Context: an optimization exercise on an open-source flow, tuned for small area, a short achievable clock period and few clock cycles. The choices shown serve that exercise and are no tape-out recipe. Where RTL was checked, it was by simulation tests only, not by an equivalence proof against the original. Not every run is shown, and edits may drop behaviour that the tests do not exercise. For runs 2 and 3, only the layout was checked, not whether the RTL still works.

## config.mk

```make
export PLATFORM = sky130hd
export DESIGN_NAME = viterbi_hamming
export DESIGN_NICKNAME = viterbi_hamming
export VERILOG_FILES = /design/flow/design.v
export SDC_FILE = /design/flow/constraint.sdc
export NUM_CORES = 4
export LEC_CHECK = 0
export CAP_MARGIN = 20
export CORE_MARGIN = 2
export CORE_UTILIZATION = 40
export SLEW_MARGIN = 20
```

## constraint.sdc

```tcl
create_clock -name core_clock -period 15.0 [get_ports {clk}]
set_input_delay 3.0000 -clock core_clock [delete_from_list [all_inputs] [get_ports {clk}]]
set_output_delay 3.0000 -clock core_clock [all_outputs]
set_load 0.01 [all_outputs]
```

## design.v

```verilog
module vh_bm (ra, rb, b1, b2, m);
  input  signed [7:0] ra, rb;
  input               b1, b2;
  output signed [9:0] m;
  wire signed [9:0] ta = b1 ? {{2{ra[7]}}, ra} : -{{2{ra[7]}}, ra};
  wire signed [9:0] tb = b2 ? {{2{rb[7]}}, rb} : -{{2{rb[7]}}, rb};
  assign m = ta + tb;
endmodule
module vh_acs (pa, ma, pb, mb, p, sel);
  input  signed [11:0] pa, pb;
  input  signed [9:0]  ma, mb;
  output signed [11:0] p;
  output               sel;
  wire signed [11:0] ca = pa + {{2{ma[9]}}, ma};
  wire signed [11:0] cb = pb + {{2{mb[9]}}, mb};
  assign sel = cb > ca;
  assign p   = sel ? cb : ca;
endmodule
module vh_section (p0, p1, p2, p3, ra, rb, q0, q1, q2, q3, d);
  input  signed [11:0] p0, p1, p2, p3;
  input  signed [7:0]  ra, rb;
  output signed [11:0] q0, q1, q2, q3;
  output [3:0]         d;
  wire signed [9:0] m00, m11, m01, m10;
  vh_bm bm00 (.ra(ra), .rb(rb), .b1(1'b0), .b2(1'b0), .m(m00));
  vh_bm bm11 (.ra(ra), .rb(rb), .b1(1'b1), .b2(1'b1), .m(m11));
  vh_bm bm01 (.ra(ra), .rb(rb), .b1(1'b0), .b2(1'b1), .m(m01));
  vh_bm bm10 (.ra(ra), .rb(rb), .b1(1'b1), .b2(1'b0), .m(m10));
  vh_acs a0 (.pa(p0), .ma(m00), .pb(p1), .mb(m11), .p(q0), .sel(d[0]));
  vh_acs a1 (.pa(p1), .ma(m00), .pb(p0), .mb(m11), .p(q1), .sel(d[1]));
  vh_acs a2 (.pa(p2), .ma(m01), .pb(p3), .mb(m10), .p(q2), .sel(d[2]));
  vh_acs a3 (.pa(p3), .ma(m01), .pb(p2), .mb(m10), .p(q3), .sel(d[3]));
endmodule
module vh_decode (r, cw, metric);
  input  [63:0] r;
  output [7:0]  cw;
  output [10:0] metric;
  wire signed [7:0] r1 = r[7:0],   r2 = r[15:8],  r3 = r[23:16], r4 = r[31:24];
  wire signed [7:0] r5 = r[39:32], r6 = r[47:40], r7 = r[55:48], r8 = r[63:56];
  wire signed [9:0] s1m0, s1m1, s1m2, s1m3;
  vh_bm b10 (.ra(r1), .rb(r2), .b1(1'b0), .b2(1'b0), .m(s1m0));
  vh_bm b11 (.ra(r1), .rb(r2), .b1(1'b1), .b2(1'b1), .m(s1m1));
  vh_bm b12 (.ra(r1), .rb(r2), .b1(1'b1), .b2(1'b0), .m(s1m2));
  vh_bm b13 (.ra(r1), .rb(r2), .b1(1'b0), .b2(1'b1), .m(s1m3));
  wire signed [11:0] p10 = {{2{s1m0[9]}}, s1m0};
  wire signed [11:0] p11 = {{2{s1m1[9]}}, s1m1};
  wire signed [11:0] p12 = {{2{s1m2[9]}}, s1m2};
  wire signed [11:0] p13 = {{2{s1m3[9]}}, s1m3};
  wire signed [11:0] p20, p21, p22, p23, p30, p31, p32, p33;
  wire [3:0] d2, d3;
  vh_section sec2 (.p0(p10), .p1(p11), .p2(p12), .p3(p13), .ra(r3), .rb(r5),
                   .q0(p20), .q1(p21), .q2(p22), .q3(p23), .d(d2));
  vh_section sec3 (.p0(p20), .p1(p21), .p2(p22), .p3(p23), .ra(r4), .rb(r6),
                   .q0(p30), .q1(p31), .q2(p32), .q3(p33), .d(d3));
  wire signed [9:0] s4m0, s4m1, s4m2, s4m3;
  vh_bm b40 (.ra(r7), .rb(r8), .b1(1'b0), .b2(1'b0), .m(s4m0));
  vh_bm b41 (.ra(r7), .rb(r8), .b1(1'b1), .b2(1'b1), .m(s4m1));
  vh_bm b42 (.ra(r7), .rb(r8), .b1(1'b1), .b2(1'b0), .m(s4m2));
  vh_bm b43 (.ra(r7), .rb(r8), .b1(1'b0), .b2(1'b1), .m(s4m3));
  wire signed [11:0] fA, fB, f;
  wire selA, selB, selF;
  vh_acs acs_a (.pa(p30), .ma(s4m0), .pb(p31), .mb(s4m1), .p(fA), .sel(selA));
  vh_acs acs_b (.pa(p32), .ma(s4m2), .pb(p33), .mb(s4m3), .p(fB), .sel(selB));
  assign selF = fB > fA;
  assign f    = selF ? fB : fA;
  wire [1:0] s3 = selF ? {1'b1, selB} : {1'b0, selA};
  wire [1:0] s2 = d3[s3] ? (s3 ^ 2'd1) : s3;
  wire [1:0] s1 = d2[s2] ? (s2 ^ 2'd1) : s2;
  function [1:0] end_label(input [1:0] s);
    case (s)
      2'd0: end_label = 2'b00;
      2'd1: end_label = 2'b11;
      2'd2: end_label = 2'b10;
      default: end_label = 2'b01;
    endcase
  endfunction
  function [1:0] mid_label(input [1:0] from, input [1:0] to);
    if (!to[1]) mid_label = (from == to) ? 2'b00 : 2'b11;
    else        mid_label = (from == to) ? 2'b01 : 2'b10;
  endfunction
  wire [1:0] l1 = end_label(s1);
  wire [1:0] l2 = mid_label(s1, s2);
  wire [1:0] l3 = mid_label(s2, s3);
  wire [1:0] l4 = end_label(s3);
  assign cw = {l4[0], l4[1], l3[0], l2[0], l3[1], l2[1], l1[0], l1[1]};
  assign metric = f[10:0];
endmodule
module viterbi_hamming (clk, reset, in_valid, r, out_valid, cw, metric);
  input         clk;
  input         reset;
  input         in_valid;
  input  [63:0] r;
  output reg        out_valid;
  output reg [7:0]  cw;
  output reg [10:0] metric;
  reg [63:0] r_q;
  reg        v_q;
  wire [7:0]  cw_d;
  wire [10:0] metric_d;
  vh_decode dec (.r(r_q), .cw(cw_d), .metric(metric_d));
  always @(posedge clk) begin
    if (reset) begin
      v_q <= 1'b0;
      out_valid <= 1'b0;
    end else begin
      v_q <= in_valid;
      out_valid <= v_q;
    end
    if (in_valid) r_q <= r;
    if (v_q) begin
      cw <= cw_d;
      metric <= metric_d;
    end
  end
endmodule
```

## run.sh

```bash
#!/bin/bash
# synth_recipe.tcl (not shown) runs the flow's synth.tcl, then flattens the netlist and writes it again
# the make line also repeats each setting of config.mk as NAME=value (left out here)
make -C /OpenROAD-flow-scripts/flow DESIGN_CONFIG=/design/flow/config.mk WORK_HOME=/design/flow/orfs CLKGATE_MAP_FILE= SYNTH_SCRIPT=/design/flow/synth_recipe.tcl finish
```

Figure 1. I/O pins on the die edge (run 1).
Pins as bars across the die edge, other pins in grey.
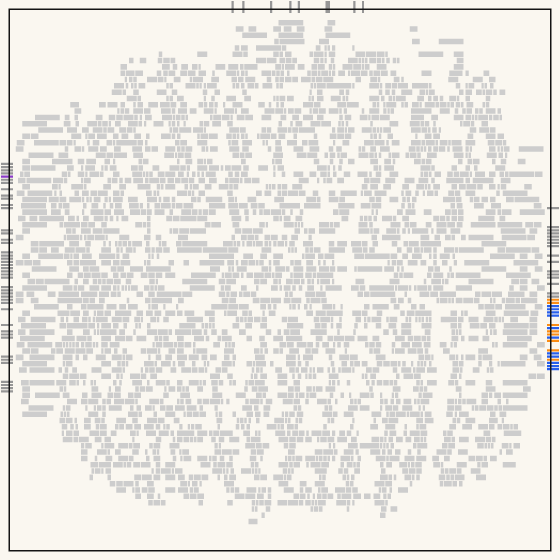
[purple] `clk` | pins: 1 | direction: input | edge: left
[blue] `metric` | pins: 11 | direction: output | edge: right
[orange] `cw` | pins: 8 | direction: output | edge: right

Figure 2. Signal metal coverage by tile (run 1).
23 x 23 tiles, from white (low) to dark blue (high), scaled to the fullest tile. Values are wire area over tile area, all layers added.
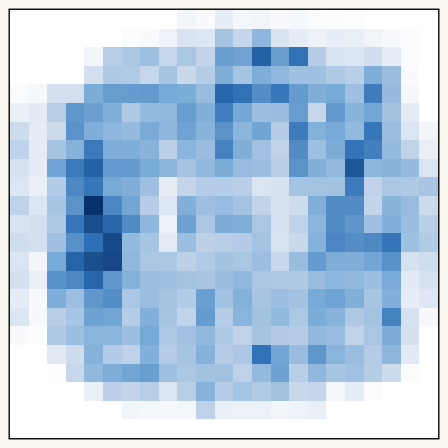
densest ninth of the die: middle left
nearly empty tiles: 16%
tiles over half the peak: 18%

==> flow_summary.yaml, run 1 <==
sta:
  fmax_mhz: 69.8
  finalHoldViolCount: 0
  slew-limit-headroom_pct: 38.7
  fin_worst_skew_ps: 16.3
  worst_pin_slew_ps: 920
  drv_slew: 0
  setup_viol: 0
  layout_min_cycle_time_ps: 14340
placement:
  place_area_um2: 22900
  gp_congestion: 0.971
  port_buffers: 86
  dp_hpwl_um: 54700
status:
  status: "timing/DRC/antenna clean"
setup_path:
  worst-path-max-fanout: 16
  critPathArrivalTime_ps: 14480
  worstSetupStartpointType: "flop"
  reg2regPathDepth: 66
  crit_type: "flop to flop"
  crit_top_cell: "a21oi_1"
  endpoint_kind: "flop"
  crit_required_ps: 15140
routing:
  vias_per_cell: 5.60
  wl_per_cell_um: 18.7
  wl_um: 62700
  ant_nets: 0
  vias: 18800
  first_iter_violations: 1064
  firstDrtPassIters: 5
  drc: 0
cts:
  cts_buffer_depth: 2
  tritoncts: "built"
  cts_hold_buf: 0
  htreeDepth: 3
  insertion_delay_ps: 400
  cts_buffers: 9
  clock_sinks: 85
  cts.clk_slew.worst_paths_ps: 70
  ctsRootBufferMaster: "clkbuf_16"
logic_synthesis:
  async_reset_ff_share_pct: 0
  syn_area_um2: 20900
  synth_top_family_by_area: "adder cells"
  syn_nets: 3077
  synth_flop_cell: "edfxtp_1"
  synth_cells: 2521
  seq_area_frac_synth_pct: 12.1
  ys_warn_count: 2
  synth-simple-area-share_pct: 11.9
  synthMuxAreaShare_pct: 3.07
  synth_xor_area_share_pct: 14.0
  synth_seq_cells: 85
  synth_compound_area_share_pct: 23.2
  synth_cell_types: 76
  synth_fa_ha_area_share_pct: 30.6
  syn_area_per_cell_um2: 8.29
min_path:
  holdPathStages: 0
  hp-class: "flop to flop"
die:
  initial_utilization_pct: 40.6
  die_x_um: 233
  die-area_um2: 54100
  core_area_um2: 51500
global_route:
  grt_pass1_vias: 18600
  grt_use_total_pct: 22.8
  grt_pass1_wl_um: 96800
  antenna_found_initial: 0
  grt_max_degree: 66
  gr-total-overflow: 0
final_layout:
  final_cell_mix: "ha_1, inv_1, xnor2_1, a21oi_1, nor2_1"
  design_area_um2: 23800
  area_growth_pct: 13.7
  mostFrequentLayoutCell: "ha_1"
  antenna-diode-count: 0
  fin_nets: 3232
flow_run:
  cap_viol_max_count: 0
Testbench counts for the RTL of run 1, summed over its fixed seeds: cycles 32,008.
Figure 3. The whole layout, all layers (run 1).
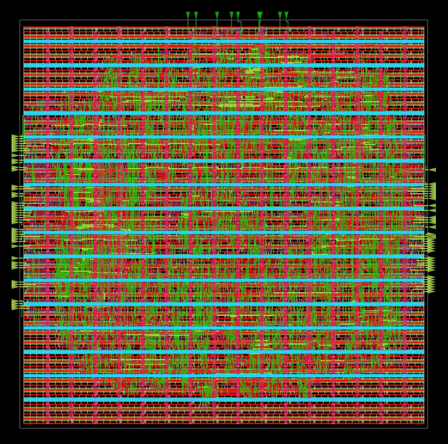
die height: 233 µm
I/O Pins: 87
fin util: 46.1%
std cell rows: 83
fin cells: 3361

[run 1: critical path: cells and delay by family, from the launching register on]
kind | cells | cell delay (ps)
AO/OA/AOI/OAI | 32 | 5940
AND/OR/NAND/NOR | 9 | 1070
flip-flops | 1 | 480
buffers and inverters | 7 | 990
multiplexers | 4 | 1250
adder cells (fa/ha/maj) | 10 | 3190
XOR/XNOR | 4 | 1160
[run 1: stage by stage]
step	instances	hold slack, ps	TNS (ps)	setup WS (ps)
after CTS	3337	900	0	39.1
after floorplan	2521	736	0	527
after global placement	3321	890	0	284
final	3361	905	0	664
after global routing	3361	962	-207	-147
after detailed placement	3321	885	0	24.6
[run 1: Yosys cell counts (55+ instances only)]
master | count | area share, %
nor2_1 | 165 | 3.0
xor2_1 | 94 | 3.9
nor3_1 | 55 | 1.3
o21a_1 | 56 | 2.0
o21ai_0 | 131 | 3.1
inv_1 | 263 | 4.7
edfxtp_1 | 83 | 12
a21oi_1 | 248 | 5.9
xnor2_1 | 236 | 9.9
o21bai_1 | 91 | 3.3
ha_1 | 453 | 27
a21o_1 | 88 | 3.2
nand2_1 | 115 | 2.1
[run 1: routing by layer]
metal,track usage [%],up-vias,routed length [µm]
li1,-,9440,-
met1,28.1,8844,27700
met2,41.7,442,30700
met3,2.22,81,2380
met4,6.65,0,2030
met5,0,-,0
[run 1: state kept, by name (all words and copies together) (netlist names)]
name and count:
cw 8, metric 11, out_valid 1, r_q 64
v_q 1
[run 1: timing repair]
action | in CTS | in global routing
resized for setup | 1 | 84
setup buffers | 0 | 24
hold endpoints to repair | 0 | 0
pin swaps | 0 | 13
setup endpoints to repair | 2 | 18
[run 1: area by class of cell]
type                    instances  area [µm²]
fillers                      5044       27800
multi-input cells            2154       17600
flip-flops and latches         85        2530
repair buffers                163        1440
inverters                     263         987
well taps                     680         851
clock buffers                  10         229
clock inverters                 6        71.3
[run 1: cell families after synthesis]
group	count (synthesis)
and+or+nand+nor	513
buffers and inverters	282
muxes	62
AOI/OAI and AO/OA	758
xor gates and xnor gates	332
DFF	85
adders and majority gates	489
[run 1: final timing paths]
| check | from | to | slack (ps) |
|---|---|---|---|
| worst max-delay path | r_q[33] | cw[1] | 660 |
| worst min-delay path | v_q | metric[6] | 910 |
| worst max register to register | r_q[33] | cw[1] | 660 |
| worst min register to register | v_q | metric[6] | 910 |
## Run 2: what changed since run 1
==> design.v (replaced) <==
module viterbi_hamming (clk, reset, in_valid, r, out_valid, cw, metric);
  input         clk;
  input         reset;
  input         in_valid;
  input  [63:0] r;
  output reg        out_valid;
  output reg [7:0]  cw;
  output reg [10:0] metric;
  reg [63:0] r_q;
  reg        v_q;
  wire signed [7:0] x0 = r_q[7:0],   x1 = r_q[15:8],  x2 = r_q[23:16], x3 = r_q[39:32];
  wire signed [7:0] x4 = r_q[31:24], x5 = r_q[47:40], x6 = r_q[55:48], x7 = r_q[63:56];
  wire signed [8:0] a0 = x0 + x1, a1 = x0 - x1, a2 = x2 + x3, a3 = x2 - x3;
  wire signed [8:0] a4 = x4 + x5, a5 = x4 - x5, a6 = x6 + x7, a7 = x6 - x7;
  wire signed [9:0] b0 = a0 + a2, b1 = a1 + a3, b2 = a0 - a2, b3 = a1 - a3;
  wire signed [9:0] b4 = a4 + a6, b5 = a5 + a7, b6 = a4 - a6, b7 = a5 - a7;
  wire signed [10:0] h0 = b0 + b4, h1 = b1 + b5, h2 = b2 + b6, h3 = b3 + b7;
  wire signed [10:0] h4 = b0 - b4, h5 = b1 - b5, h6 = b2 - b6, h7 = b3 - b7;
  function [10:0] key(input [10:0] h);
    key = {h[9:0] ^ {10{h[10]}}, h[10]};
  endfunction
  wire [10:0] k0 = key(h0), k1 = key(h1), k2 = key(h2), k3 = key(h3);
  wire [10:0] k4 = key(h4), k5 = key(h5), k6 = key(h6), k7 = key(h7);
  wire g01 = k1 > k0, g23 = k3 > k2, g45 = k5 > k4, g67 = k7 > k6;
  wire [10:0] m01 = g01 ? k1 : k0, m23 = g23 ? k3 : k2;
  wire [10:0] m45 = g45 ? k5 : k4, m67 = g67 ? k7 : k6;
  wire g03 = m23 > m01, g47 = m67 > m45;
  wire [10:0] m03 = g03 ? m23 : m01, m47 = g47 ? m67 : m45;
  wire g07 = m47 > m03;
  wire [10:0] mk = g07 ? m47 : m03;
  wire [2:0] a;
  assign a[2] = g07;
  assign a[1] = g07 ? g47 : g03;
  assign a[0] = g07 ? (g47 ? g67 : g45) : (g03 ? g23 : g01);
  wire [10:0] mag = {1'b0, mk[10:1]} + {10'd0, mk[0]};
  wire        a0b = ~mk[0];   
  wire [7:0] c;
  assign c[0] = a0b;                          
  assign c[1] = a[0] ^ a0b;                   
  assign c[2] = a[1] ^ a0b;                   
  assign c[4] = a[0] ^ a[1] ^ a0b;            
  assign c[3] = a[2] ^ a0b;                   
  assign c[5] = a[2] ^ a[0] ^ a0b;            
  assign c[6] = a[2] ^ a[1] ^ a0b;            
  assign c[7] = a[2] ^ a[1] ^ a[0] ^ a0b;     
  always @(posedge clk) begin
    if (reset) begin
      v_q <= 1'b0;
      out_valid <= 1'b0;
    end else begin
      v_q <= in_valid;
      out_valid <= v_q;
    end
    r_q <= r;
    cw <= c;
    metric <= mag;
  end
endmodule
==> run 2 against run 1 <==
Still clean. Via count shrank 29%. Non-clock buffer count decreased by 74. Critical path type unchanged.
==> flow_summary.yaml, run 2 <==
logic_synthesis:
  async_reset_ff_share_pct: 0
  synth_flop_cell: "dfxtp_1"
  syn_nets: 2311
  synth_cell_types: 88
  syn_area_um2: 15000
  synth_seq_cells: 85
  ys_warn_count: 1
  seq_area_frac_synth_pct: 11.3
  syn_area_per_cell_um2: 7.81
  synth_most_common_cell: "ha_1"
final_layout:
  antenna-diode-count: 0
  fin_nets: 2348
  mostFrequentLayoutCell: "ha_1"
  largest_reg_flops: 64
min_path:
  hp-start: "v_q"
  holdPathStages: 1
  holdPathEnd: "out_valid"
  hp-class: "flop to flop"
cts:
  insertion_delay_ps: 390
  tritoncts: "built"
  cts.clk_slew.worst_paths_ps: 60
  ctsRootBufferMaster: "clkbuf_16"
  cts_resized: 0
  clock_sinks: 85
  cts_buffers: 9
  cts_hold_buf: 0
  cts_buffer_depth: 2
routing:
  wl_per_cell_um: 17.1
  firstDrtPassIters: 5
  ant_nets: 0
  drc: 0
  first_iter_violations: 920
  vias_per_cell: 5.45
setup_path:
  crit_top_cell: "ha_1"
  cpLargestDelayFamily: "compound AO/OA/AOI/OAI gates"
  worstSetupStartpointType: "flop"
  cp_num_buf_inv: 5
  r2r_start: "r_q[10]"
  ff2ff_setup_slack_ps: 2810
  endpoint_kind: "flop"
  crit_type: "flop to flop"
  critPathArrivalTime_ps: 12450
global_route:
  antenna_found_initial: 0
  grt_pass1_vias: 12900
  grt_use_total_pct: 21.9
  grt_max_degree: 25
  gr-total-overflow: 0
die:
  die-area_um2: 39100
  pin_count: 87
  num_rows: 70
sta:
  fin_ws_ps: 2810
  slew-limit-headroom_pct: 24.5
  drv_slew: 0
  finalSetupTns_ps: 0
  layout_min_cycle_time_ps: 12190
  finalHoldViolCount: 0
  worst_pin_slew_ps: 1120
  fin_worst_skew_ps: 15.5
placement:
  pre_cts_ws_ps: 2900
  gp_congestion: 0.965
  placed_cells: 2419
  dp_hpwl_um: 36000
flow_run:
  cap_viol_max_count: 0
status:
  status: "timing/DRC/antenna clean"
==> run 2: changes by cell type after synthesis, sizes merged, moves of 19 or more <==
cell / before / now
a21oi: 248 / 163
dfxtp: 2 / 85
xnor2: 236 / 143
a21o: 88 / 24
edfxtp: 83 / 0
nor2b: 40 / 21
ha: 453 / 295
o21bai: 91 / 59
nand2: 115 / 77
o21a: 57 / 19
buf: 3 / 30
o21ai: 135 / 88
nor3: 55 / 29
==> run 2: final cells by class <==
type                            instances  area [µm²]
Clock buffer                            9         225
Clock inverter                          7        78.8
Fill cell                            3786       20300
Inverter                              263         987
Multi-Input combinational cell       1514       12100
Sequential cell                        85        1700
Tap cell                              468         586
Timing Repair Buffer                   89         883
==> run 2: per-stage QoR <==
stage,util (%),hold slack (ps)
6_report,44.9,452
5_1_grt,44.9,473
4_1_cts,44.9,458
3_5_place_dp,44.1,436
3_3_place_gp,44.1,441
2_1_floorplan,-,414
==> run 2: worst register-to-register path, delay by kind of cell (launching register included) <==
| kind | cells | cell delay, ps |
|---|---|---|
| buf+inv | 5 | 450 |
| flops | 1 | 330 |
| xor+xnor | 5 | 1460 |
| simple gates | 10 | 1490 |
| compound gates | 20 | 5960 |
| fa+ha+maj | 8 | 2390 |
==> run 2: kinds of logic after synthesis <==
group / count (synthesis) / synth area share [%]
AOI/OAI and AO/OA: 503 / 22.5
and+or+nand+nor: 426 / 13.9
buffers and inverters: 326 / 8.46
adders and majority gates: 319 / 27.8
xor gates and xnor gates: 228 / 13.4
DFF: 85 / 11.3
muxes: 38 / 2.61
==> run 2: worst max path at each step <==
stage                           end  cells past startpoint
after global routing      metric[8]                     48
after CTS                 metric[8]                     48
after global placement    metric[8]                     47
after floorplan           metric[8]                     49
after detailed placement  metric[8]                     48
final                     metric[8]                     48
==> run 2: metal layers <==
layer  GRT usage (%)  vias to the layer above  part of all wire [%]
met4            8.66                        0                   3.9
met3            2.66                       80                   4.6
met1            28.2                     6127                    47
li1                -                     6705                     -
met5               0                        -                     0
met2            37.1                      350                    45
Figure 4. I/O pins on the die edge (run 2).
Pins as bars across the die edge, other pins in grey.
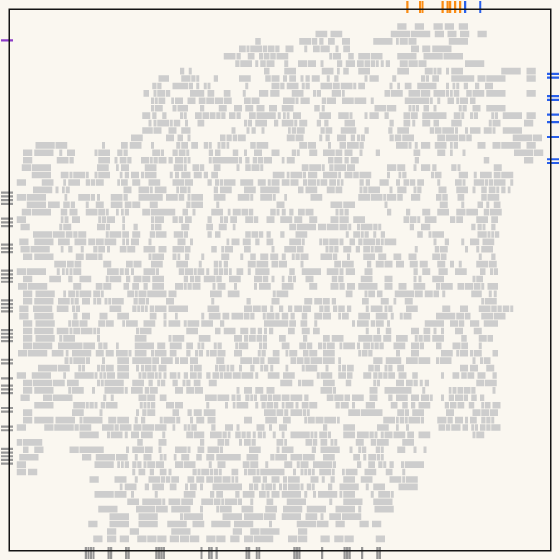
[orange] `cw` | pins: 8 | direction: output | edge: top
[blue] `metric` | pins: 11 | direction: output | edge: 9 right, 2 top
[purple] `clk` | pins: 1 | direction: input | edge: left
all pins by edge: 38 left, 30 bottom, 10 top, 9 right
port bufs: 86
Chip Width: 198 µm
die height: 198 µm

Figure 5. Supply network (run 2).
Scale bar: 50 µm. Pins as bars on the die edge.
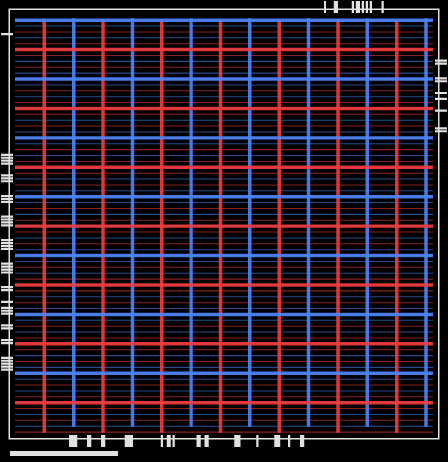
[red] VSS
[blue] VDD
rows: 70
met4 straps: 14
met5 straps: 14
signal pins: 87
met1 rails: 71
core region area: 36800 µm²

Figure 6. The whole layout, all layers (run 2).
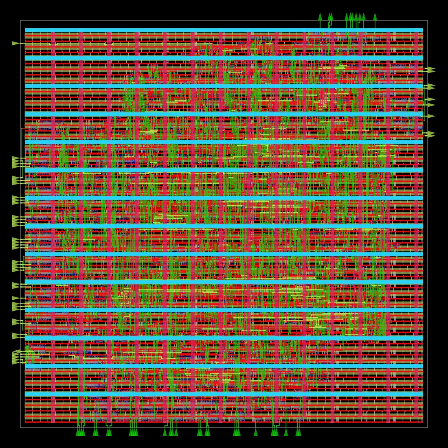
post-route cell area: 16500 µm²
fin util: 44.9%
drt total wl: 41700 µm
fin cells: 2435

Figure 7. Routed clock nets over the placement (run 2).
Scale bar: 50 µm.
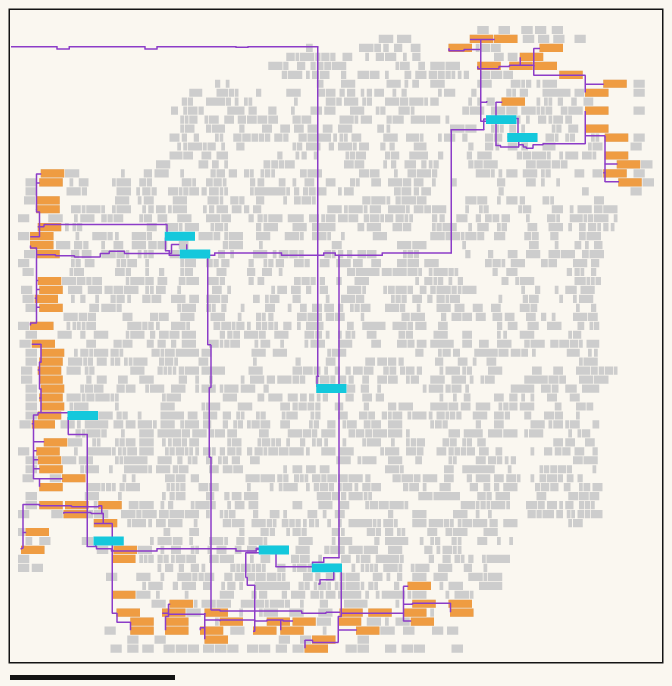
[purple] clock wires | length: 1500 µm
[orange] flip-flops | count: 85
[cyan] cells driving clock nets | count: 9
routed clock nets: 10

==> run 3: a larger rewrite; changed files in full <==
==> design.v <==
module vh_addsub #(parameter W = 8, parameter SUB = 0) (a, b, s);
  input  [W-1:0] a, b;
  output [W:0]   s;
  wire [W:0] x = {a[W-1], a};
  wire [W:0] y = {b[W-1], b} ^ {(W+1){SUB[0]}};
  wire [W+1:0] c;
  assign c[0] = SUB[0];
  genvar i;
  generate
    for (i = 0; i <= W; i = i + 1) begin : bit_
      assign s[i]   = x[i] ^ y[i] ^ c[i];
      assign c[i+1] = (x[i] & y[i]) | (c[i] & (x[i] ^ y[i]));
    end
  endgenerate
endmodule
module vh_addu #(parameter W = 9) (a, b, ci, s);
  input  [W-1:0] a, b;
  input          ci;
  output [W:0]   s;
  wire [W:0] c;
  assign c[0] = ci;
  genvar i;
  generate
    for (i = 0; i < W; i = i + 1) begin : bit_
      assign s[i]   = a[i] ^ b[i] ^ c[i];
      assign c[i+1] = (a[i] & b[i]) | (c[i] & (a[i] ^ b[i]));
    end
  endgenerate
  assign s[W] = c[W];
endmodule
module vh_gt #(parameter W = 11) (a, b, gt);
  input  [W-1:0] a, b;
  output         gt;
  wire [W:0] c;
  assign c[0] = 1'b0;
  genvar i;
  generate
    for (i = 0; i < W; i = i + 1) begin : bit_
      assign c[i+1] = (a[i] & ~b[i]) | (c[i] & ~(a[i] ^ b[i]));
    end
  endgenerate
  assign gt = c[W];
endmodule
module vh_pair (x, y, key, hi, sx);
  input  [9:0]  x, y;
  output [10:0] key;
  output        hi, sx;
  assign sx = x[9];
  wire sy = y[9];
  wire [9:0] s;
  vh_addu #(9) add (.a(x[8:0] ^ {9{sx}}), .b(y[8:0] ^ {9{sy}}), .ci(sx), .s(s));
  assign key = {s, sy};
  assign hi  = sx ^ sy;
endmodule
module viterbi_hamming (clk, reset, in_valid, r, out_valid, cw, metric);
  input         clk;
  input         reset;
  input         in_valid;
  input  [63:0] r;
  output reg        out_valid;
  output reg [7:0]  cw;
  output reg [10:0] metric;
  reg [63:0] r_q;
  reg        v_q;
  wire [7:0] x0 = r_q[7:0],   x1 = r_q[15:8],  x2 = r_q[23:16], x3 = r_q[39:32];
  wire [7:0] x4 = r_q[31:24], x5 = r_q[47:40], x6 = r_q[55:48], x7 = r_q[63:56];
  wire [8:0] a0, a1, a2, a3, a4, a5, a6, a7;
  vh_addsub #(8, 0) s1_0 (.a(x0), .b(x1), .s(a0));
  vh_addsub #(8, 1) s1_1 (.a(x0), .b(x1), .s(a1));
  vh_addsub #(8, 0) s1_2 (.a(x2), .b(x3), .s(a2));
  vh_addsub #(8, 1) s1_3 (.a(x2), .b(x3), .s(a3));
  vh_addsub #(8, 0) s1_4 (.a(x4), .b(x5), .s(a4));
  vh_addsub #(8, 1) s1_5 (.a(x4), .b(x5), .s(a5));
  vh_addsub #(8, 0) s1_6 (.a(x6), .b(x7), .s(a6));
  vh_addsub #(8, 1) s1_7 (.a(x6), .b(x7), .s(a7));
  wire [9:0] b0, b1, b2, b3, b4, b5, b6, b7;
  vh_addsub #(9, 0) s2_0 (.a(a0), .b(a2), .s(b0));
  vh_addsub #(9, 0) s2_1 (.a(a1), .b(a3), .s(b1));
  vh_addsub #(9, 1) s2_2 (.a(a0), .b(a2), .s(b2));
  vh_addsub #(9, 1) s2_3 (.a(a1), .b(a3), .s(b3));
  vh_addsub #(9, 0) s2_4 (.a(a4), .b(a6), .s(b4));
  vh_addsub #(9, 0) s2_5 (.a(a5), .b(a7), .s(b5));
  vh_addsub #(9, 1) s2_6 (.a(a4), .b(a6), .s(b6));
  vh_addsub #(9, 1) s2_7 (.a(a5), .b(a7), .s(b7));
  wire [10:0] k0, k1, k2, k3;
  wire hi0, hi1, hi2, hi3, sg0, sg1, sg2, sg3;
  vh_pair p0 (.x(b0), .y(b4), .key(k0), .hi(hi0), .sx(sg0));
  vh_pair p1 (.x(b1), .y(b5), .key(k1), .hi(hi1), .sx(sg1));
  vh_pair p2 (.x(b2), .y(b6), .key(k2), .hi(hi2), .sx(sg2));
  vh_pair p3 (.x(b3), .y(b7), .key(k3), .hi(hi3), .sx(sg3));
  wire g01, g23, g;
  vh_gt #(11) c01 (.a(k1), .b(k0), .gt(g01));
  vh_gt #(11) c23 (.a(k3), .b(k2), .gt(g23));
  wire [10:0] m01 = g01 ? k1 : k0;
  wire [10:0] m23 = g23 ? k3 : k2;
  vh_gt #(11) c03 (.a(m23), .b(m01), .gt(g));
  wire [10:0] mk = g ? m23 : m01;
  wire [1:0]  j  = {g, g ? g23 : g01};
  wire        hi = g ? (g23 ? hi3 : hi2) : (g01 ? hi1 : hi0);
  wire        sg = g ? (g23 ? sg3 : sg2) : (g01 ? sg1 : sg0);
  wire [2:0]  a  = {hi, j};
  wire        a0b = ~sg;
  wire [10:0] mag = {1'b0, mk[10:1]} + {10'd0, mk[0]};
  wire [7:0] c;
  assign c[0] = a0b;                          
  assign c[1] = a[0] ^ a0b;                   
  assign c[2] = a[1] ^ a0b;                   
  assign c[4] = a[0] ^ a[1] ^ a0b;            
  assign c[3] = a[2] ^ a0b;                   
  assign c[5] = a[2] ^ a[0] ^ a0b;            
  assign c[6] = a[2] ^ a[1] ^ a0b;            
  assign c[7] = a[2] ^ a[1] ^ a[0] ^ a0b;     
  always @(posedge clk) begin
    if (reset) begin
      v_q <= 1'b0;
      out_valid <= 1'b0;
    end else begin
      v_q <= in_valid;
      out_valid <= v_q;
    end
    r_q <= r;
    cw <= c;
    metric <= mag;
  end
endmodule
==> run 3 against run 2 <==
Still clean. Synthesized area down 43%. First-iteration DRC count down 74%. Worst hold slack worse by 5.2 ps.
==> flow_summary.yaml, run 3 <==
final_layout:
  largest_reg_flops: 64
  stdcell_count: 1226
  area_growth_pct: 16.9
  drive_gt1_share_pct: 6.41
  fillers: 2016
  antenna-diode-count: 0
  fin_nets: 1236
  reg_top3: "r_q (64), metric (11), cw (8)"
  regMostFlops: "r_q"
  mostFrequentLayoutCell: "inv_1"
  final_cell_mix: "inv_1, fa_1, ha_1, clkdlybuf4s50_1, dfxtp_1"
global_route:
  antenna_found_initial: 0
  grt_pass1_vias: 6311
  grt_pass1_wl_um: 32100
  gr-total-overflow: 0
  grt_max_degree: 21
cts:
  tritoncts: "built"
  cts_buffer_depth: 2
  clock_sinks: 85
  cts.clk_slew.worst_paths_ps: 70
  ctsRootBufferMaster: "clkbuf_16"
  insertion_delay_ps: 350
  postCtsSetupBuffers: 0
  cts_hold_buf: 0
  cts_buffers: 9
  cts_resized: 0
  htreeDepth: 3
setup_path:
  critPathSlowestCell: "fa_1"
  crit_required_ps: 15250
  worstSetupStartpointType: "flop"
  critPathArrivalTime_ps: 14100
  crit_top_cell: "fa_1"
  crit_path_max_incr_delay_ps: 630
  worst-path-max-fanout: 14
  endpoint_kind: "flop"
  crit_type: "flop to flop"
routing:
  vias_per_cell: 4.76
  drc: 0
  firstDrtPassIters: 5
  ant_nets: 0
  first_iter_violations: 236
die:
  num_rows: 53
  initial_utilization_pct: 40.8
  die-area_um2: 22700
  pin_count: 87
placement:
  placed_cells: 1210
  port_buffers: 86
  gp_congestion: 0.961
  dp_hpwl_um: 17000
sta:
  layout_min_cycle_time_ps: 13860
  whs_ps: 447
  finalHoldViolCount: 0
  drv_slew: 0
  fmax_mhz: 72.2
  setup_viol: 0
  rsz0062_at_grt: "false"
  finalCritPeriodShare_pct: 92.4
  finalSetupTns_ps: 0
  slew-limit-headroom_pct: 42.2
  worst_pin_slew_ps: 863
  fin_worst_skew_ps: 10.7
logic_synthesis:
  seq_area_frac_synth_pct: 19.8
  ys_top_cells_by_area: "fa_1, dfxtp_1, ha_1"
  syn_area_per_cell_um2: 9.98
  syn_area_um2: 8600
  syn_nets: 1152
  synth_top_area_cell: "fa_1"
  synth_edf_count: 0
  synth_most_common_cell: "inv_1"
  synth_flop_cell: "dfxtp_1"
  ys_warn_count: 1
  synth_top_cells_by_count: "inv_1, fa_1, ha_1, dfxtp_1"
  async_reset_ff_share_pct: 0
  synth_seq_cells: 85
  synth_cell_types: 56
  synth_top_area_share_pct: 29.8
  synth_cells: 862
status:
  status: "timing/DRC/antenna clean"
flow_run:
  cap_viol_max_count: 0
min_path:
  hp-class: "flop to flop"
-- run 3: final timing paths --
kind	startpoint	to	slack, ps	depth (start not counted)
worst min-delay path	v_q	out_valid	450	1
worst min register to register	v_q	out_valid	450	1
worst max register to register	r_q[0]	metric[9]	1140	49
worst max-delay path	r_q[0]	metric[9]	1140	49
-- run 3: worst max-delay path, delay by kind of cell, from the launching register on --
family | cells | cell delay (ps)
fa+ha+maj | 22 | 7780
simple gates | 11 | 2880
compound gates | 7 | 1590
buf+inv | 7 | 700
flops | 1 | 310
xor+xnor | 1 | 240
mux | 1 | 210
-- run 3: cell families (layout without fill, tap and decap cells) --
kind of cell / count (synthesis) / after routing / synth area share (%)
buf+inv: 209 / 298 / 9.28
fa+ha+maj: 223 / 223 / 43.6
simple gates: 133 / 133 / 8.22
xor+xnor: 84 / 84 / 8.56
flops: 85 / 85 / 19.8
mux: 16 / 16 / 1.88
compound gates: 112 / 112 / 8.66
-- run 3: metrics by stage --
step / util [%] / setup slack [ps] / cell area (µm²)
5_1_grt: 47.7 / 401 / 10100
3_5_place_dp: 46.4 / 1280 / 9780
3_3_place_gp: 46.4 / 1390 / 9780
6_report: 47.7 / 1140 / 10100
4_1_cts: 47.7 / 1220 / 10100
2_1_floorplan: - / 2070 / 8600
-- run 3: cell type report --
class / instances / area, µm² / area share (%)
timing repair buffer: 95 / 928 / 9.24
sequential: 85 / 1700 / 16.9
multi-input combinational: 568 / 6100 / 60.7
clock buffer: 10 / 229 / 2.28
tap: 275 / 344 / 3.42
inverter: 187 / 702 / 6.98
clock inverter: 6 / 47.5 / 0.473
-- run 3: metal layers --
metal	global-route usage (%)	up-vias	wire length (µm)
li1	-	2885	-
met1	24.1	2769	8810
met2	31.7	145	9240
met3	3.24	37	815
met4	6.40	0	550
met5	0	-	0
Figure 8. I/O pins on the die edge (run 3).
Pins as bars across the die edge, other pins in grey.
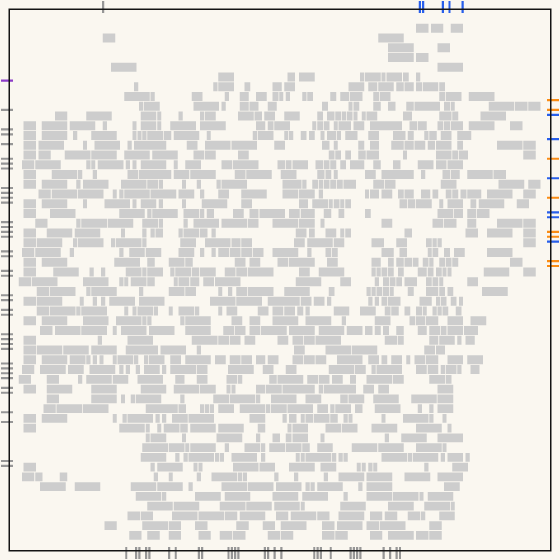
[purple] `clk` | pins: 1 | direction: input | edge: left
[blue] `metric` | pins: 11 | direction: output | edge: 6 right, 5 top
[orange] `cw` | pins: 8 | direction: output | edge: right
all pins by edge: 38 left, 29 bottom, 14 right, 6 top
die height: 151 µm
Chip Width: 151 µm

Figure 9. Signal metal coverage by tile (run 3).
30 x 30 tiles, from white (low) to dark blue (high), scaled to the fullest tile. Values are wire area over tile area, all layers added.
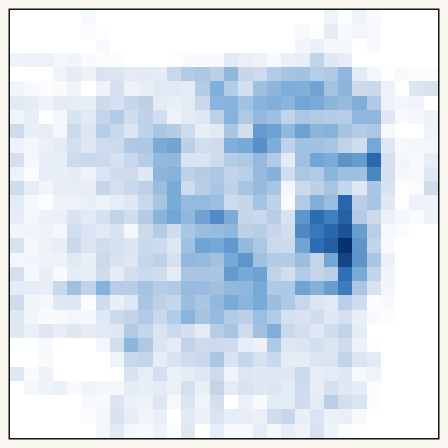
densest ninth of the die: centre
fullest tile: 0.75
mean over tiles: 0.14
nearly empty tiles: 22%
GRT Total Usage: 18.7%
wire per inst: 15.8 µm
drt total wl: 19400 µm
vias post-DR: 5836

Figure 10. Routed clock nets over the placement (run 3).
Scale bar: 50 µm.
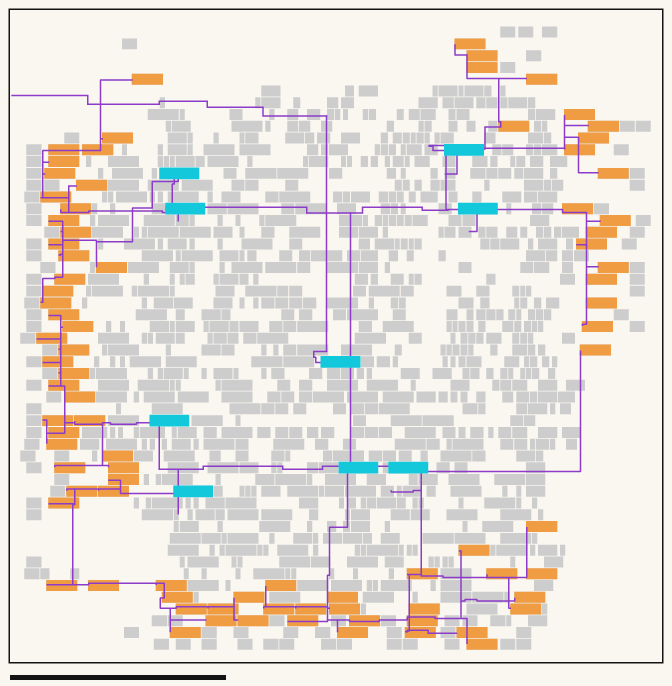
[cyan] cells driving clock nets | count: 9
[purple] clock wires | length: 1310 µm
[orange] flip-flops | count: 85
flops lie: widely spread

Figure 11. Supply network (run 3).
Scale bar: 50 µm. Pins as bars on the die edge.
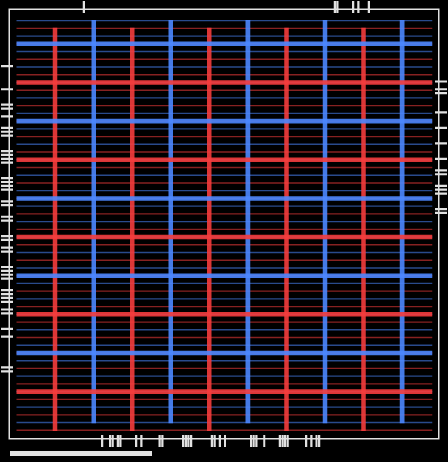
[blue] VDD
[red] VSS
rows: 53
met4 straps: 10
core region area: 21100 µm²

--- run 4 (changed files replaced; the others as in run 3) ---
removed: run.sh
==> design.v <==
module vh_addsub #(parameter W = 8, parameter SUB = 0) (a, b, s);
  input  [W-1:0] a, b;
  output [W:0]   s;
  wire [W:0] x = {a[W-1], a};
  wire [W:0] y = {b[W-1], b} ^ {(W+1){SUB[0]}};
  wire [W+1:0] c;
  assign c[0] = SUB[0];
  genvar i;
  generate
    for (i = 0; i <= W; i = i + 1) begin : bit_
      assign s[i]   = x[i] ^ y[i] ^ c[i];
      assign c[i+1] = (x[i] & y[i]) | (c[i] & (x[i] ^ y[i]));
    end
  endgenerate
endmodule
module vh_addu #(parameter W = 9) (a, b, ci, s);
  input  [W-1:0] a, b;
  input          ci;
  output [W:0]   s;
  wire [W:0] c;
  assign c[0] = ci;
  genvar i;
  generate
    for (i = 0; i < W; i = i + 1) begin : bit_
      assign s[i]   = a[i] ^ b[i] ^ c[i];
      assign c[i+1] = (a[i] & b[i]) | (c[i] & (a[i] ^ b[i]));
    end
  endgenerate
  assign s[W] = c[W];
endmodule
module vh_gt #(parameter W = 11) (a, b, gt);
  input  [W-1:0] a, b;
  output         gt;
  wire [W:0] c;
  assign c[0] = 1'b0;
  genvar i;
  generate
    for (i = 0; i < W; i = i + 1) begin : bit_
      assign c[i+1] = (a[i] & ~b[i]) | (c[i] & ~(a[i] ^ b[i]));
    end
  endgenerate
  assign gt = c[W];
endmodule
module vh_pair (x, y, key, hi, sx);
  input  [9:0]  x, y;
  output [10:0] key;
  output        hi, sx;
  assign sx = x[9];
  wire sy = y[9];
  wire [9:0] s;
  vh_addu #(9) add (.a(x[8:0] ^ {9{sx}}), .b(y[8:0] ^ {9{sy}}), .ci(sx), .s(s));
  assign key = {s, sy};
  assign hi  = sx ^ sy;
endmodule
module viterbi_hamming (clk, reset, in_valid, r, out_valid, cw, metric);
  input         clk;
  input         reset;
  input         in_valid;
  input  [63:0] r;
  output reg    out_valid;
  output [7:0]  cw;
  output [10:0] metric;
  reg [63:0] r_q;
  reg        v_q;
  wire [7:0] x0 = r_q[7:0],   x1 = r_q[15:8],  x2 = r_q[23:16], x3 = r_q[39:32];
  wire [7:0] x4 = r_q[31:24], x5 = r_q[47:40], x6 = r_q[55:48], x7 = r_q[63:56];
  wire [8:0] a0, a1, a2, a3, a4, a5, a6, a7;
  vh_addsub #(8, 0) s1_0 (.a(x0), .b(x1), .s(a0));
  vh_addsub #(8, 1) s1_1 (.a(x0), .b(x1), .s(a1));
  vh_addsub #(8, 0) s1_2 (.a(x2), .b(x3), .s(a2));
  vh_addsub #(8, 1) s1_3 (.a(x2), .b(x3), .s(a3));
  vh_addsub #(8, 0) s1_4 (.a(x4), .b(x5), .s(a4));
  vh_addsub #(8, 1) s1_5 (.a(x4), .b(x5), .s(a5));
  vh_addsub #(8, 0) s1_6 (.a(x6), .b(x7), .s(a6));
  vh_addsub #(8, 1) s1_7 (.a(x6), .b(x7), .s(a7));
  wire [9:0] b0, b1, b2, b3, b4, b5, b6, b7;
  vh_addsub #(9, 0) s2_0 (.a(a0), .b(a2), .s(b0));
  vh_addsub #(9, 0) s2_1 (.a(a1), .b(a3), .s(b1));
  vh_addsub #(9, 1) s2_2 (.a(a0), .b(a2), .s(b2));
  vh_addsub #(9, 1) s2_3 (.a(a1), .b(a3), .s(b3));
  vh_addsub #(9, 0) s2_4 (.a(a4), .b(a6), .s(b4));
  vh_addsub #(9, 0) s2_5 (.a(a5), .b(a7), .s(b5));
  vh_addsub #(9, 1) s2_6 (.a(a4), .b(a6), .s(b6));
  vh_addsub #(9, 1) s2_7 (.a(a5), .b(a7), .s(b7));
  wire [10:0] k0, k1, k2, k3;
  wire hi0, hi1, hi2, hi3, sg0, sg1, sg2, sg3;
  vh_pair p0 (.x(b0), .y(b4), .key(k0), .hi(hi0), .sx(sg0));
  vh_pair p1 (.x(b1), .y(b5), .key(k1), .hi(hi1), .sx(sg1));
  vh_pair p2 (.x(b2), .y(b6), .key(k2), .hi(hi2), .sx(sg2));
  vh_pair p3 (.x(b3), .y(b7), .key(k3), .hi(hi3), .sx(sg3));
  wire g10, g20, g30, g21, g31, g32;
  vh_gt #(11) c10 (.a(k1), .b(k0), .gt(g10));
  vh_gt #(11) c20 (.a(k2), .b(k0), .gt(g20));
  vh_gt #(11) c30 (.a(k3), .b(k0), .gt(g30));
  vh_gt #(11) c21 (.a(k2), .b(k1), .gt(g21));
  vh_gt #(11) c31 (.a(k3), .b(k1), .gt(g31));
  vh_gt #(11) c32 (.a(k3), .b(k2), .gt(g32));
  wire w0 = ~g10 & ~g20 & ~g30;
  wire w1 =  g10 & ~g21 & ~g31;
  wire w2 =  g20 &  g21 & ~g32;
  wire w3 =  g30 &  g31 &  g32;
  wire [10:0] mk = ({11{w0}} & k0) | ({11{w1}} & k1) | ({11{w2}} & k2) | ({11{w3}} & k3);
  wire hi = (w0 & hi0) | (w1 & hi1) | (w2 & hi2) | (w3 & hi3);
  wire sg = (w0 & sg0) | (w1 & sg1) | (w2 & sg2) | (w3 & sg3);
  wire [1:0] j = {w2 | w3, w1 | w3};
  reg [10:0] mk_q;
  reg [2:0]  a_q;
  reg        sg_q;
  always @(posedge clk) begin
    if (reset) begin
      v_q <= 1'b0;
      out_valid <= 1'b0;
    end else begin
      v_q <= in_valid;
      out_valid <= v_q;
    end
    r_q <= r;
    mk_q <= mk;
    a_q <= {hi, j};
    sg_q <= sg;
  end
  assign metric = {1'b0, mk_q[10:1]} + {10'd0, mk_q[0]};
  wire a0b = ~sg_q;
  assign cw[0] = a0b;                                
  assign cw[1] = a_q[0] ^ a0b;                       
  assign cw[2] = a_q[1] ^ a0b;                       
  assign cw[4] = a_q[0] ^ a_q[1] ^ a0b;              
  assign cw[3] = a_q[2] ^ a0b;                       
  assign cw[5] = a_q[2] ^ a_q[0] ^ a0b;              
  assign cw[6] = a_q[2] ^ a_q[1] ^ a0b;              
  assign cw[7] = a_q[2] ^ a_q[1] ^ a_q[0] ^ a0b;     
endmodule
==> flow/run.sh <==
#!/bin/bash
# Layout flow: the standard flow, with Yosys's full/half-adder extraction off
# so that ABC maps the adders itself, and plain buffers on the ports.
set -e
echo "export ADDER_MAP_FILE =" >> config.mk
echo "export BUFFER_PORTS_ARGS = -buffer_cell sky130_fd_sc_hd__buf_1" >> config.mk
bash standard.sh > standard.log 2>&1
==> standard.sh <==
#!/bin/bash
# synth_recipe.tcl (not shown) runs the flow's synth.tcl, then flattens the netlist and writes it again
# the make line also repeats each setting of config.mk as NAME=value (left out here)
make -C /OpenROAD-flow-scripts/flow DESIGN_CONFIG=/design/flow/config.mk WORK_HOME=/design/flow/orfs CLKGATE_MAP_FILE= SYNTH_SCRIPT=/design/flow/synth_recipe.tcl "${@:-finish}"
==> config.mk <==
export PLATFORM = sky130hd
export DESIGN_NAME = viterbi_hamming
export DESIGN_NICKNAME = viterbi_hamming
export VERILOG_FILES = /design/flow/design.v
export SDC_FILE = /design/flow/constraint.sdc
export NUM_CORES = 4
export LEC_CHECK = 0
export ABC_AREA = 1
export CAP_MARGIN = 20
export CORE_MARGIN = 2
export CORE_UTILIZATION = 40
export SLEW_MARGIN = 20
export ADDER_MAP_FILE =
export BUFFER_PORTS_ARGS = -buffer_cell sky130_fd_sc_hd__buf_1
Figure 12. The whole layout, all layers (run 4).
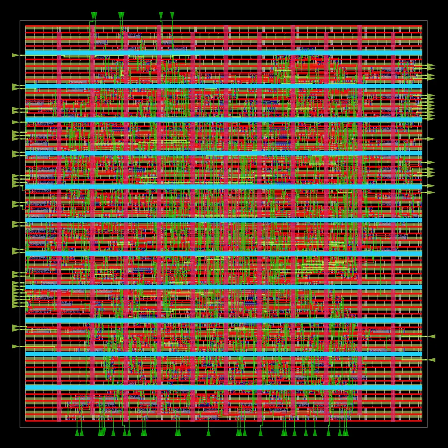
fin util: 43.7%
post-route cell area: 11300 µm²
std cell rows: 59
area of the die: 27400 µm²
die height: 165 µm

Figure 13. Routed clock nets over the placement (run 4).
Scale bar: 50 µm.
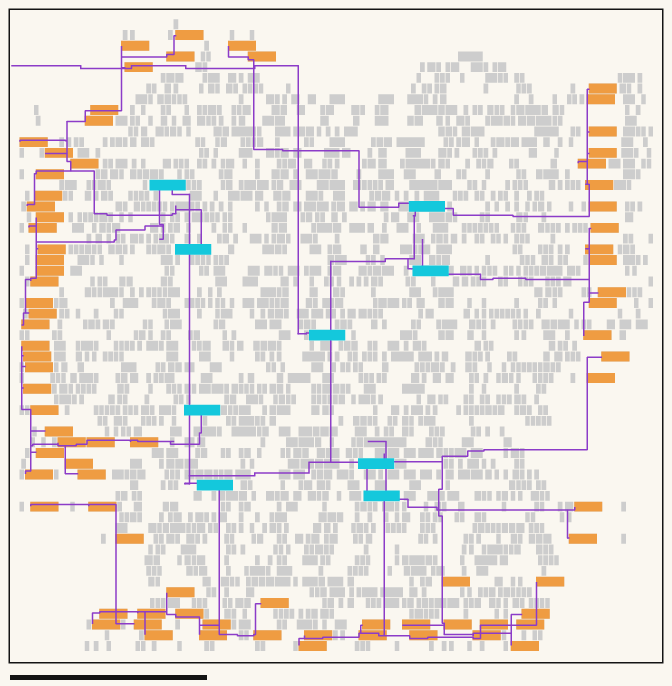
[cyan] cells driving clock nets | count: 9
[purple] clock wires | length: 1540 µm
[orange] flip-flops | count: 81
routed clock nets: 10
flops lie: widely spread

==> run 4 against run 3 <==
Still clean on timing, DRC and antenna. Core utilization fell by 3.9 points. Clock-buffer cell count is 1 higher. Worst setup slack gained 8700 ps. Via count up 79%. Synthesized area grew 21%. Critical path depth is 2 higher. First-iteration DRC count grew 99%. Cell count rose by 85%. Cell area rose by 12%. Critical path type unchanged. Critical endpoint is now sg_q.
==> flow_summary.yaml, run 4 <==
final_layout:
  area_growth_pct: 8.36
  largest_reg_flops: 64
  mostFrequentLayoutCell: "nand2_1"
  drive_gt1_share_pct: 16.5
  fin_nets: 1993
  antenna-diode-count: 0
  final_cell_mix: "nand2_1, inv_1, nand3_1, nand2_2, nor2_1"
  regMostFlops: "r_q"
  reg_top3: "r_q (64), mk_q (11), a_q (3)"
sta:
  finalHoldViolCount: 0
  finalCritPeriodShare_pct: 34.5
  drv_slew: 0
  fin_ws_ps: 9820
  layout_min_cycle_time_ps: 5180
  setup_viol: 0
  rsz0062_at_grt: "false"
  fmax_mhz: 193
  slew-limit-headroom_pct: 56.4
  finalSetupTns_ps: 0
  worst_pin_slew_ps: 647
  fin_worst_skew_ps: 13.9
routing:
  firstDrtPassIters: 5
  drc: 0
  first_iter_violations: 469
  ant_nets: 0
  vias_per_cell: 4.60
global_route:
  gr-total-overflow: 0
  antenna_found_initial: 0
  grt_pass1_wl_um: 44000
  grt_max_degree: 15
  grt_use_met2_pct: 32.9
  grt.busiest_layer: "met2"
  grt_use_met3_pct: 2.22
  grt_pass1_vias: 9511
  met1_usage_pct: 27.4
die:
  initial_utilization_pct: 40.4
  pin_count: 87
  die_x_um: 165
  core_area_um2: 25800
cts:
  cts_resized: 0
  clock_sinks: 81
  htreeDepth: 3
  cts_hold_buf: 0
  tritoncts: "built"
  insertion_delay_ps: 360
  ctsRootBufferMaster: "clkbuf_16"
  cts.clk_slew.worst_paths_ps: 70
  cts_buffers: 9
  postCtsSetupBuffers: 0
  cts_buffer_depth: 2
logic_synthesis:
  seq_area_frac_synth_pct: 15.6
  synth_seq_cells: 81
  syn_area_um2: 10400
  synth_most_common_cell: "nand2_1"
  synth_edf_count: 0
  synth_top_cells_by_count: "nand2_1, inv_1, nand3_1, nand2_2, nor2_1"
  synth_cell_types: 41
  synth_top_area_share_pct: 28.6
  ys_top_cells_by_area: "nand2_1, dfxtp_1, nand3_1"
  synth_top_area_cell: "nand2_1"
  ys_warn_count: 1
  syn_nets: 1909
  syn_area_per_cell_um2: 5.66
  synth_cells: 1842
  synth_flop_cell: "dfxtp_1"
  async_reset_ff_share_pct: 0
setup_path:
  r2r_start: "r_q[49]"
  endpoint: "sg_q"
  cpLargestDelayFamily: "simple AND/OR/NAND/NOR gates"
  timing.rr.end: "sg_q"
  path_depth: 51
  critPathSlowestCell: "dfxtp_1"
  crit_path_max_incr_delay_ps: 390
  crit_top_cell: "nand2_1"
  worstSetupStartpointType: "flop"
  reg2regPathDepth: 51
  cp_num_buf_inv: 6
  crit_type: "flop to flop"
  timing.critical_path.from: "r_q[49]"
  ff2ff_setup_slack_ps: 9820
  crit_required_ps: 15240
  endpoint_kind: "flop"
  worst-path-max-fanout: 14
  critPathArrivalTime_ps: 5410
placement:
  dp_hpwl_um: 22500
  gp_congestion: 0.873
  pre_cts_ws_ps: 9890
  place_area_um2: 11000
  port_buffers: 86
status:
  status: "timing/DRC/antenna clean"
min_path:
  hp-class: "flop to flop"
flow_run:
  cap_viol_max_count: 0
Testbench counts for the RTL of run 4, summed over its fixed seeds: cycles 32,008.
Figure 14. I/O pins on the die edge (run 4).
Pins as bars across the die edge, other pins in grey.
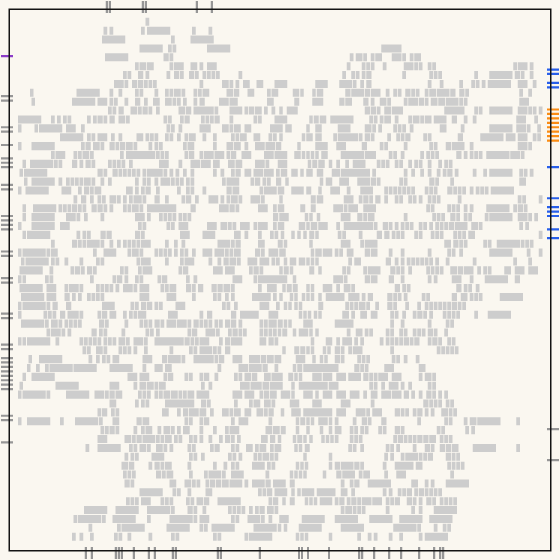
[orange] `cw` | pins: 8 | direction: output | edge: right
[blue] `metric` | pins: 11 | direction: output | edge: right
[purple] `clk` | pins: 1 | direction: input | edge: left
all pins by edge: 34 left, 26 bottom, 21 right, 6 top

Figure 15. Signal metal coverage by tile (run 4).
33 x 33 tiles, from white (low) to dark blue (high), scaled to the fullest tile. Values are wire area over tile area, all layers added.
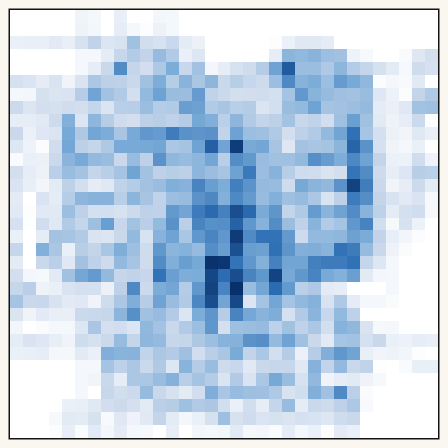
mean over tiles: 0.15
fullest tile: 0.58
densest ninth of the die: centre
GRT Total Usage: 20.2%
drt total wl: 26300 µm
vias post-DR: 10.4k
wire per inst: 11.6 µm

[run 4: cell types whose count changed after synthesis, sizes merged, moves of 55 or more]
cell,before,now
fa,128,0
ha,95,0
inv,187,242
nand2,20,988
nand3,22,199
nor2,26,103
[run 4: cell families after synthesis]
group	after synthesis	synth area share [%]
flops	81	15.6
mux	2	0.204
simple gates	1316	59.1
buf+inv	257	10.5
xor+xnor	133	11.6
compound gates	53	3.06
[run 4: layout make-up]
type | instances | area (µm²)
well taps | 335 | 419
flip-flops and latches | 81 | 1620
inverters | 244 | 922
repair buffers | 86 | 323
clock inverters | 5 | 62.6
clock buffers | 11 | 243
fillers | 2831 | 14500
multi-input cells | 1504 | 7710
[run 4: per-stage QoR]
| stage | instances | hold slack (ps) | util (%) |
|---|---|---|---|
| after CTS | 2266 | 415 | 43.7 |
| after global routing | 2266 | 440 | 43.7 |
| after detailed placement | 2250 | 404 | 42.6 |
| after global placement | 2250 | 394 | 42.6 |
| final | 2266 | 410 | 43.7 |
| after floorplan | 1842 | 388 | - |
[run 4: worst min-delay path by stage]
stage	start	slack, ps	cells past startpoint	endpoint
final	v_q	410	2	out_valid
after global routing	v_q	440	2	out_valid
after CTS	v_q	420	2	out_valid
after detailed placement	v_q	400	2	out_valid
after global placement	v_q	390	2	out_valid
after floorplan	v_q	390	2	out_valid
[run 4: worst reg2reg max path: cells and delay by family (launching register included)]
| kind | cells | cell delay [ps] |
|---|---|---|
| flops | 1 | 390 |
| simple gates | 44 | 4030 |
| compound gates | 1 | 110 |
| buf+inv | 6 | 530 |
[run 4: metal layers]
| layer | wire (µm) | share of wire (%) | vias to the layer above |
|---|---|---|---|
| li1 | - | - | 5742 |
| met1 | 13200 | 50 | 4458 |
| met2 | 11200 | 43 | 183 |
| met3 | 975 | 3.7 | 38 |
| met4 | 941 | 3.6 | 0 |
| met5 | 0 | 0 | - |
--- run 5 (changed files replaced; the others as in run 4) ---
==> design.v <==
module vh_addsub #(parameter W = 8, parameter SUB = 0) (a, b, s);
  input  [W-1:0] a, b;
  output [W:0]   s;
  wire [W:0] x = {a[W-1], a};
  wire [W:0] y = {b[W-1], b} ^ {(W+1){SUB[0]}};
  wire [W+1:0] c;
  assign c[0] = SUB[0];
  genvar i;
  generate
    for (i = 0; i <= W; i = i + 1) begin : bit_
      assign s[i]   = x[i] ^ y[i] ^ c[i];
      assign c[i+1] = (x[i] & y[i]) | (c[i] & (x[i] ^ y[i]));
    end
  endgenerate
endmodule
module vh_addu #(parameter W = 9) (a, b, ci, s);
  input  [W-1:0] a, b;
  input          ci;
  output [W:0]   s;
  wire [W:0] c;
  assign c[0] = ci;
  genvar i;
  generate
    for (i = 0; i < W; i = i + 1) begin : bit_
      assign s[i]   = a[i] ^ b[i] ^ c[i];
      assign c[i+1] = (a[i] & b[i]) | (c[i] & (a[i] ^ b[i]));
    end
  endgenerate
  assign s[W] = c[W];
endmodule
module vh_gt #(parameter W = 11) (a, b, gt);
  input  [W-1:0] a, b;
  output         gt;
  wire [W:0] c;
  assign c[0] = 1'b0;
  genvar i;
  generate
    for (i = 0; i < W; i = i + 1) begin : bit_
      assign c[i+1] = (a[i] & ~b[i]) | (c[i] & ~(a[i] ^ b[i]));
    end
  endgenerate
  assign gt = c[W];
endmodule
module vh_pair (x, y, s, sx, sy);
  input  [9:0] x, y;
  output [9:0] s;
  output       sx, sy;
  assign sx = x[9];
  assign sy = y[9];
  vh_addu #(9) add (.a(x[8:0] ^ {9{sx}}), .b(y[8:0] ^ {9{sy}}), .ci(sx), .s(s));
endmodule
module viterbi_hamming (clk, reset, in_valid, r, out_valid, cw, metric);
  input         clk;
  input         reset;
  input         in_valid;
  input  [63:0] r;
  output reg        out_valid;
  output reg [7:0]  cw;
  output reg [10:0] metric;
  reg [63:0] r_q;
  reg        v_q, v2_q;
  wire [7:0] x0 = r_q[7:0],   x1 = r_q[15:8],  x2 = r_q[23:16], x3 = r_q[39:32];
  wire [7:0] x4 = r_q[31:24], x5 = r_q[47:40], x6 = r_q[55:48], x7 = r_q[63:56];
  wire [8:0] a0, a1, a2, a3, a4, a5, a6, a7;
  vh_addsub #(8, 0) s1_0 (.a(x0), .b(x1), .s(a0));
  vh_addsub #(8, 1) s1_1 (.a(x0), .b(x1), .s(a1));
  vh_addsub #(8, 0) s1_2 (.a(x2), .b(x3), .s(a2));
  vh_addsub #(8, 1) s1_3 (.a(x2), .b(x3), .s(a3));
  vh_addsub #(8, 0) s1_4 (.a(x4), .b(x5), .s(a4));
  vh_addsub #(8, 1) s1_5 (.a(x4), .b(x5), .s(a5));
  vh_addsub #(8, 0) s1_6 (.a(x6), .b(x7), .s(a6));
  vh_addsub #(8, 1) s1_7 (.a(x6), .b(x7), .s(a7));
  wire [9:0] b0, b1, b2, b3, b4, b5, b6, b7;
  vh_addsub #(9, 0) s2_0 (.a(a0), .b(a2), .s(b0));
  vh_addsub #(9, 0) s2_1 (.a(a1), .b(a3), .s(b1));
  vh_addsub #(9, 1) s2_2 (.a(a0), .b(a2), .s(b2));
  vh_addsub #(9, 1) s2_3 (.a(a1), .b(a3), .s(b3));
  vh_addsub #(9, 0) s2_4 (.a(a4), .b(a6), .s(b4));
  vh_addsub #(9, 0) s2_5 (.a(a5), .b(a7), .s(b5));
  vh_addsub #(9, 1) s2_6 (.a(a4), .b(a6), .s(b6));
  vh_addsub #(9, 1) s2_7 (.a(a5), .b(a7), .s(b7));
  wire [9:0] s0, s1, s2, s3;
  wire sx0, sx1, sx2, sx3, sy0, sy1, sy2, sy3;
  vh_pair p0 (.x(b0), .y(b4), .s(s0), .sx(sx0), .sy(sy0));
  vh_pair p1 (.x(b1), .y(b5), .s(s1), .sx(sx1), .sy(sy1));
  vh_pair p2 (.x(b2), .y(b6), .s(s2), .sx(sx2), .sy(sy2));
  vh_pair p3 (.x(b3), .y(b7), .s(s3), .sx(sx3), .sy(sy3));
  reg [9:0] s0_q, s1_q, s2_q, s3_q;
  reg [3:0] sx_q, sy_q;
  wire [10:0] k0 = {s0_q, sy_q[0]}, k1 = {s1_q, sy_q[1]};
  wire [10:0] k2 = {s2_q, sy_q[2]}, k3 = {s3_q, sy_q[3]};
  wire [3:0]  hiv = sx_q ^ sy_q;
  wire g10, g20, g30, g21, g31, g32;
  vh_gt #(11) c10 (.a(k1), .b(k0), .gt(g10));
  vh_gt #(11) c20 (.a(k2), .b(k0), .gt(g20));
  vh_gt #(11) c30 (.a(k3), .b(k0), .gt(g30));
  vh_gt #(11) c21 (.a(k2), .b(k1), .gt(g21));
  vh_gt #(11) c31 (.a(k3), .b(k1), .gt(g31));
  vh_gt #(11) c32 (.a(k3), .b(k2), .gt(g32));
  wire [3:0] w;
  assign w[0] = ~g10 & ~g20 & ~g30;
  assign w[1] =  g10 & ~g21 & ~g31;
  assign w[2] =  g20 &  g21 & ~g32;
  assign w[3] =  g30 &  g31 &  g32;
  wire [10:0] mk = ({11{w[0]}} & k0) | ({11{w[1]}} & k1) | ({11{w[2]}} & k2) | ({11{w[3]}} & k3);
  wire hi = |(w & hiv);
  wire sg = |(w & sx_q);
  wire [2:0] a = {hi, w[2] | w[3], w[1] | w[3]};
  wire [10:0] mag = {1'b0, mk[10:1]} + {10'd0, mk[0]};
  wire a0b = ~sg;
  wire [7:0] c;
  assign c[0] = a0b;                          
  assign c[1] = a[0] ^ a0b;                   
  assign c[2] = a[1] ^ a0b;                   
  assign c[4] = a[0] ^ a[1] ^ a0b;            
  assign c[3] = a[2] ^ a0b;                   
  assign c[5] = a[2] ^ a[0] ^ a0b;            
  assign c[6] = a[2] ^ a[1] ^ a0b;            
  assign c[7] = a[2] ^ a[1] ^ a[0] ^ a0b;     
  always @(posedge clk) begin
    if (reset) begin
      v_q <= 1'b0;
      v2_q <= 1'b0;
      out_valid <= 1'b0;
    end else begin
      v_q <= in_valid;
      v2_q <= v_q;
      out_valid <= v2_q;
    end
    r_q <= r;
    s0_q <= s0;
    s1_q <= s1;
    s2_q <= s2;
    s3_q <= s3;
    sx_q <= {sx3, sx2, sx1, sx0};
    sy_q <= {sy3, sy2, sy1, sy0};
    cw <= c;
    metric <= mag;
  end
endmodule
==> run 5 against run 4 <==
Sequential cell count grew 53. Fmax grew 34%. Clock skew is essentially flat. First-iteration DRC count shrank 4.7%. Register-to-register slack gained 1300 ps. Via count shrank 6.9%. Cell count shrank 6.9%. Global-route usage shrank 1.7 points. Largest cell class unchanged. Highest routed layer unchanged.
==> flow_summary.yaml, run 5 <==
status:
  status: "timing/DRC/antenna clean"
flow_run:
  cap_viol_max_count: 0
routing:
  wl_per_cell_um: 11.9
  vias_per_cell: 4.60
  drc: 0
  vias: 9707
  ant_nets: 0
  first_iter_violations: 447
  firstDrtPassIters: 5
cts:
  cts_resized: 0
  postCtsSetupBuffers: 0
  cts_buffer_depth: 2
  cts_buffers: 17
  htreeDepth: 4
  clock_sinks: 134
  cts.clk_slew.worst_paths_ps: 60
  tritoncts: "built"
  ctsRootBufferMaster: "clkbuf_16"
  cts_hold_buf: 0
global_route:
  gr-total-overflow: 0
  met1_usage_pct: 25.0
  grt_max_degree: 17
  grt.busiest_layer: "met2"
  grt_pass1_vias: 9116
  grt_use_total_pct: 18.5
  grt_use_met3_pct: 2.47
  antenna_found_initial: 0
  grt_use_met2_pct: 30.4
  grt_pass1_wl_um: 42200
logic_synthesis:
  synth_top_cells_by_count: "nand2_1, inv_1, dfxtp_1, nand3_1, nand2_2"
  synth_compound_area_share_pct: 7.37
  synth_top_area_share_pct: 25.4
  synthMuxAreaShare_pct: 0
  synth_edf_count: 0
  synth_top_family_by_area: "simple AND/OR/NAND/NOR gates"
  ys_top_cells_by_area: "dfxtp_1, nand2_1, xor2_1"
  synth_fa_ha_area_share_pct: 0.189
  synth-simple-area-share_pct: 43.8
  syn_nets: 1730
  synth_xor_area_share_pct: 14.0
  syn_area_per_cell_um2: 6.36
  synth_most_common_cell: "nand2_1"
  ys_warn_count: 1
  syn_area_um2: 10600
  synth_top_area_cell: "dfxtp_1"
  async_reset_ff_share_pct: 0
  seq_area_frac_synth_pct: 25.4
  synth_seq_cells: 134
  synth_cell_types: 44
  synth_flop_cell: "dfxtp_1"
  synth_cells: 1663
sta:
  drv_slew: 0
  worst_pin_slew_ps: 715
  finalCritPeriodShare_pct: 25.8
  rsz0062_at_grt: "false"
  whs_ps: 403
  slew-limit-headroom_pct: 51.8
  finalSetupTns_ps: 0
  finalHoldViolCount: 0
  setup_viol: 0
  layout_min_cycle_time_ps: 3870
  fmax_mhz: 258
final_layout:
  largest_reg_flops: 64
  fillers: 2701
  regMostFlops: "r_q"
  mostFrequentLayoutCell: "nand2_1"
  area_growth_pct: 12.2
  reg_top3: "r_q (64), metric (11)"
  multi_input_area_um2: 6910
  final_cell_mix: "nand2_1, inv_1, dfxtp_1, nand3_1, nand2_2"
  antenna-diode-count: 0
  register_area_um2: 2680
  drive_gt1_share_pct: 15.7
  fin_nets: 1831
placement:
  gp_congestion: 0.893
  port_buffers: 86
  dp_hpwl_um: 21300
die:
  pin_count: 87
  initial_utilization_pct: 40.7
  core_area_um2: 26000
  num_rows: 59
setup_path:
  crit_type: "flop to primary output"
  worstSetupStartpointType: "flop"
  worst-path-max-fanout: 1
  critPathSlowestCell: "dfxtp_1"
  crit_required_ps: 12000
  worstPathCellList: "buf_1"
  cp_num_buf_inv: 1
  endpoint_kind: "primary output"
  crit_path_max_incr_delay_ps: 300
  critPathArrivalTime_ps: 870
  cpLargestDelayFamily: "flip-flops"
min_path:
  hp-class: "flop to flop"
Testbench counts for the RTL of run 5, summed over its fixed seeds: cycles 32,016.
## run 5: cell types whose count changed after synthesis, moves of 18 or more
cell	change
dfxtp_1	+53
nand2_1	-189
nand2_2	-29
nand3_1	-67
nor2_1	-22
o221ai_1	+18
xor2_1	+29
## run 5: layout make-up
cell class | count | share of cell area, %
Multi-Input combinational cell | 1276 | 58.2
Sequential cell | 134 | 22.6
Inverter | 248 | 7.85
Clock buffer | 18 | 3.70
Tap cell | 335 | 3.53
Timing Repair Buffer | 87 | 2.78
Clock inverter | 12 | 1.30
## run 5: stage by stage
stage | std cells | instance area (µm²) | setup slack [ps]
finish | 2110 | 11900 | 11130
global placement | 2080 | 11300 | 11260
global route | 2110 | 11900 | 10570
detailed placement | 2080 | 11300 | 11180
floorplan | 1663 | 10600 | 11670
CTS | 2110 | 11900 | 11100
## run 5: metal layers
layer	up-vias	routed length, µm	part of all wire, %
met1	4188	12400	50
li1	5317	-	-
met3	33	876	3.5
met2	169	11000	44
met5	-	0	0
met4	0	774	3.1
## run 5: cell families (layout without fill, tap and decap cells)
family                     after synthesis  count (layout)
AOI/OAI and AO/OA                      117             117
xor gates and xnor gates               163             163
adders and majority gates                2               2
buffers and inverters                  253             365
DFF                                    134             134
and+or+nand+nor                        994             994
## run 5: final timing paths
check,endpoint,cells past startpoint,from,slack (ps)
worst max-delay path,metric[5],1,metric[5],11130
worst max register to register,s2_q[9],40,r_q[33],11130
worst min register to register,v2_q,2,v_q,400
worst min-delay path,v2_q,2,v_q,400
Figure 16. Routed clock nets over the placement (run 5).
Scale bar: 50 µm.
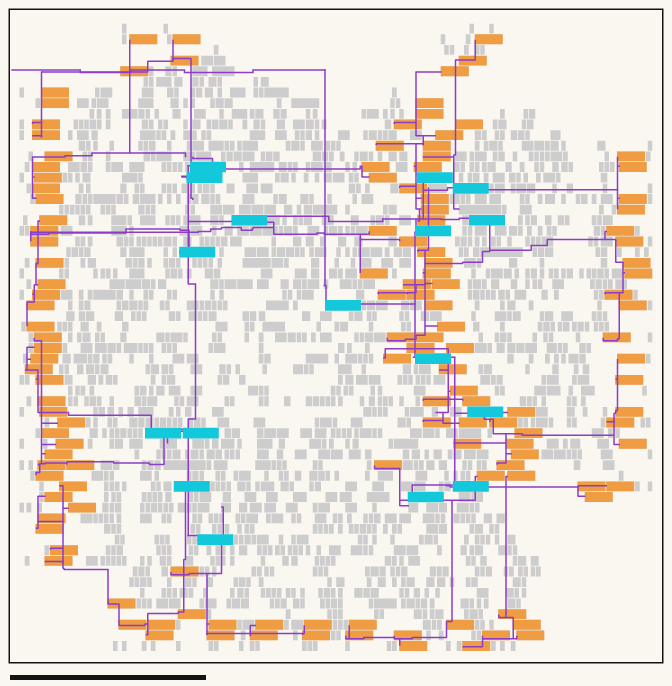
[orange] flip-flops | count: 134
[cyan] cells driving clock nets | count: 17
[purple] clock wires | length: 2080 µm
routed clock nets: 18
flops lie: widely spread
skew final: 13.7 ps
clock latency on the worst-skew pair: 430 ps

Figure 17. I/O pins on the die edge (run 5).
Pins as bars across the die edge, other pins in grey.
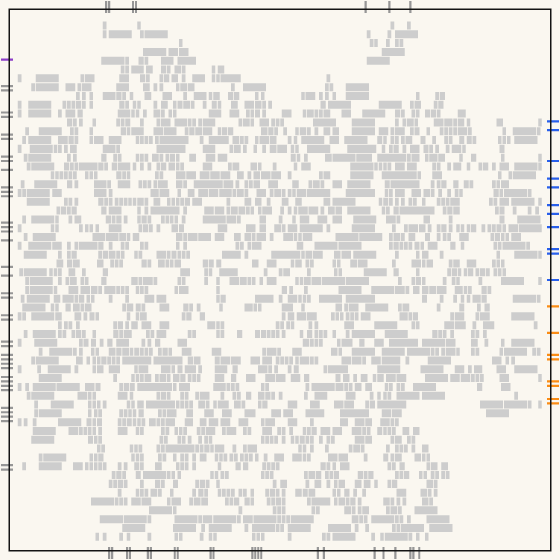
[purple] `clk` | pins: 1 | direction: input | edge: left
[blue] `metric` | pins: 11 | direction: output | edge: right
[orange] `cw` | pins: 8 | direction: output | edge: right
die height: 167 µm
Chip Width: 167 µm

Figure 18. Signal metal coverage by tile (run 5).
33 x 33 tiles, from white (low) to dark blue (high), scaled to the fullest tile. Values are wire area over tile area, all layers added.
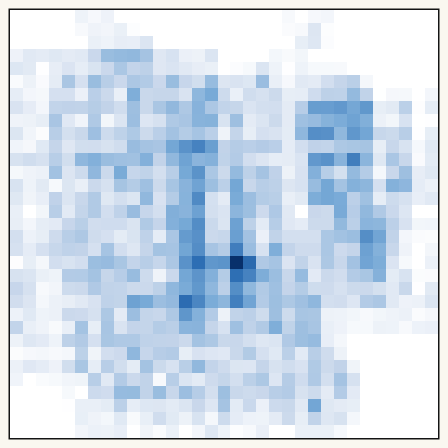
mean over tiles: 0.14
fullest tile: 0.71
emptiest ninth of the die: lower right

Figure 19. The whole layout, all layers (run 5).
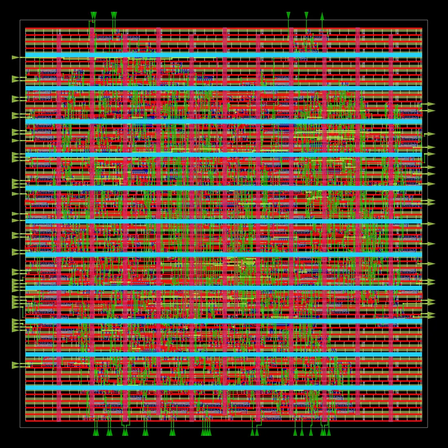
area of the die: 27800 µm²
fin util: 45.7%
drt total wl: 25100 µm

## Run 6: what changed since run 5
--- a/config.mk
+++ b/config.mk
@@ -8,7 +8,9 @@
 export ABC_AREA = 1
 export CAP_MARGIN = 20
 export CORE_MARGIN = 2
-export CORE_UTILIZATION = 40
+export CORE_UTILIZATION = 60
+export CTS_BUF_LIST = sky130_fd_sc_hd__clkbuf_8
+export CTS_CLUSTER_SIZE = 30
 export SLEW_MARGIN = 20
 export ADDER_MAP_FILE =
 export BUFFER_PORTS_ARGS = -buffer_cell sky130_fd_sc_hd__buf_1
==> run 6 against run 5 <==
Still clean. First-iteration DRC count is 11% higher. Non-clock buffer count unchanged. Routed wire length decreased by 2.3%. Critical path type unchanged. Largest cell class unchanged.
==> flow_summary.yaml, run 6 <==
status:
  status: "timing/DRC/antenna clean"
final_layout:
  fin_nets: 1831
  final_cell_mix: "nand2_1, inv_1, dfxtp_1, nand3_1, nand2_2"
  fillers: 1650
  reg_top3: "r_q (64), metric (11)"
  mostFrequentLayoutCell: "nand2_1"
  regMostFlops: "r_q"
  antenna-diode-count: 0
  largest_reg_flops: 64
  drive_gt1_share_pct: 15.8
setup_path:
  critPathSlowestCell: "dfxtp_1"
  crit_required_ps: 12000
  worstPathCellList: "buf_1"
  worstSetupStartpointType: "flop"
  timing.rr.end: "metric[8]"
  reg2regPathDepth: 21
  cpLargestDelayFamily: "flip-flops"
  worst-path-max-fanout: 1
  endpoint_kind: "primary output"
  critPathArrivalTime_ps: 930
  crit_type: "flop to primary output"
  r2r_start: "s2_q[0]"
  crit_path_max_incr_delay_ps: 320
  ff2ff_setup_slack_ps: 11090
logic_synthesis:
  synth_flop_cell: "dfxtp_1"
  seq_area_frac_synth_pct: 25.4
  synth_top_area_cell: "dfxtp_1"
  synth_top_area_share_pct: 25.4
  synth_most_common_cell: "nand2_1"
  syn_area_per_cell_um2: 6.36
  synth_top_cells_by_count: "nand2_1, inv_1, dfxtp_1, nand3_1, nand2_2"
  async_reset_ff_share_pct: 0
  ys_warn_count: 1
  synth_edf_count: 0
  synth_seq_cells: 134
  ys_top_cells_by_area: "dfxtp_1, nand2_1, xor2_1"
  synth_cell_types: 44
  syn_nets: 1730
  synth_cells: 1663
  syn_area_um2: 10600
placement:
  dp_hpwl_um: 20700
  gp_congestion: 0.905
  port_buffers: 86
  placed_cells: 1970
cts:
  postCtsSetupBuffers: 0
  ctsRootBufferMaster: "clkbuf_8"
  cts.clk_slew.worst_paths_ps: 100
  cts_resized: 0
  tritoncts: "built"
  htreeDepth: 4
  cts_hold_buf: 0
  cts_buffer_depth: 2
  clock_sinks: 134
  cts_buffers: 17
die:
  pin_count: 87
  num_rows: 48
  initial_utilization_pct: 61.4
sta:
  setup_viol: 0
  finalHoldViolCount: 0
  slew-limit-headroom_pct: 49.1
  finalCritPeriodShare_pct: 26.2
  whs_ps: 409
  rsz0062_at_grt: "false"
  worst_pin_slew_ps: 755
  drv_slew: 0
  fmax_mhz: 254
  finalSetupTns_ps: 0
routing:
  firstDrtPassIters: 5
  vias: 9884
  first_iter_violations: 496
  wl_per_cell_um: 12.2
  drc: 0
  vias_per_cell: 4.94
global_route:
  grt_use_total_pct: 27.5
  grt_pass1_vias: 9046
  grt_pass1_wl_um: 40500
  gr-total-overflow: 0
  antenna_found_initial: 0
min_path:
  holdPathEnd: "v2_q"
  hp-class: "flop to flop"
  hp-start: "v_q"
  holdPathStages: 2
flow_run:
  cap_viol_max_count: 0
[run 6: per-layer routing]
metal / part of all wire, % / global-route usage [%]
met4: 3.4 / 11.5
met2: 45 / 45.4
met5: 0 / 0
met3: 3.2 / 3.96
met1: 48 / 35.9
[run 6: layout make-up]
class                   count  area, µm²  area share (%)
flip-flops and latches    134       2680            23.3
well taps                 225        282            2.45
repair buffers             87        330            2.87
inverters                 248        931            8.09
multi-input cells        1276       6910            60.0
clock inverters            14        131            1.14
clock buffers              18        248            2.15
[run 6: how the worst max path moves through the flow]
stage,startpoint,endpoint,depth (start not counted)
floorplan,cw[0],cw[0],0
global placement,s2_q[0],metric[7],20
detailed placement,r_q[8],s1_q[8],37
CTS,cw[4],cw[4],1
global route,sy_q[2],metric[8],23
finish,cw[4],cw[4],1
[run 6: stage by stage]
step           setup WS (ps)  utilization (%)  cell area [µm²]
6_report               11070             66.8            11500
2_1_floorplan          11670                -            10600
3_5_place_dp           11170             64.6            11100
3_3_place_gp           11190             64.6            11100
4_1_cts                11040             66.8            11500
5_1_grt                10580             66.8            11500
[run 6: logic make-up after synthesis]
kind of cell,after synthesis,share of synthesized area (%)
flip-flops,134,25.4
AND/OR/NAND/NOR,994,43.8
XOR/XNOR,163,14.0
AO/OA/AOI/OAI,117,7.37
buffers and inverters,253,9.31
adder cells (fa/ha/maj),2,0.189
Figure 20. Routed clock nets over the placement (run 6).
Scale bar: 50 µm.
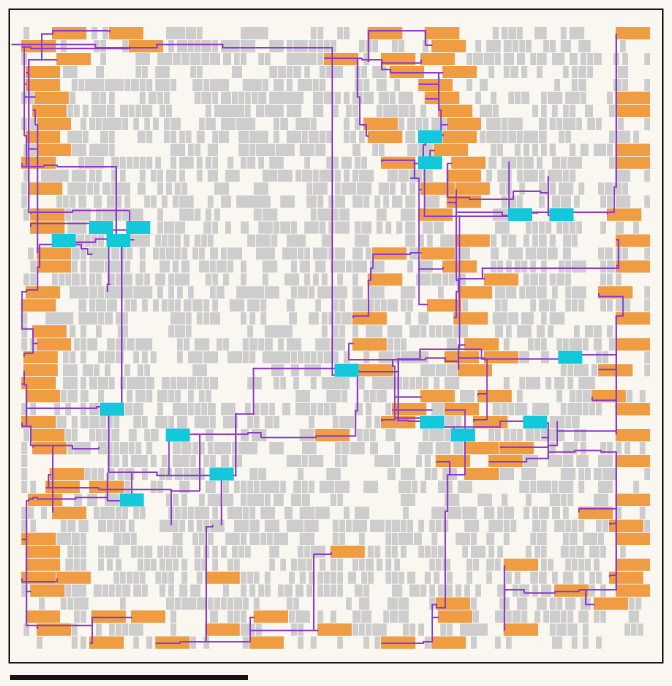
[purple] clock wires | length: 1910 µm
[cyan] cells driving clock nets | count: 17
[orange] flip-flops | count: 134
routed clock nets: 18
flops lie: widely spread
skew final: 12.8 ps
clock latency on the worst-skew pair: 460 ps

Figure 21. The whole layout, all layers (run 6).
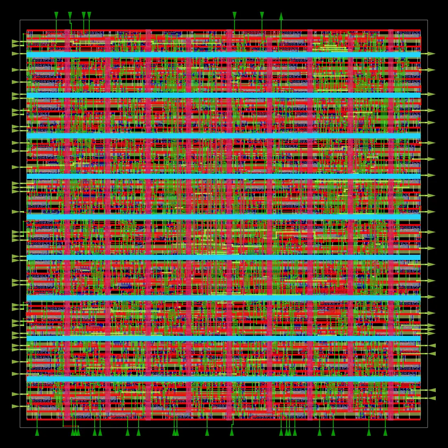
area of the die: 18700 µm²
drt total wl: 24500 µm
fin util: 66.8%
die height: 137 µm
fin cells: 2002

Figure 22. Supply network (run 6).
Scale bar: 50 µm. Pins as bars on the die edge.
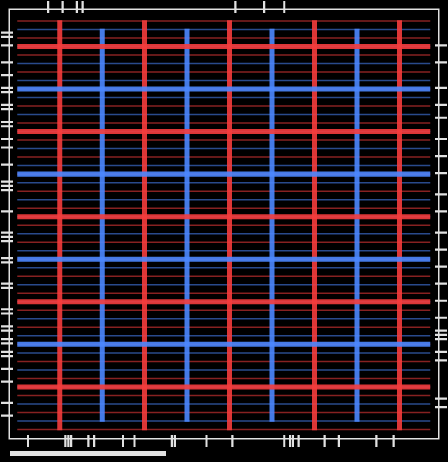
[red] VSS
[blue] VDD
signal pins: 87
met5 straps: 9
met1 rails: 49
core region area: 17200 µm²
Chip Width: 137 µm

Figure 23. I/O pins on the die edge (run 6).
Pins as bars across the die edge, other pins in grey.
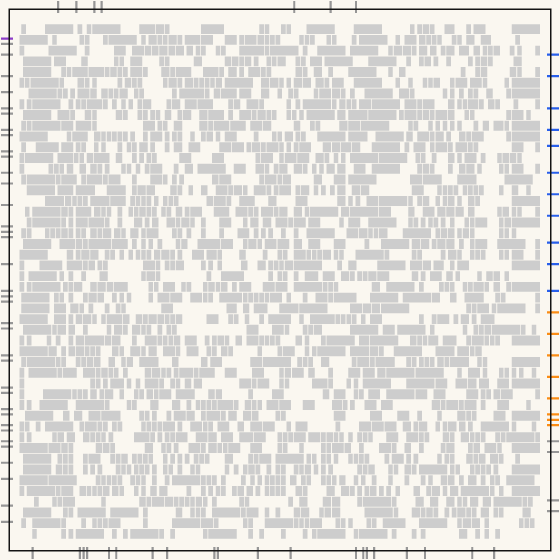
[purple] `clk` | pins: 1 | direction: input | edge: left
[orange] `cw` | pins: 8 | direction: output | edge: right
[blue] `metric` | pins: 11 | direction: output | edge: right
all pins by edge: 37 left, 23 right, 20 bottom, 7 top

## Run 7: what changed since run 6
--- a/config.mk
+++ b/config.mk
@@ -8,7 +8,7 @@
 export ABC_AREA = 1
 export CAP_MARGIN = 20
 export CORE_MARGIN = 2
-export CORE_UTILIZATION = 60
+export CORE_UTILIZATION = 40
 export CTS_BUF_LIST = sky130_fd_sc_hd__clkbuf_8
 export CTS_CLUSTER_SIZE = 30
 export SLEW_MARGIN = 20
Figure 24. The whole layout, all layers (run 7).
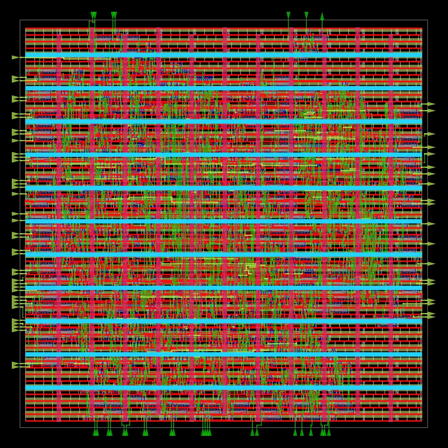
drt total wl: 25000 µm
Chip Width: 167 µm
area of the die: 27800 µm²
fin cells: 2110

Figure 25. Supply network (run 7).
Scale bar: 50 µm. Pins as bars on the die edge.
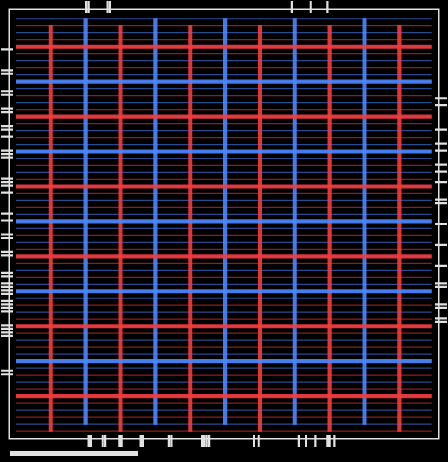
[red] VSS
[blue] VDD
signal pins: 87
rows: 59
met5 straps: 11
met4 straps: 11
met1 rails: 60

Figure 26. Routed clock nets over the placement (run 7).
Scale bar: 50 µm.
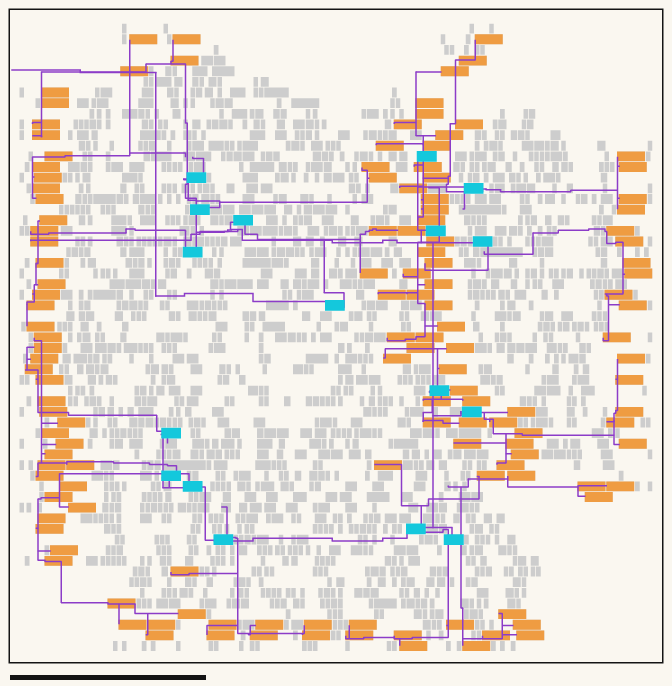
[cyan] cells driving clock nets | count: 17
[orange] flip-flops | count: 134
[purple] clock wires | length: 2130 µm
routed clock nets: 18
skew final: 20.1 ps

Figure 27. I/O pins on the die edge (run 7).
Pins as bars across the die edge, other pins in grey.
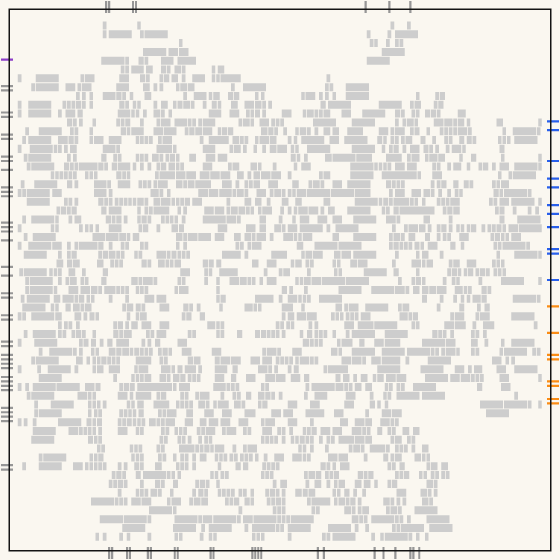
[purple] `clk` | pins: 1 | direction: input | edge: left
[blue] `metric` | pins: 11 | direction: output | edge: right
[orange] `cw` | pins: 8 | direction: output | edge: right
all pins by edge: 39 left, 22 bottom, 19 right, 7 top

==> run 7 against run 6 <==
Worst setup slack improved by 16 ps. Routed wire length is 2.1% higher. Clock skew increased by 7.3 ps. Core utilization is 22 points lower. Synthesized cell count unchanged. Cell count up 5.4%. Critical path type unchanged. Critical endpoint is now cw[0].
==> flow_summary.yaml, run 7 <==
setup_path:
  ff2ff_setup_slack_ps: 11130
  worstPathCellList: "buf_1"
  cpLargestDelayFamily: "flip-flops"
  cp_num_buf_inv: 1
  timing.rr.end: "s2_q[9]"
  worst-path-max-fanout: 1
  reg2regPathDepth: 40
  timing.critical_path.from: "cw[0]"
  critPathSlowestCell: "dfxtp_1"
  worstSetupStartpointType: "flop"
  crit_type: "flop to primary output"
  critPathArrivalTime_ps: 910
  r2r_start: "r_q[33]"
  endpoint_kind: "primary output"
  crit_required_ps: 12000
  crit_path_max_incr_delay_ps: 320
cts:
  cts_resized: 0
  clock_sinks: 134
  cts_buffer_depth: 2
  cts_buffers: 17
  tritoncts: "built"
  htreeDepth: 4
  insertion_delay_ps: 460
  cts_hold_buf: 0
  postCtsSetupBuffers: 0
  cts.clk_slew.worst_paths_ps: 80
  ctsRootBufferMaster: "clkbuf_8"
logic_synthesis:
  synth_flop_cell: "dfxtp_1"
  synth_top_area_cell: "dfxtp_1"
  seq_area_frac_synth_pct: 25.4
  synth_cell_types: 44
  async_reset_ff_share_pct: 0
  synth_top_area_share_pct: 25.4
  synth_most_common_cell: "nand2_1"
  syn_nets: 1730
  ys_top_cells_by_area: "dfxtp_1, nand2_1, xor2_1"
  ys_warn_count: 1
  syn_area_um2: 10600
  synth_top_cells_by_count: "nand2_1, inv_1, dfxtp_1, nand3_1, nand2_2"
  synth_seq_cells: 134
  synth_cells: 1663
  synth_edf_count: 0
  syn_area_per_cell_um2: 6.36
routing:
  drc: 0
  top_layer: "met4"
  m1WireLength_um: 12500
  firstDrtPassIters: 4
  met2_length_um: 10900
  ant_nets: 0
  wl_met3_um: 827
  vias: 9709
  wl_per_cell_um: 11.9
  vias_per_cell: 4.60
  first_iter_violations: 431
sta:
  drv_slew: 0
  finalCritPeriodShare_pct: 26.1
  finalSetupTns_ps: 0
  fmax_mhz: 255
  slew-limit-headroom_pct: 51.8
  setup_viol: 0
  finalHoldViolCount: 0
  rsz0062_at_grt: "false"
  layout_min_cycle_time_ps: 3910
  worst_pin_slew_ps: 715
global_route:
  grt_max_degree: 17
  grt_pass1_vias: 9084
  antenna_found_initial: 0
  grt_pass1_wl_um: 42100
  grt_use_total_pct: 18.6
  gr-total-overflow: 0
final_layout:
  area_growth_pct: 10.4
  mostFrequentLayoutCell: "nand2_1"
  final_cell_mix: "nand2_1, inv_1, dfxtp_1, nand3_1, nand2_2"
  regMostFlops: "r_q"
  reg_top3: "r_q (64), metric (11)"
  drive_gt1_share_pct: 15.7
  design_area_um2: 11700
  largest_reg_flops: 64
  fin_nets: 1831
min_path:
  holdPathStages: 2
  holdPathEnd: "v2_q"
  hp-start: "v_q"
die:
  num_rows: 59
  initial_utilization_pct: 40.7
  pin_count: 87
  core_area_um2: 26000
flow_run:
  cap_viol_max_count: 0
placement:
  dp_hpwl_um: 21300
  place_area_um2: 11300
  gp_congestion: 0.893
  port_buffers: 86
status:
  status: "timing/DRC/antenna clean"
## run 7: cell types whose count changed in the layout (fill, tap and decap cells not counted)
cell | previous run | this run
clkinv_2 | 1 | 3
inv_6 | 7 | 1
clkinv_4 | 0 | 2
inv_8 | 3 | 0
clkinv_8 | 1 | 0
bufinv_16 | 0 | 3
clkinvlp_4 | 2 | 3
## run 7: logic make-up (layout without fill, tap and decap cells)
group | Yosys count | in the layout | synth area share, %
XOR/XNOR | 163 | 163 | 14.0
adder cells (fa/ha/maj) | 2 | 2 | 0.189
AND/OR/NAND/NOR | 994 | 994 | 43.8
AO/OA/AOI/OAI | 117 | 117 | 7.37
buffers and inverters | 253 | 365 | 9.31
flip-flops | 134 | 134 | 25.4
## run 7: how the worst max path moves through the flow
| stage | slack (ps) | end | cells after the start |
|---|---|---|---|
| floorplan | 11670 | cw[0] | 0 |
| finish | 11090 | cw[0] | 1 |
| CTS | 11040 | metric[5] | 1 |
| global placement | 11260 | s3_q[9] | 36 |
| global route | 10560 | s1_q[9] | 39 |
| detailed placement | 11180 | s3_q[9] | 39 |
## run 7: worst register-to-register path, delay by kind of cell, from the launching register on
family	cells	cell delay, ps
simple gates	35	2880
flops	1	370
xor+xnor	1	280
buf+inv	4	260
## run 7: final cells by class
type | instances | area (µm²)
multi-input combinational | 1276 | 6910
timing repair buffer | 87 | 330
tap | 335 | 419
inverter | 248 | 931
fill | 2718 | 14300
sequential | 134 | 2680
clock buffer | 18 | 248
clock inverter | 12 | 154
## run 7: through the flow
step	hold slack, ps	instances	setup slack (ps)	utilization [%]
global placement	391	2080	11260	43.4
floorplan	388	1663	11670	-
global route	420	2110	10560	44.9
finish	400	2110	11090	44.9
detailed placement	395	2080	11180	43.4
CTS	408	2110	11040	44.9
## run 7: metal layers
layer	global-route usage, %	up-vias
met2	30.2	158
met4	6.30	0
met5	0	-
li1	-	5321
met3	3.11	28
met1	25.0	4202
Figure 28. Signal metal coverage by tile (run 7).
33 x 33 tiles, from white (low) to dark blue (high), scaled to the fullest tile. Values are wire area over tile area, all layers added.
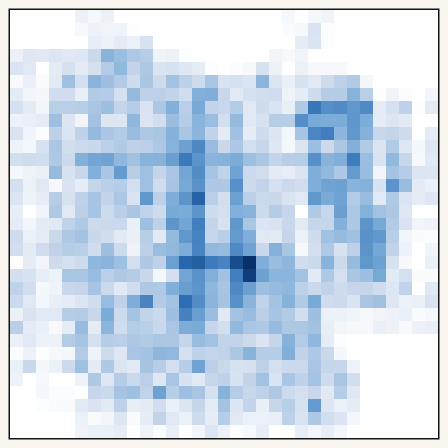

## Run 8: what changed since run 7
--- a/config.mk
+++ b/config.mk
@@ -10,7 +10,9 @@
 export CORE_MARGIN = 2
 export CORE_UTILIZATION = 40
 export CTS_BUF_LIST = sky130_fd_sc_hd__clkbuf_8
-export CTS_CLUSTER_SIZE = 30
+export CTS_CLUSTER_DIAMETER = 200
+export CTS_CLUSTER_SIZE = 50
+export PLACE_DENSITY = 0.75
 export SLEW_MARGIN = 20
 export ADDER_MAP_FILE =
 export BUFFER_PORTS_ARGS = -buffer_cell sky130_fd_sc_hd__buf_1
Figure 29. Signal metal coverage by tile (run 8).
33 x 33 tiles, from white (low) to dark blue (high), scaled to the fullest tile. Values are wire area over tile area, all layers added.
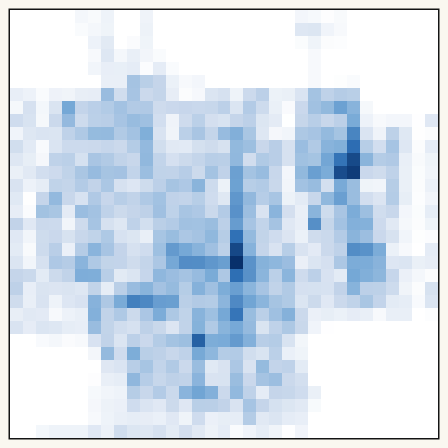
densest ninth of the die: centre
tiles over half the peak: 4.3%
fullest tile: 0.78
vias post-DR: 9856
drt total wl: 24900 µm

Figure 30. Supply network (run 8).
Scale bar: 50 µm. Pins as bars on the die edge.
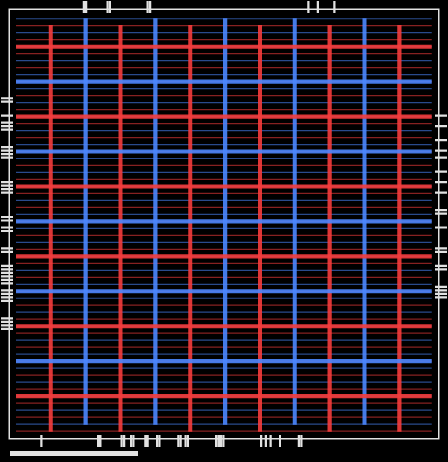
[blue] VDD
[red] VSS
signal pins: 87
met5 straps: 11
met1 rails: 60

Figure 31. Routed clock nets over the placement (run 8).
Scale bar: 50 µm.
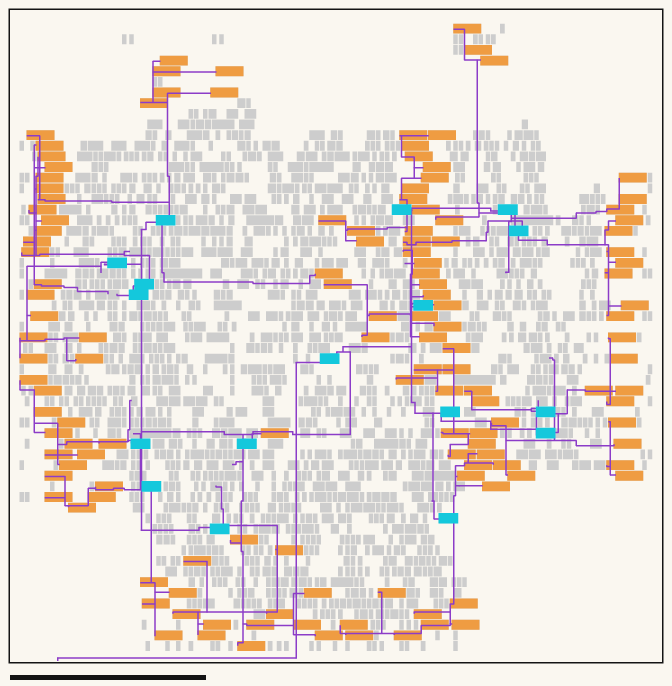
[purple] clock wires | length: 2110 µm
[orange] flip-flops | count: 134
[cyan] cells driving clock nets | count: 17
routed clock nets: 18
flops lie: widely spread

Figure 32. I/O pins on the die edge (run 8).
Pins as bars across the die edge, other pins in grey.
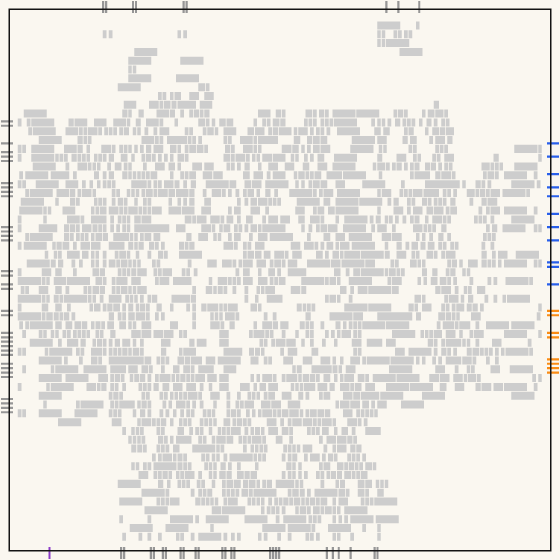
[purple] `clk` | pins: 1 | direction: input | edge: bottom
[blue] `metric` | pins: 11 | direction: output | edge: right
[orange] `cw` | pins: 8 | direction: output | edge: right

==> run 8 against run 7 <==
Cell area increased by 0.20%. Highest routed layer unchanged. Global-route usage decreased by 0.21 points. Die area unchanged. Via count increased by 1.5%. Register-to-register slack got worse by 140 ps. Critical path depth increased by 20. Synthesized area unchanged. Still clean.
==> flow_summary.yaml, run 8 <==
sta:
  fmax_mhz: 250
  whs_ps: 407
  finalCritPeriodShare_pct: 26.7
  finalSetupTns_ps: 0
  slew-limit-headroom_pct: 33.9
  fin_worst_skew_ps: 23.6
  worst_pin_slew_ps: 988
routing:
  vias_per_cell: 4.67
  wl_met3_um: 1070
  wl_per_cell_um: 11.8
  drc: 0
  ant_nets: 0
  m1WireLength_um: 11700
setup_path:
  endpoint_kind: "flop"
  critPathArrivalTime_ps: 4370
  worstSetupStartpointType: "flop"
  crit_type: "flop to flop"
global_route:
  antenna_found_initial: 0
  grt_pass1_wl_um: 42000
  grt_use_total_pct: 18.4
  grt_max_degree: 17
  grt_pass1_vias: 9239
  gr-total-overflow: 0
cts:
  ctsRootBufferMaster: "clkbuf_8"
  cts_hold_buf: 0
  clock_sinks: 134
  cts_buffers: 17
final_layout:
  largest_reg_flops: 64
  design_area_um2: 11700
  mostFrequentLayoutCell: "nand2_1"
  area_growth_pct: 10.6
logic_synthesis:
  syn_nets: 1730
  ys_warn_count: 1
  synth_flop_cell: "dfxtp_1"
  syn_area_per_cell_um2: 6.36
  synth_edf_count: 0
  synth_top_cells_by_count: "nand2_1, inv_1, dfxtp_1, nand3_1, nand2_2"
  synth_cells: 1663
status:
  status: "timing/DRC/antenna clean"
die:
  die-area_um2: 27800
  core_area_um2: 26000
  num_rows: 59
placement:
  dp_hpwl_um: 20900
==> run 8: worst max-delay path, delay by kind of cell (launching register included) <==
family,cells,cell delay [ps]
simple gates,11,2000
compound gates,7,880
flops,1,400
fa+ha+maj,1,350
xor+xnor,1,160
buf+inv,1,110
==> run 8: logic make-up after synthesis <==
group | synth area share [%]
adder cells (fa/ha/maj) | 0.189
flip-flops | 25.4
AO/OA/AOI/OAI | 7.37
buffers and inverters | 9.31
XOR/XNOR | 14.0
AND/OR/NAND/NOR | 43.8
==> run 8: per-layer routing <==
metal | global-route usage [%] | vias up
li1 | - | 5319
met1 | 23.7 | 4281
met2 | 30.8 | 213
met3 | 2.99 | 43
met4 | 7.01 | 0
met5 | 0 | -
==> run 8: area by class of cell <==
type,count,area (µm²)
inverter,248,931
tap,335,419
sequential,134,2680
fill,2708,14300
clock buffer,17,234
timing repair buffer,86,323
clock inverter,14,199
multi-input combinational,1276,6910
==> run 8: worst paths after layout <==
check / start / end / slack [ps] / cells after the start
min reg2reg: v2_q / out_valid / 410 / 2
max: s0_q[0] / metric[7] / 10990 / 21
max reg2reg: s0_q[0] / metric[7] / 10990 / 21
min: v2_q / out_valid / 410 / 2
==> run 8: stage by stage <==
| stage | worst slack [ps] | std cells | utilization, % |
|---|---|---|---|
| 2_1_floorplan | 11670 | 1663 | - |
| 3_3_place_gp | 11040 | 2079 | 43.4 |
| 3_5_place_dp | 11050 | 2079 | 43.4 |
| 4_1_cts | 11030 | 2110 | 45.0 |
| 5_1_grt | 10610 | 2110 | 45.0 |
| 6_report | 10990 | 2110 | 45.0 |
## Run 9: what changed since run 8
--- a/config.mk
+++ b/config.mk
@@ -12,7 +12,6 @@
 export CTS_BUF_LIST = sky130_fd_sc_hd__clkbuf_8
 export CTS_CLUSTER_DIAMETER = 200
 export CTS_CLUSTER_SIZE = 50
-export PLACE_DENSITY = 0.75
 export SLEW_MARGIN = 20
 export ADDER_MAP_FILE =
 export BUFFER_PORTS_ARGS = -buffer_cell sky130_fd_sc_hd__buf_1
==> run 9 against run 8 <==
Cell count is the same. Core utilization fell by 0.091 points. Critical endpoint is now cw[0]. First-iteration DRC count up 1.2%. Fmax rose by 2.3%. Still clean on timing, DRC and antenna. Critical path type is now flop to primary output. Global-route usage grew 0.21 points. Worst hold slack got worse by 7.8 ps.
==> flow_summary.yaml, run 9 <==
cts:
  cts_resized: 0
  cts_hold_buf: 0
  htreeDepth: 4
  tritoncts: "built"
  clock_sinks: 134
  cts_buffers: 17
  ctsRootBufferMaster: "clkbuf_8"
  insertion_delay_ps: 460
sta:
  finalCritPeriodShare_pct: 26.1
  layout_min_cycle_time_ps: 3910
  drv_slew: 0
  whs_ps: 400
  fmax_mhz: 255
  setup_viol: 0
  finalSetupTns_ps: 0
setup_path:
  r2r_start: "r_q[33]"
  crit_required_ps: 12000
  cp_num_buf_inv: 1
  critPathSlowestCell: "dfxtp_1"
  critPathArrivalTime_ps: 910
  crit_type: "flop to primary output"
  crit_path_max_incr_delay_ps: 320
logic_synthesis:
  synth_top_area_cell: "dfxtp_1"
  seq_area_frac_synth_pct: 25.4
  syn_nets: 1730
  syn_area_um2: 10600
  synth_edf_count: 0
  syn_area_per_cell_um2: 6.36
  synth_most_common_cell: "nand2_1"
  synth_flop_cell: "dfxtp_1"
  synth_top_area_share_pct: 25.4
  synth_top_cells_by_count: "nand2_1, inv_1, dfxtp_1, nand3_1, nand2_2"
die:
  core_area_um2: 26000
  initial_utilization_pct: 40.7
  die-area_um2: 27800
  fp.dieH_um: 167
  die_x_um: 167
  pin_count: 87
  num_rows: 59
final_layout:
  fin_nets: 1831
  regMostFlops: "r_q"
  drive_gt1_share_pct: 15.7
  fillers: 2718
global_route:
  grt_pass1_wl_um: 42100
  gr-total-overflow: 0
  grt_use_total_pct: 18.6
  grt_pass1_vias: 9084
min_path:
  holdPathStages: 2
  hp-class: "flop to flop"
routing:
  firstDrtPassIters: 4
  wl_met3_um: 827
  ant_nets: 0
  top_layer: "met4"
  wl_per_cell_um: 11.9
placement:
  pre_cts_ws_ps: 11180
  dp_hpwl_um: 21300
  place_area_um2: 11300
status:
  status: "timing/DRC/antenna clean"
-- run 9: cell count changes in the layout (fill, tap and decap cells not counted) --
cell / delta
inv_6: -4
clkinv_2: +2
bufinv_16: -1
buf_4: +1
clkinvlp_4: +3
inv_1: -1
clkbuf_8: +1
clkinv_4: -1
-- run 9: worst max path at each step --
stage	startpoint	to	slack [ps]	cells past startpoint
3_5_place_dp	r_q[49]	s3_q[9]	11180	39
2_1_floorplan	cw[0]	cw[0]	11670	0
5_1_grt	r_q[8]	s1_q[9]	10560	39
3_3_place_gp	r_q[49]	s3_q[9]	11260	36
6_report	cw[0]	cw[0]	11090	1
4_1_cts	metric[5]	metric[5]	11040	1
-- run 9: logic make-up after synthesis --
logic type	count (synthesis)	synth area share [%]
adders and majority gates	2	0.189
AOI/OAI and AO/OA	117	7.37
and+or+nand+nor	994	43.8
buffers and inverters	253	9.31
DFF	134	25.4
xor gates and xnor gates	163	14.0
-- run 9: metal layers --
metal / global-route usage [%] / up-vias
met5: 0 / -
met2: 30.2 / 158
li1: - / 5321
met4: 6.30 / 0
met1: 25.0 / 4202
met3: 3.11 / 28
-- run 9: cell type report --
type | count | share of cell area (%)
inverter | 248 | 7.97
timing repair buffer | 87 | 2.83
clock buffer | 18 | 2.12
multi-input combinational | 1276 | 59.2
clock inverter | 12 | 1.32
sequential | 134 | 23.0
tap | 335 | 3.59
-- run 9: per-stage QoR --
stage	utilization, %	std cells
CTS	44.9	2110
global placement	43.4	2080
finish	44.9	2110
global route	44.9	2110
floorplan	-	1663
detailed placement	43.4	2080
## Run 10: what changed since run 9
--- a/config.mk
+++ b/config.mk
@@ -9,9 +9,9 @@
 export CAP_MARGIN = 20
 export CORE_MARGIN = 2
 export CORE_UTILIZATION = 40
-export CTS_BUF_LIST = sky130_fd_sc_hd__clkbuf_8
+export CTS_BUF_LIST = sky130_fd_sc_hd__clkbuf_16
 export CTS_CLUSTER_DIAMETER = 200
-export CTS_CLUSTER_SIZE = 50
+export CTS_CLUSTER_SIZE = 40
 export SLEW_MARGIN = 20
 export ADDER_MAP_FILE =
 export BUFFER_PORTS_ARGS = -buffer_cell sky130_fd_sc_hd__buf_1
==> run 10 against run 9 <==
Via count about the same. Fmax rose by 1.1%. Synthesized area is the same. Register-to-register slack better by 20 ps. Critical path type unchanged. Critical endpoint is now metric[5]. Highest routed layer unchanged.
==> flow_summary.yaml, run 10 <==
setup_path:
  crit_type: "flop to primary output"
  reg2regPathDepth: 38
  timing.rr.end: "s3_q[9]"
  ff2ff_setup_slack_ps: 11150
  critPathArrivalTime_ps: 870
  crit_required_ps: 12000
  cp_num_buf_inv: 1
  r2r_start: "r_q[8]"
  worst-path-max-fanout: 1
  path_depth: 1
  cpLargestDelayFamily: "flip-flops"
  endpoint_kind: "primary output"
  endpoint: "metric[5]"
  timing.critical_path.from: "metric[5]"
  crit_path_max_incr_delay_ps: 300
  critPathSlowestCell: "dfxtp_1"
  worstSetupStartpointType: "flop"
cts:
  cts_hold_buf: 0
  clock_sinks: 134
  cts_buffer_depth: 2
  cts_resized: 0
  postCtsSetupBuffers: 0
  ctsRootBufferMaster: "clkbuf_16"
  cts_buffers: 17
  cts.clk_slew.worst_paths_ps: 60
  htreeDepth: 4
logic_synthesis:
  synth_flop_cell: "dfxtp_1"
  synth_cells: 1663
  synth_seq_cells: 134
  syn_nets: 1730
  ys_top_cells_by_area: "dfxtp_1, nand2_1, xor2_1"
  seq_area_frac_synth_pct: 25.4
  synth_top_area_cell: "dfxtp_1"
  syn_area_um2: 10600
  ys_warn_count: 1
  synth_edf_count: 0
  synth_top_area_share_pct: 25.4
  async_reset_ff_share_pct: 0
  synth_most_common_cell: "nand2_1"
  syn_area_per_cell_um2: 6.36
  synth_cell_types: 44
  synth_top_cells_by_count: "nand2_1, inv_1, dfxtp_1, nand3_1, nand2_2"
die:
  die-area_um2: 27800
  die_x_um: 167
  initial_utilization_pct: 40.7
  num_rows: 59
  pin_count: 87
  core_area_um2: 26000
placement:
  gp_congestion: 0.893
  port_buffers: 86
  dp_hpwl_um: 21300
global_route:
  grt_use_total_pct: 18.5
  grt_max_degree: 17
  grt_pass1_vias: 9102
  gr-total-overflow: 0
  antenna_found_initial: 0
  grt_pass1_wl_um: 42100
routing:
  ant_nets: 0
  m1WireLength_um: 12500
  wl_per_cell_um: 11.9
  vias: 9715
  met2_length_um: 10900
  wl_met3_um: 783
  vias_per_cell: 4.60
  firstDrtPassIters: 5
  top_layer: "met4"
  drc: 0
  first_iter_violations: 400
sta:
  whs_ps: 403
  slew-limit-headroom_pct: 51.5
  finalCritPeriodShare_pct: 25.8
  finalSetupTns_ps: 0
  fmax_mhz: 258
  rsz0062_at_grt: "false"
  worst_pin_slew_ps: 720
  drv_slew: 0
  layout_min_cycle_time_ps: 3870
  finalHoldViolCount: 0
min_path:
  hp-class: "flop to flop"
final_layout:
  mostFrequentLayoutCell: "nand2_1"
  fillers: 2701
  area_growth_pct: 12.1
  antenna-diode-count: 0
  largest_reg_flops: 64
  fin_nets: 1831
  reg_top3: "r_q (64), metric (11)"
  drive_gt1_share_pct: 15.7
  regMostFlops: "r_q"
  final_cell_mix: "nand2_1, inv_1, dfxtp_1, nand3_1, nand2_2"
status:
  status: "timing/DRC/antenna clean"
flow_run:
  cap_viol_max_count: 0
-- run 10: changes by cell type in the layout (fill, tap and decap cells not counted) --
| cell | previous run | this run |
|---|---|---|
| clkbuf_16 | 0 | 17 |
| clkbuf_8 | 18 | 0 |
| clkinv_1 | 1 | 2 |
-- run 10: cell families (layout without fill, tap and decap cells) --
kind of cell / count (synthesis) / after routing / synth area share (%)
compound gates: 117 / 117 / 7.37
xor+xnor: 163 / 163 / 14.0
fa+ha+maj: 2 / 2 / 0.189
buf+inv: 253 / 365 / 9.31
flops: 134 / 134 / 25.4
simple gates: 994 / 994 / 43.8
-- run 10: worst min-delay path by stage --
stage,slack [ps],to,depth (start not counted),startpoint
finish,400,v2_q,2,v_q
global route,420,out_valid,2,v2_q
detailed placement,400,out_valid,2,v2_q
CTS,410,out_valid,2,v2_q
global placement,390,v2_q,2,v_q
floorplan,390,out_valid,2,v2_q
-- run 10: through the flow --
step | instance area, µm² | setup WS (ps) | instances
5_1_grt | 11900 | 10570 | 2110
4_1_cts | 11900 | 11100 | 2110
6_report | 11900 | 11130 | 2110
3_5_place_dp | 11300 | 11180 | 2080
2_1_floorplan | 10600 | 11670 | 1663
3_3_place_gp | 11300 | 11260 | 2080
-- run 10: final cells by class --
| cell class | count | area [µm²] | area share, % |
|---|---|---|---|
| flip-flops and latches | 134 | 2680 | 22.6 |
| repair buffers | 87 | 330 | 2.79 |
| well taps | 335 | 419 | 3.54 |
| multi-input cells | 1276 | 6910 | 58.3 |
| clock buffers | 17 | 425 | 3.59 |
| clock inverters | 13 | 158 | 1.33 |
| inverters | 248 | 931 | 7.85 |
-- run 10: tightest hold or removal path, cell delays in order, from the launching register on --
cell	delay, ps
dfxtp_1	300
inv_1	40
nor2_1	30
-- run 10: metal layers --
layer  up-vias  global-route usage, %
met5         -                      0
met4         0                   6.82
met3        35                   2.47
met2       163                   30.2
met1      4196                   25.0
li1       5321                      -
Figure 33. Signal metal coverage by tile (run 10).
33 x 33 tiles, from white (low) to dark blue (high), scaled to the fullest tile. Values are wire area over tile area, all layers added.
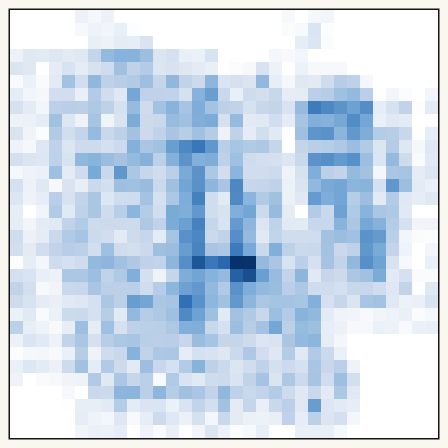
densest ninth of the die: centre
nearly empty tiles: 19%
mean over tiles: 0.14

Figure 34. I/O pins on the die edge (run 10).
Pins as bars across the die edge, other pins in grey.
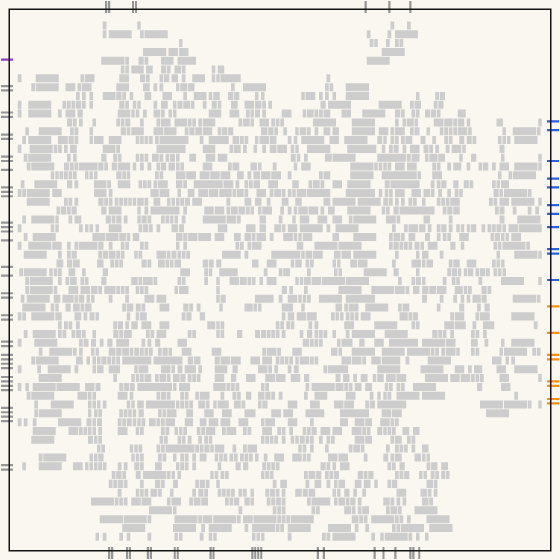
[blue] `metric` | pins: 11 | direction: output | edge: right
[orange] `cw` | pins: 8 | direction: output | edge: right
[purple] `clk` | pins: 1 | direction: input | edge: left

Figure 35. Routed clock nets over the placement (run 10).
Scale bar: 50 µm.
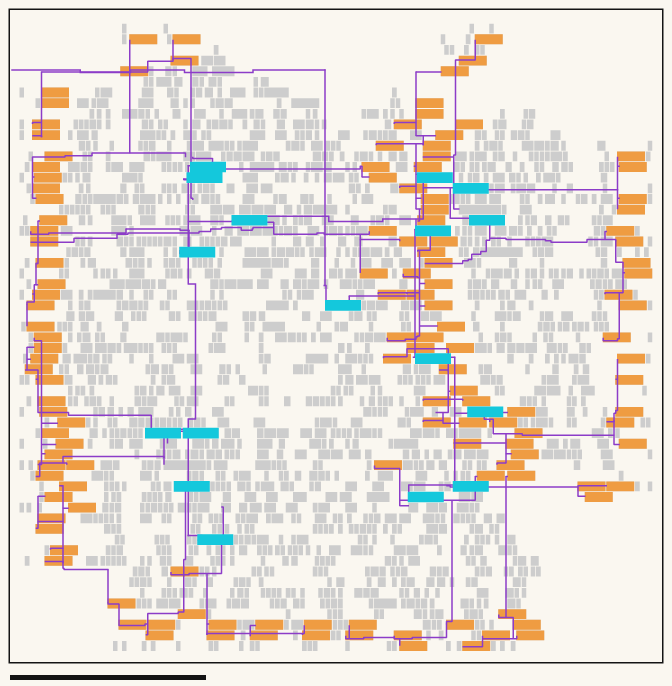
[purple] clock wires | length: 2070 µm
[orange] flip-flops | count: 134
[cyan] cells driving clock nets | count: 17
flops lie: widely spread
clock latency on the worst-skew pair: 430 ps
skew final: 13.8 ps

Figure 36. The whole layout, all layers (run 10).
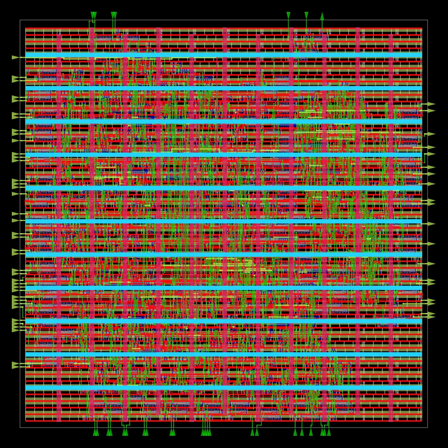
fin util: 45.6%
die height: 167 µm
drt total wl: 25000 µm
post-route cell area: 11900 µm²

## separate check: timing with driven ports
The flow's constraints put no driver on any port. The routed layouts listed below were extracted and timed again, unchanged, in two steps.
Step 1 assumes that a clkbuf_16 drives the clock port and a buf_2 every other input.
Step 2 also shifts input and output timing later by t, the mid clock arrival at the registers, as if the neighbouring blocks saw the same clock.
Slacks: ideal / step 1 / step 2; pairs: ideal / step 1.
| run | shift t [ns] | slack for setup (ns) | worst setup path after step 2 |
|---|---|---|---|
| run 1 | 0.438 | 0.664 / 0.664 / 0.664 | register to register |
| run 2 | 0.431 | 2.813 / 2.813 / 2.813 | register to register |
| run 3 | 0.395 | 1.141 / 1.141 / 1.141 | register to register |
| run 4 | 0.396 | 9.825 / 9.825 / 9.825 | register to register |
| run 5 | 0.463 | 11.128 / 11.084 / 11.131 | register to register |
| run 6 | 0.503 | 11.069 / 11.025 / 11.088 | register to register |
| run 7 | 0.493 | 11.086 / 11.045 / 11.132 | register to register |
| run 8 | 0.513 | 10.995 / 10.995 / 10.995 | register to register |
| run 9 | 0.493 | 11.086 / 11.045 / 11.132 | register to register |
| run 10 | 0.464 | 11.128 / 11.083 / 11.150 | register to register |
After both steps every run listed still meets setup and hold.
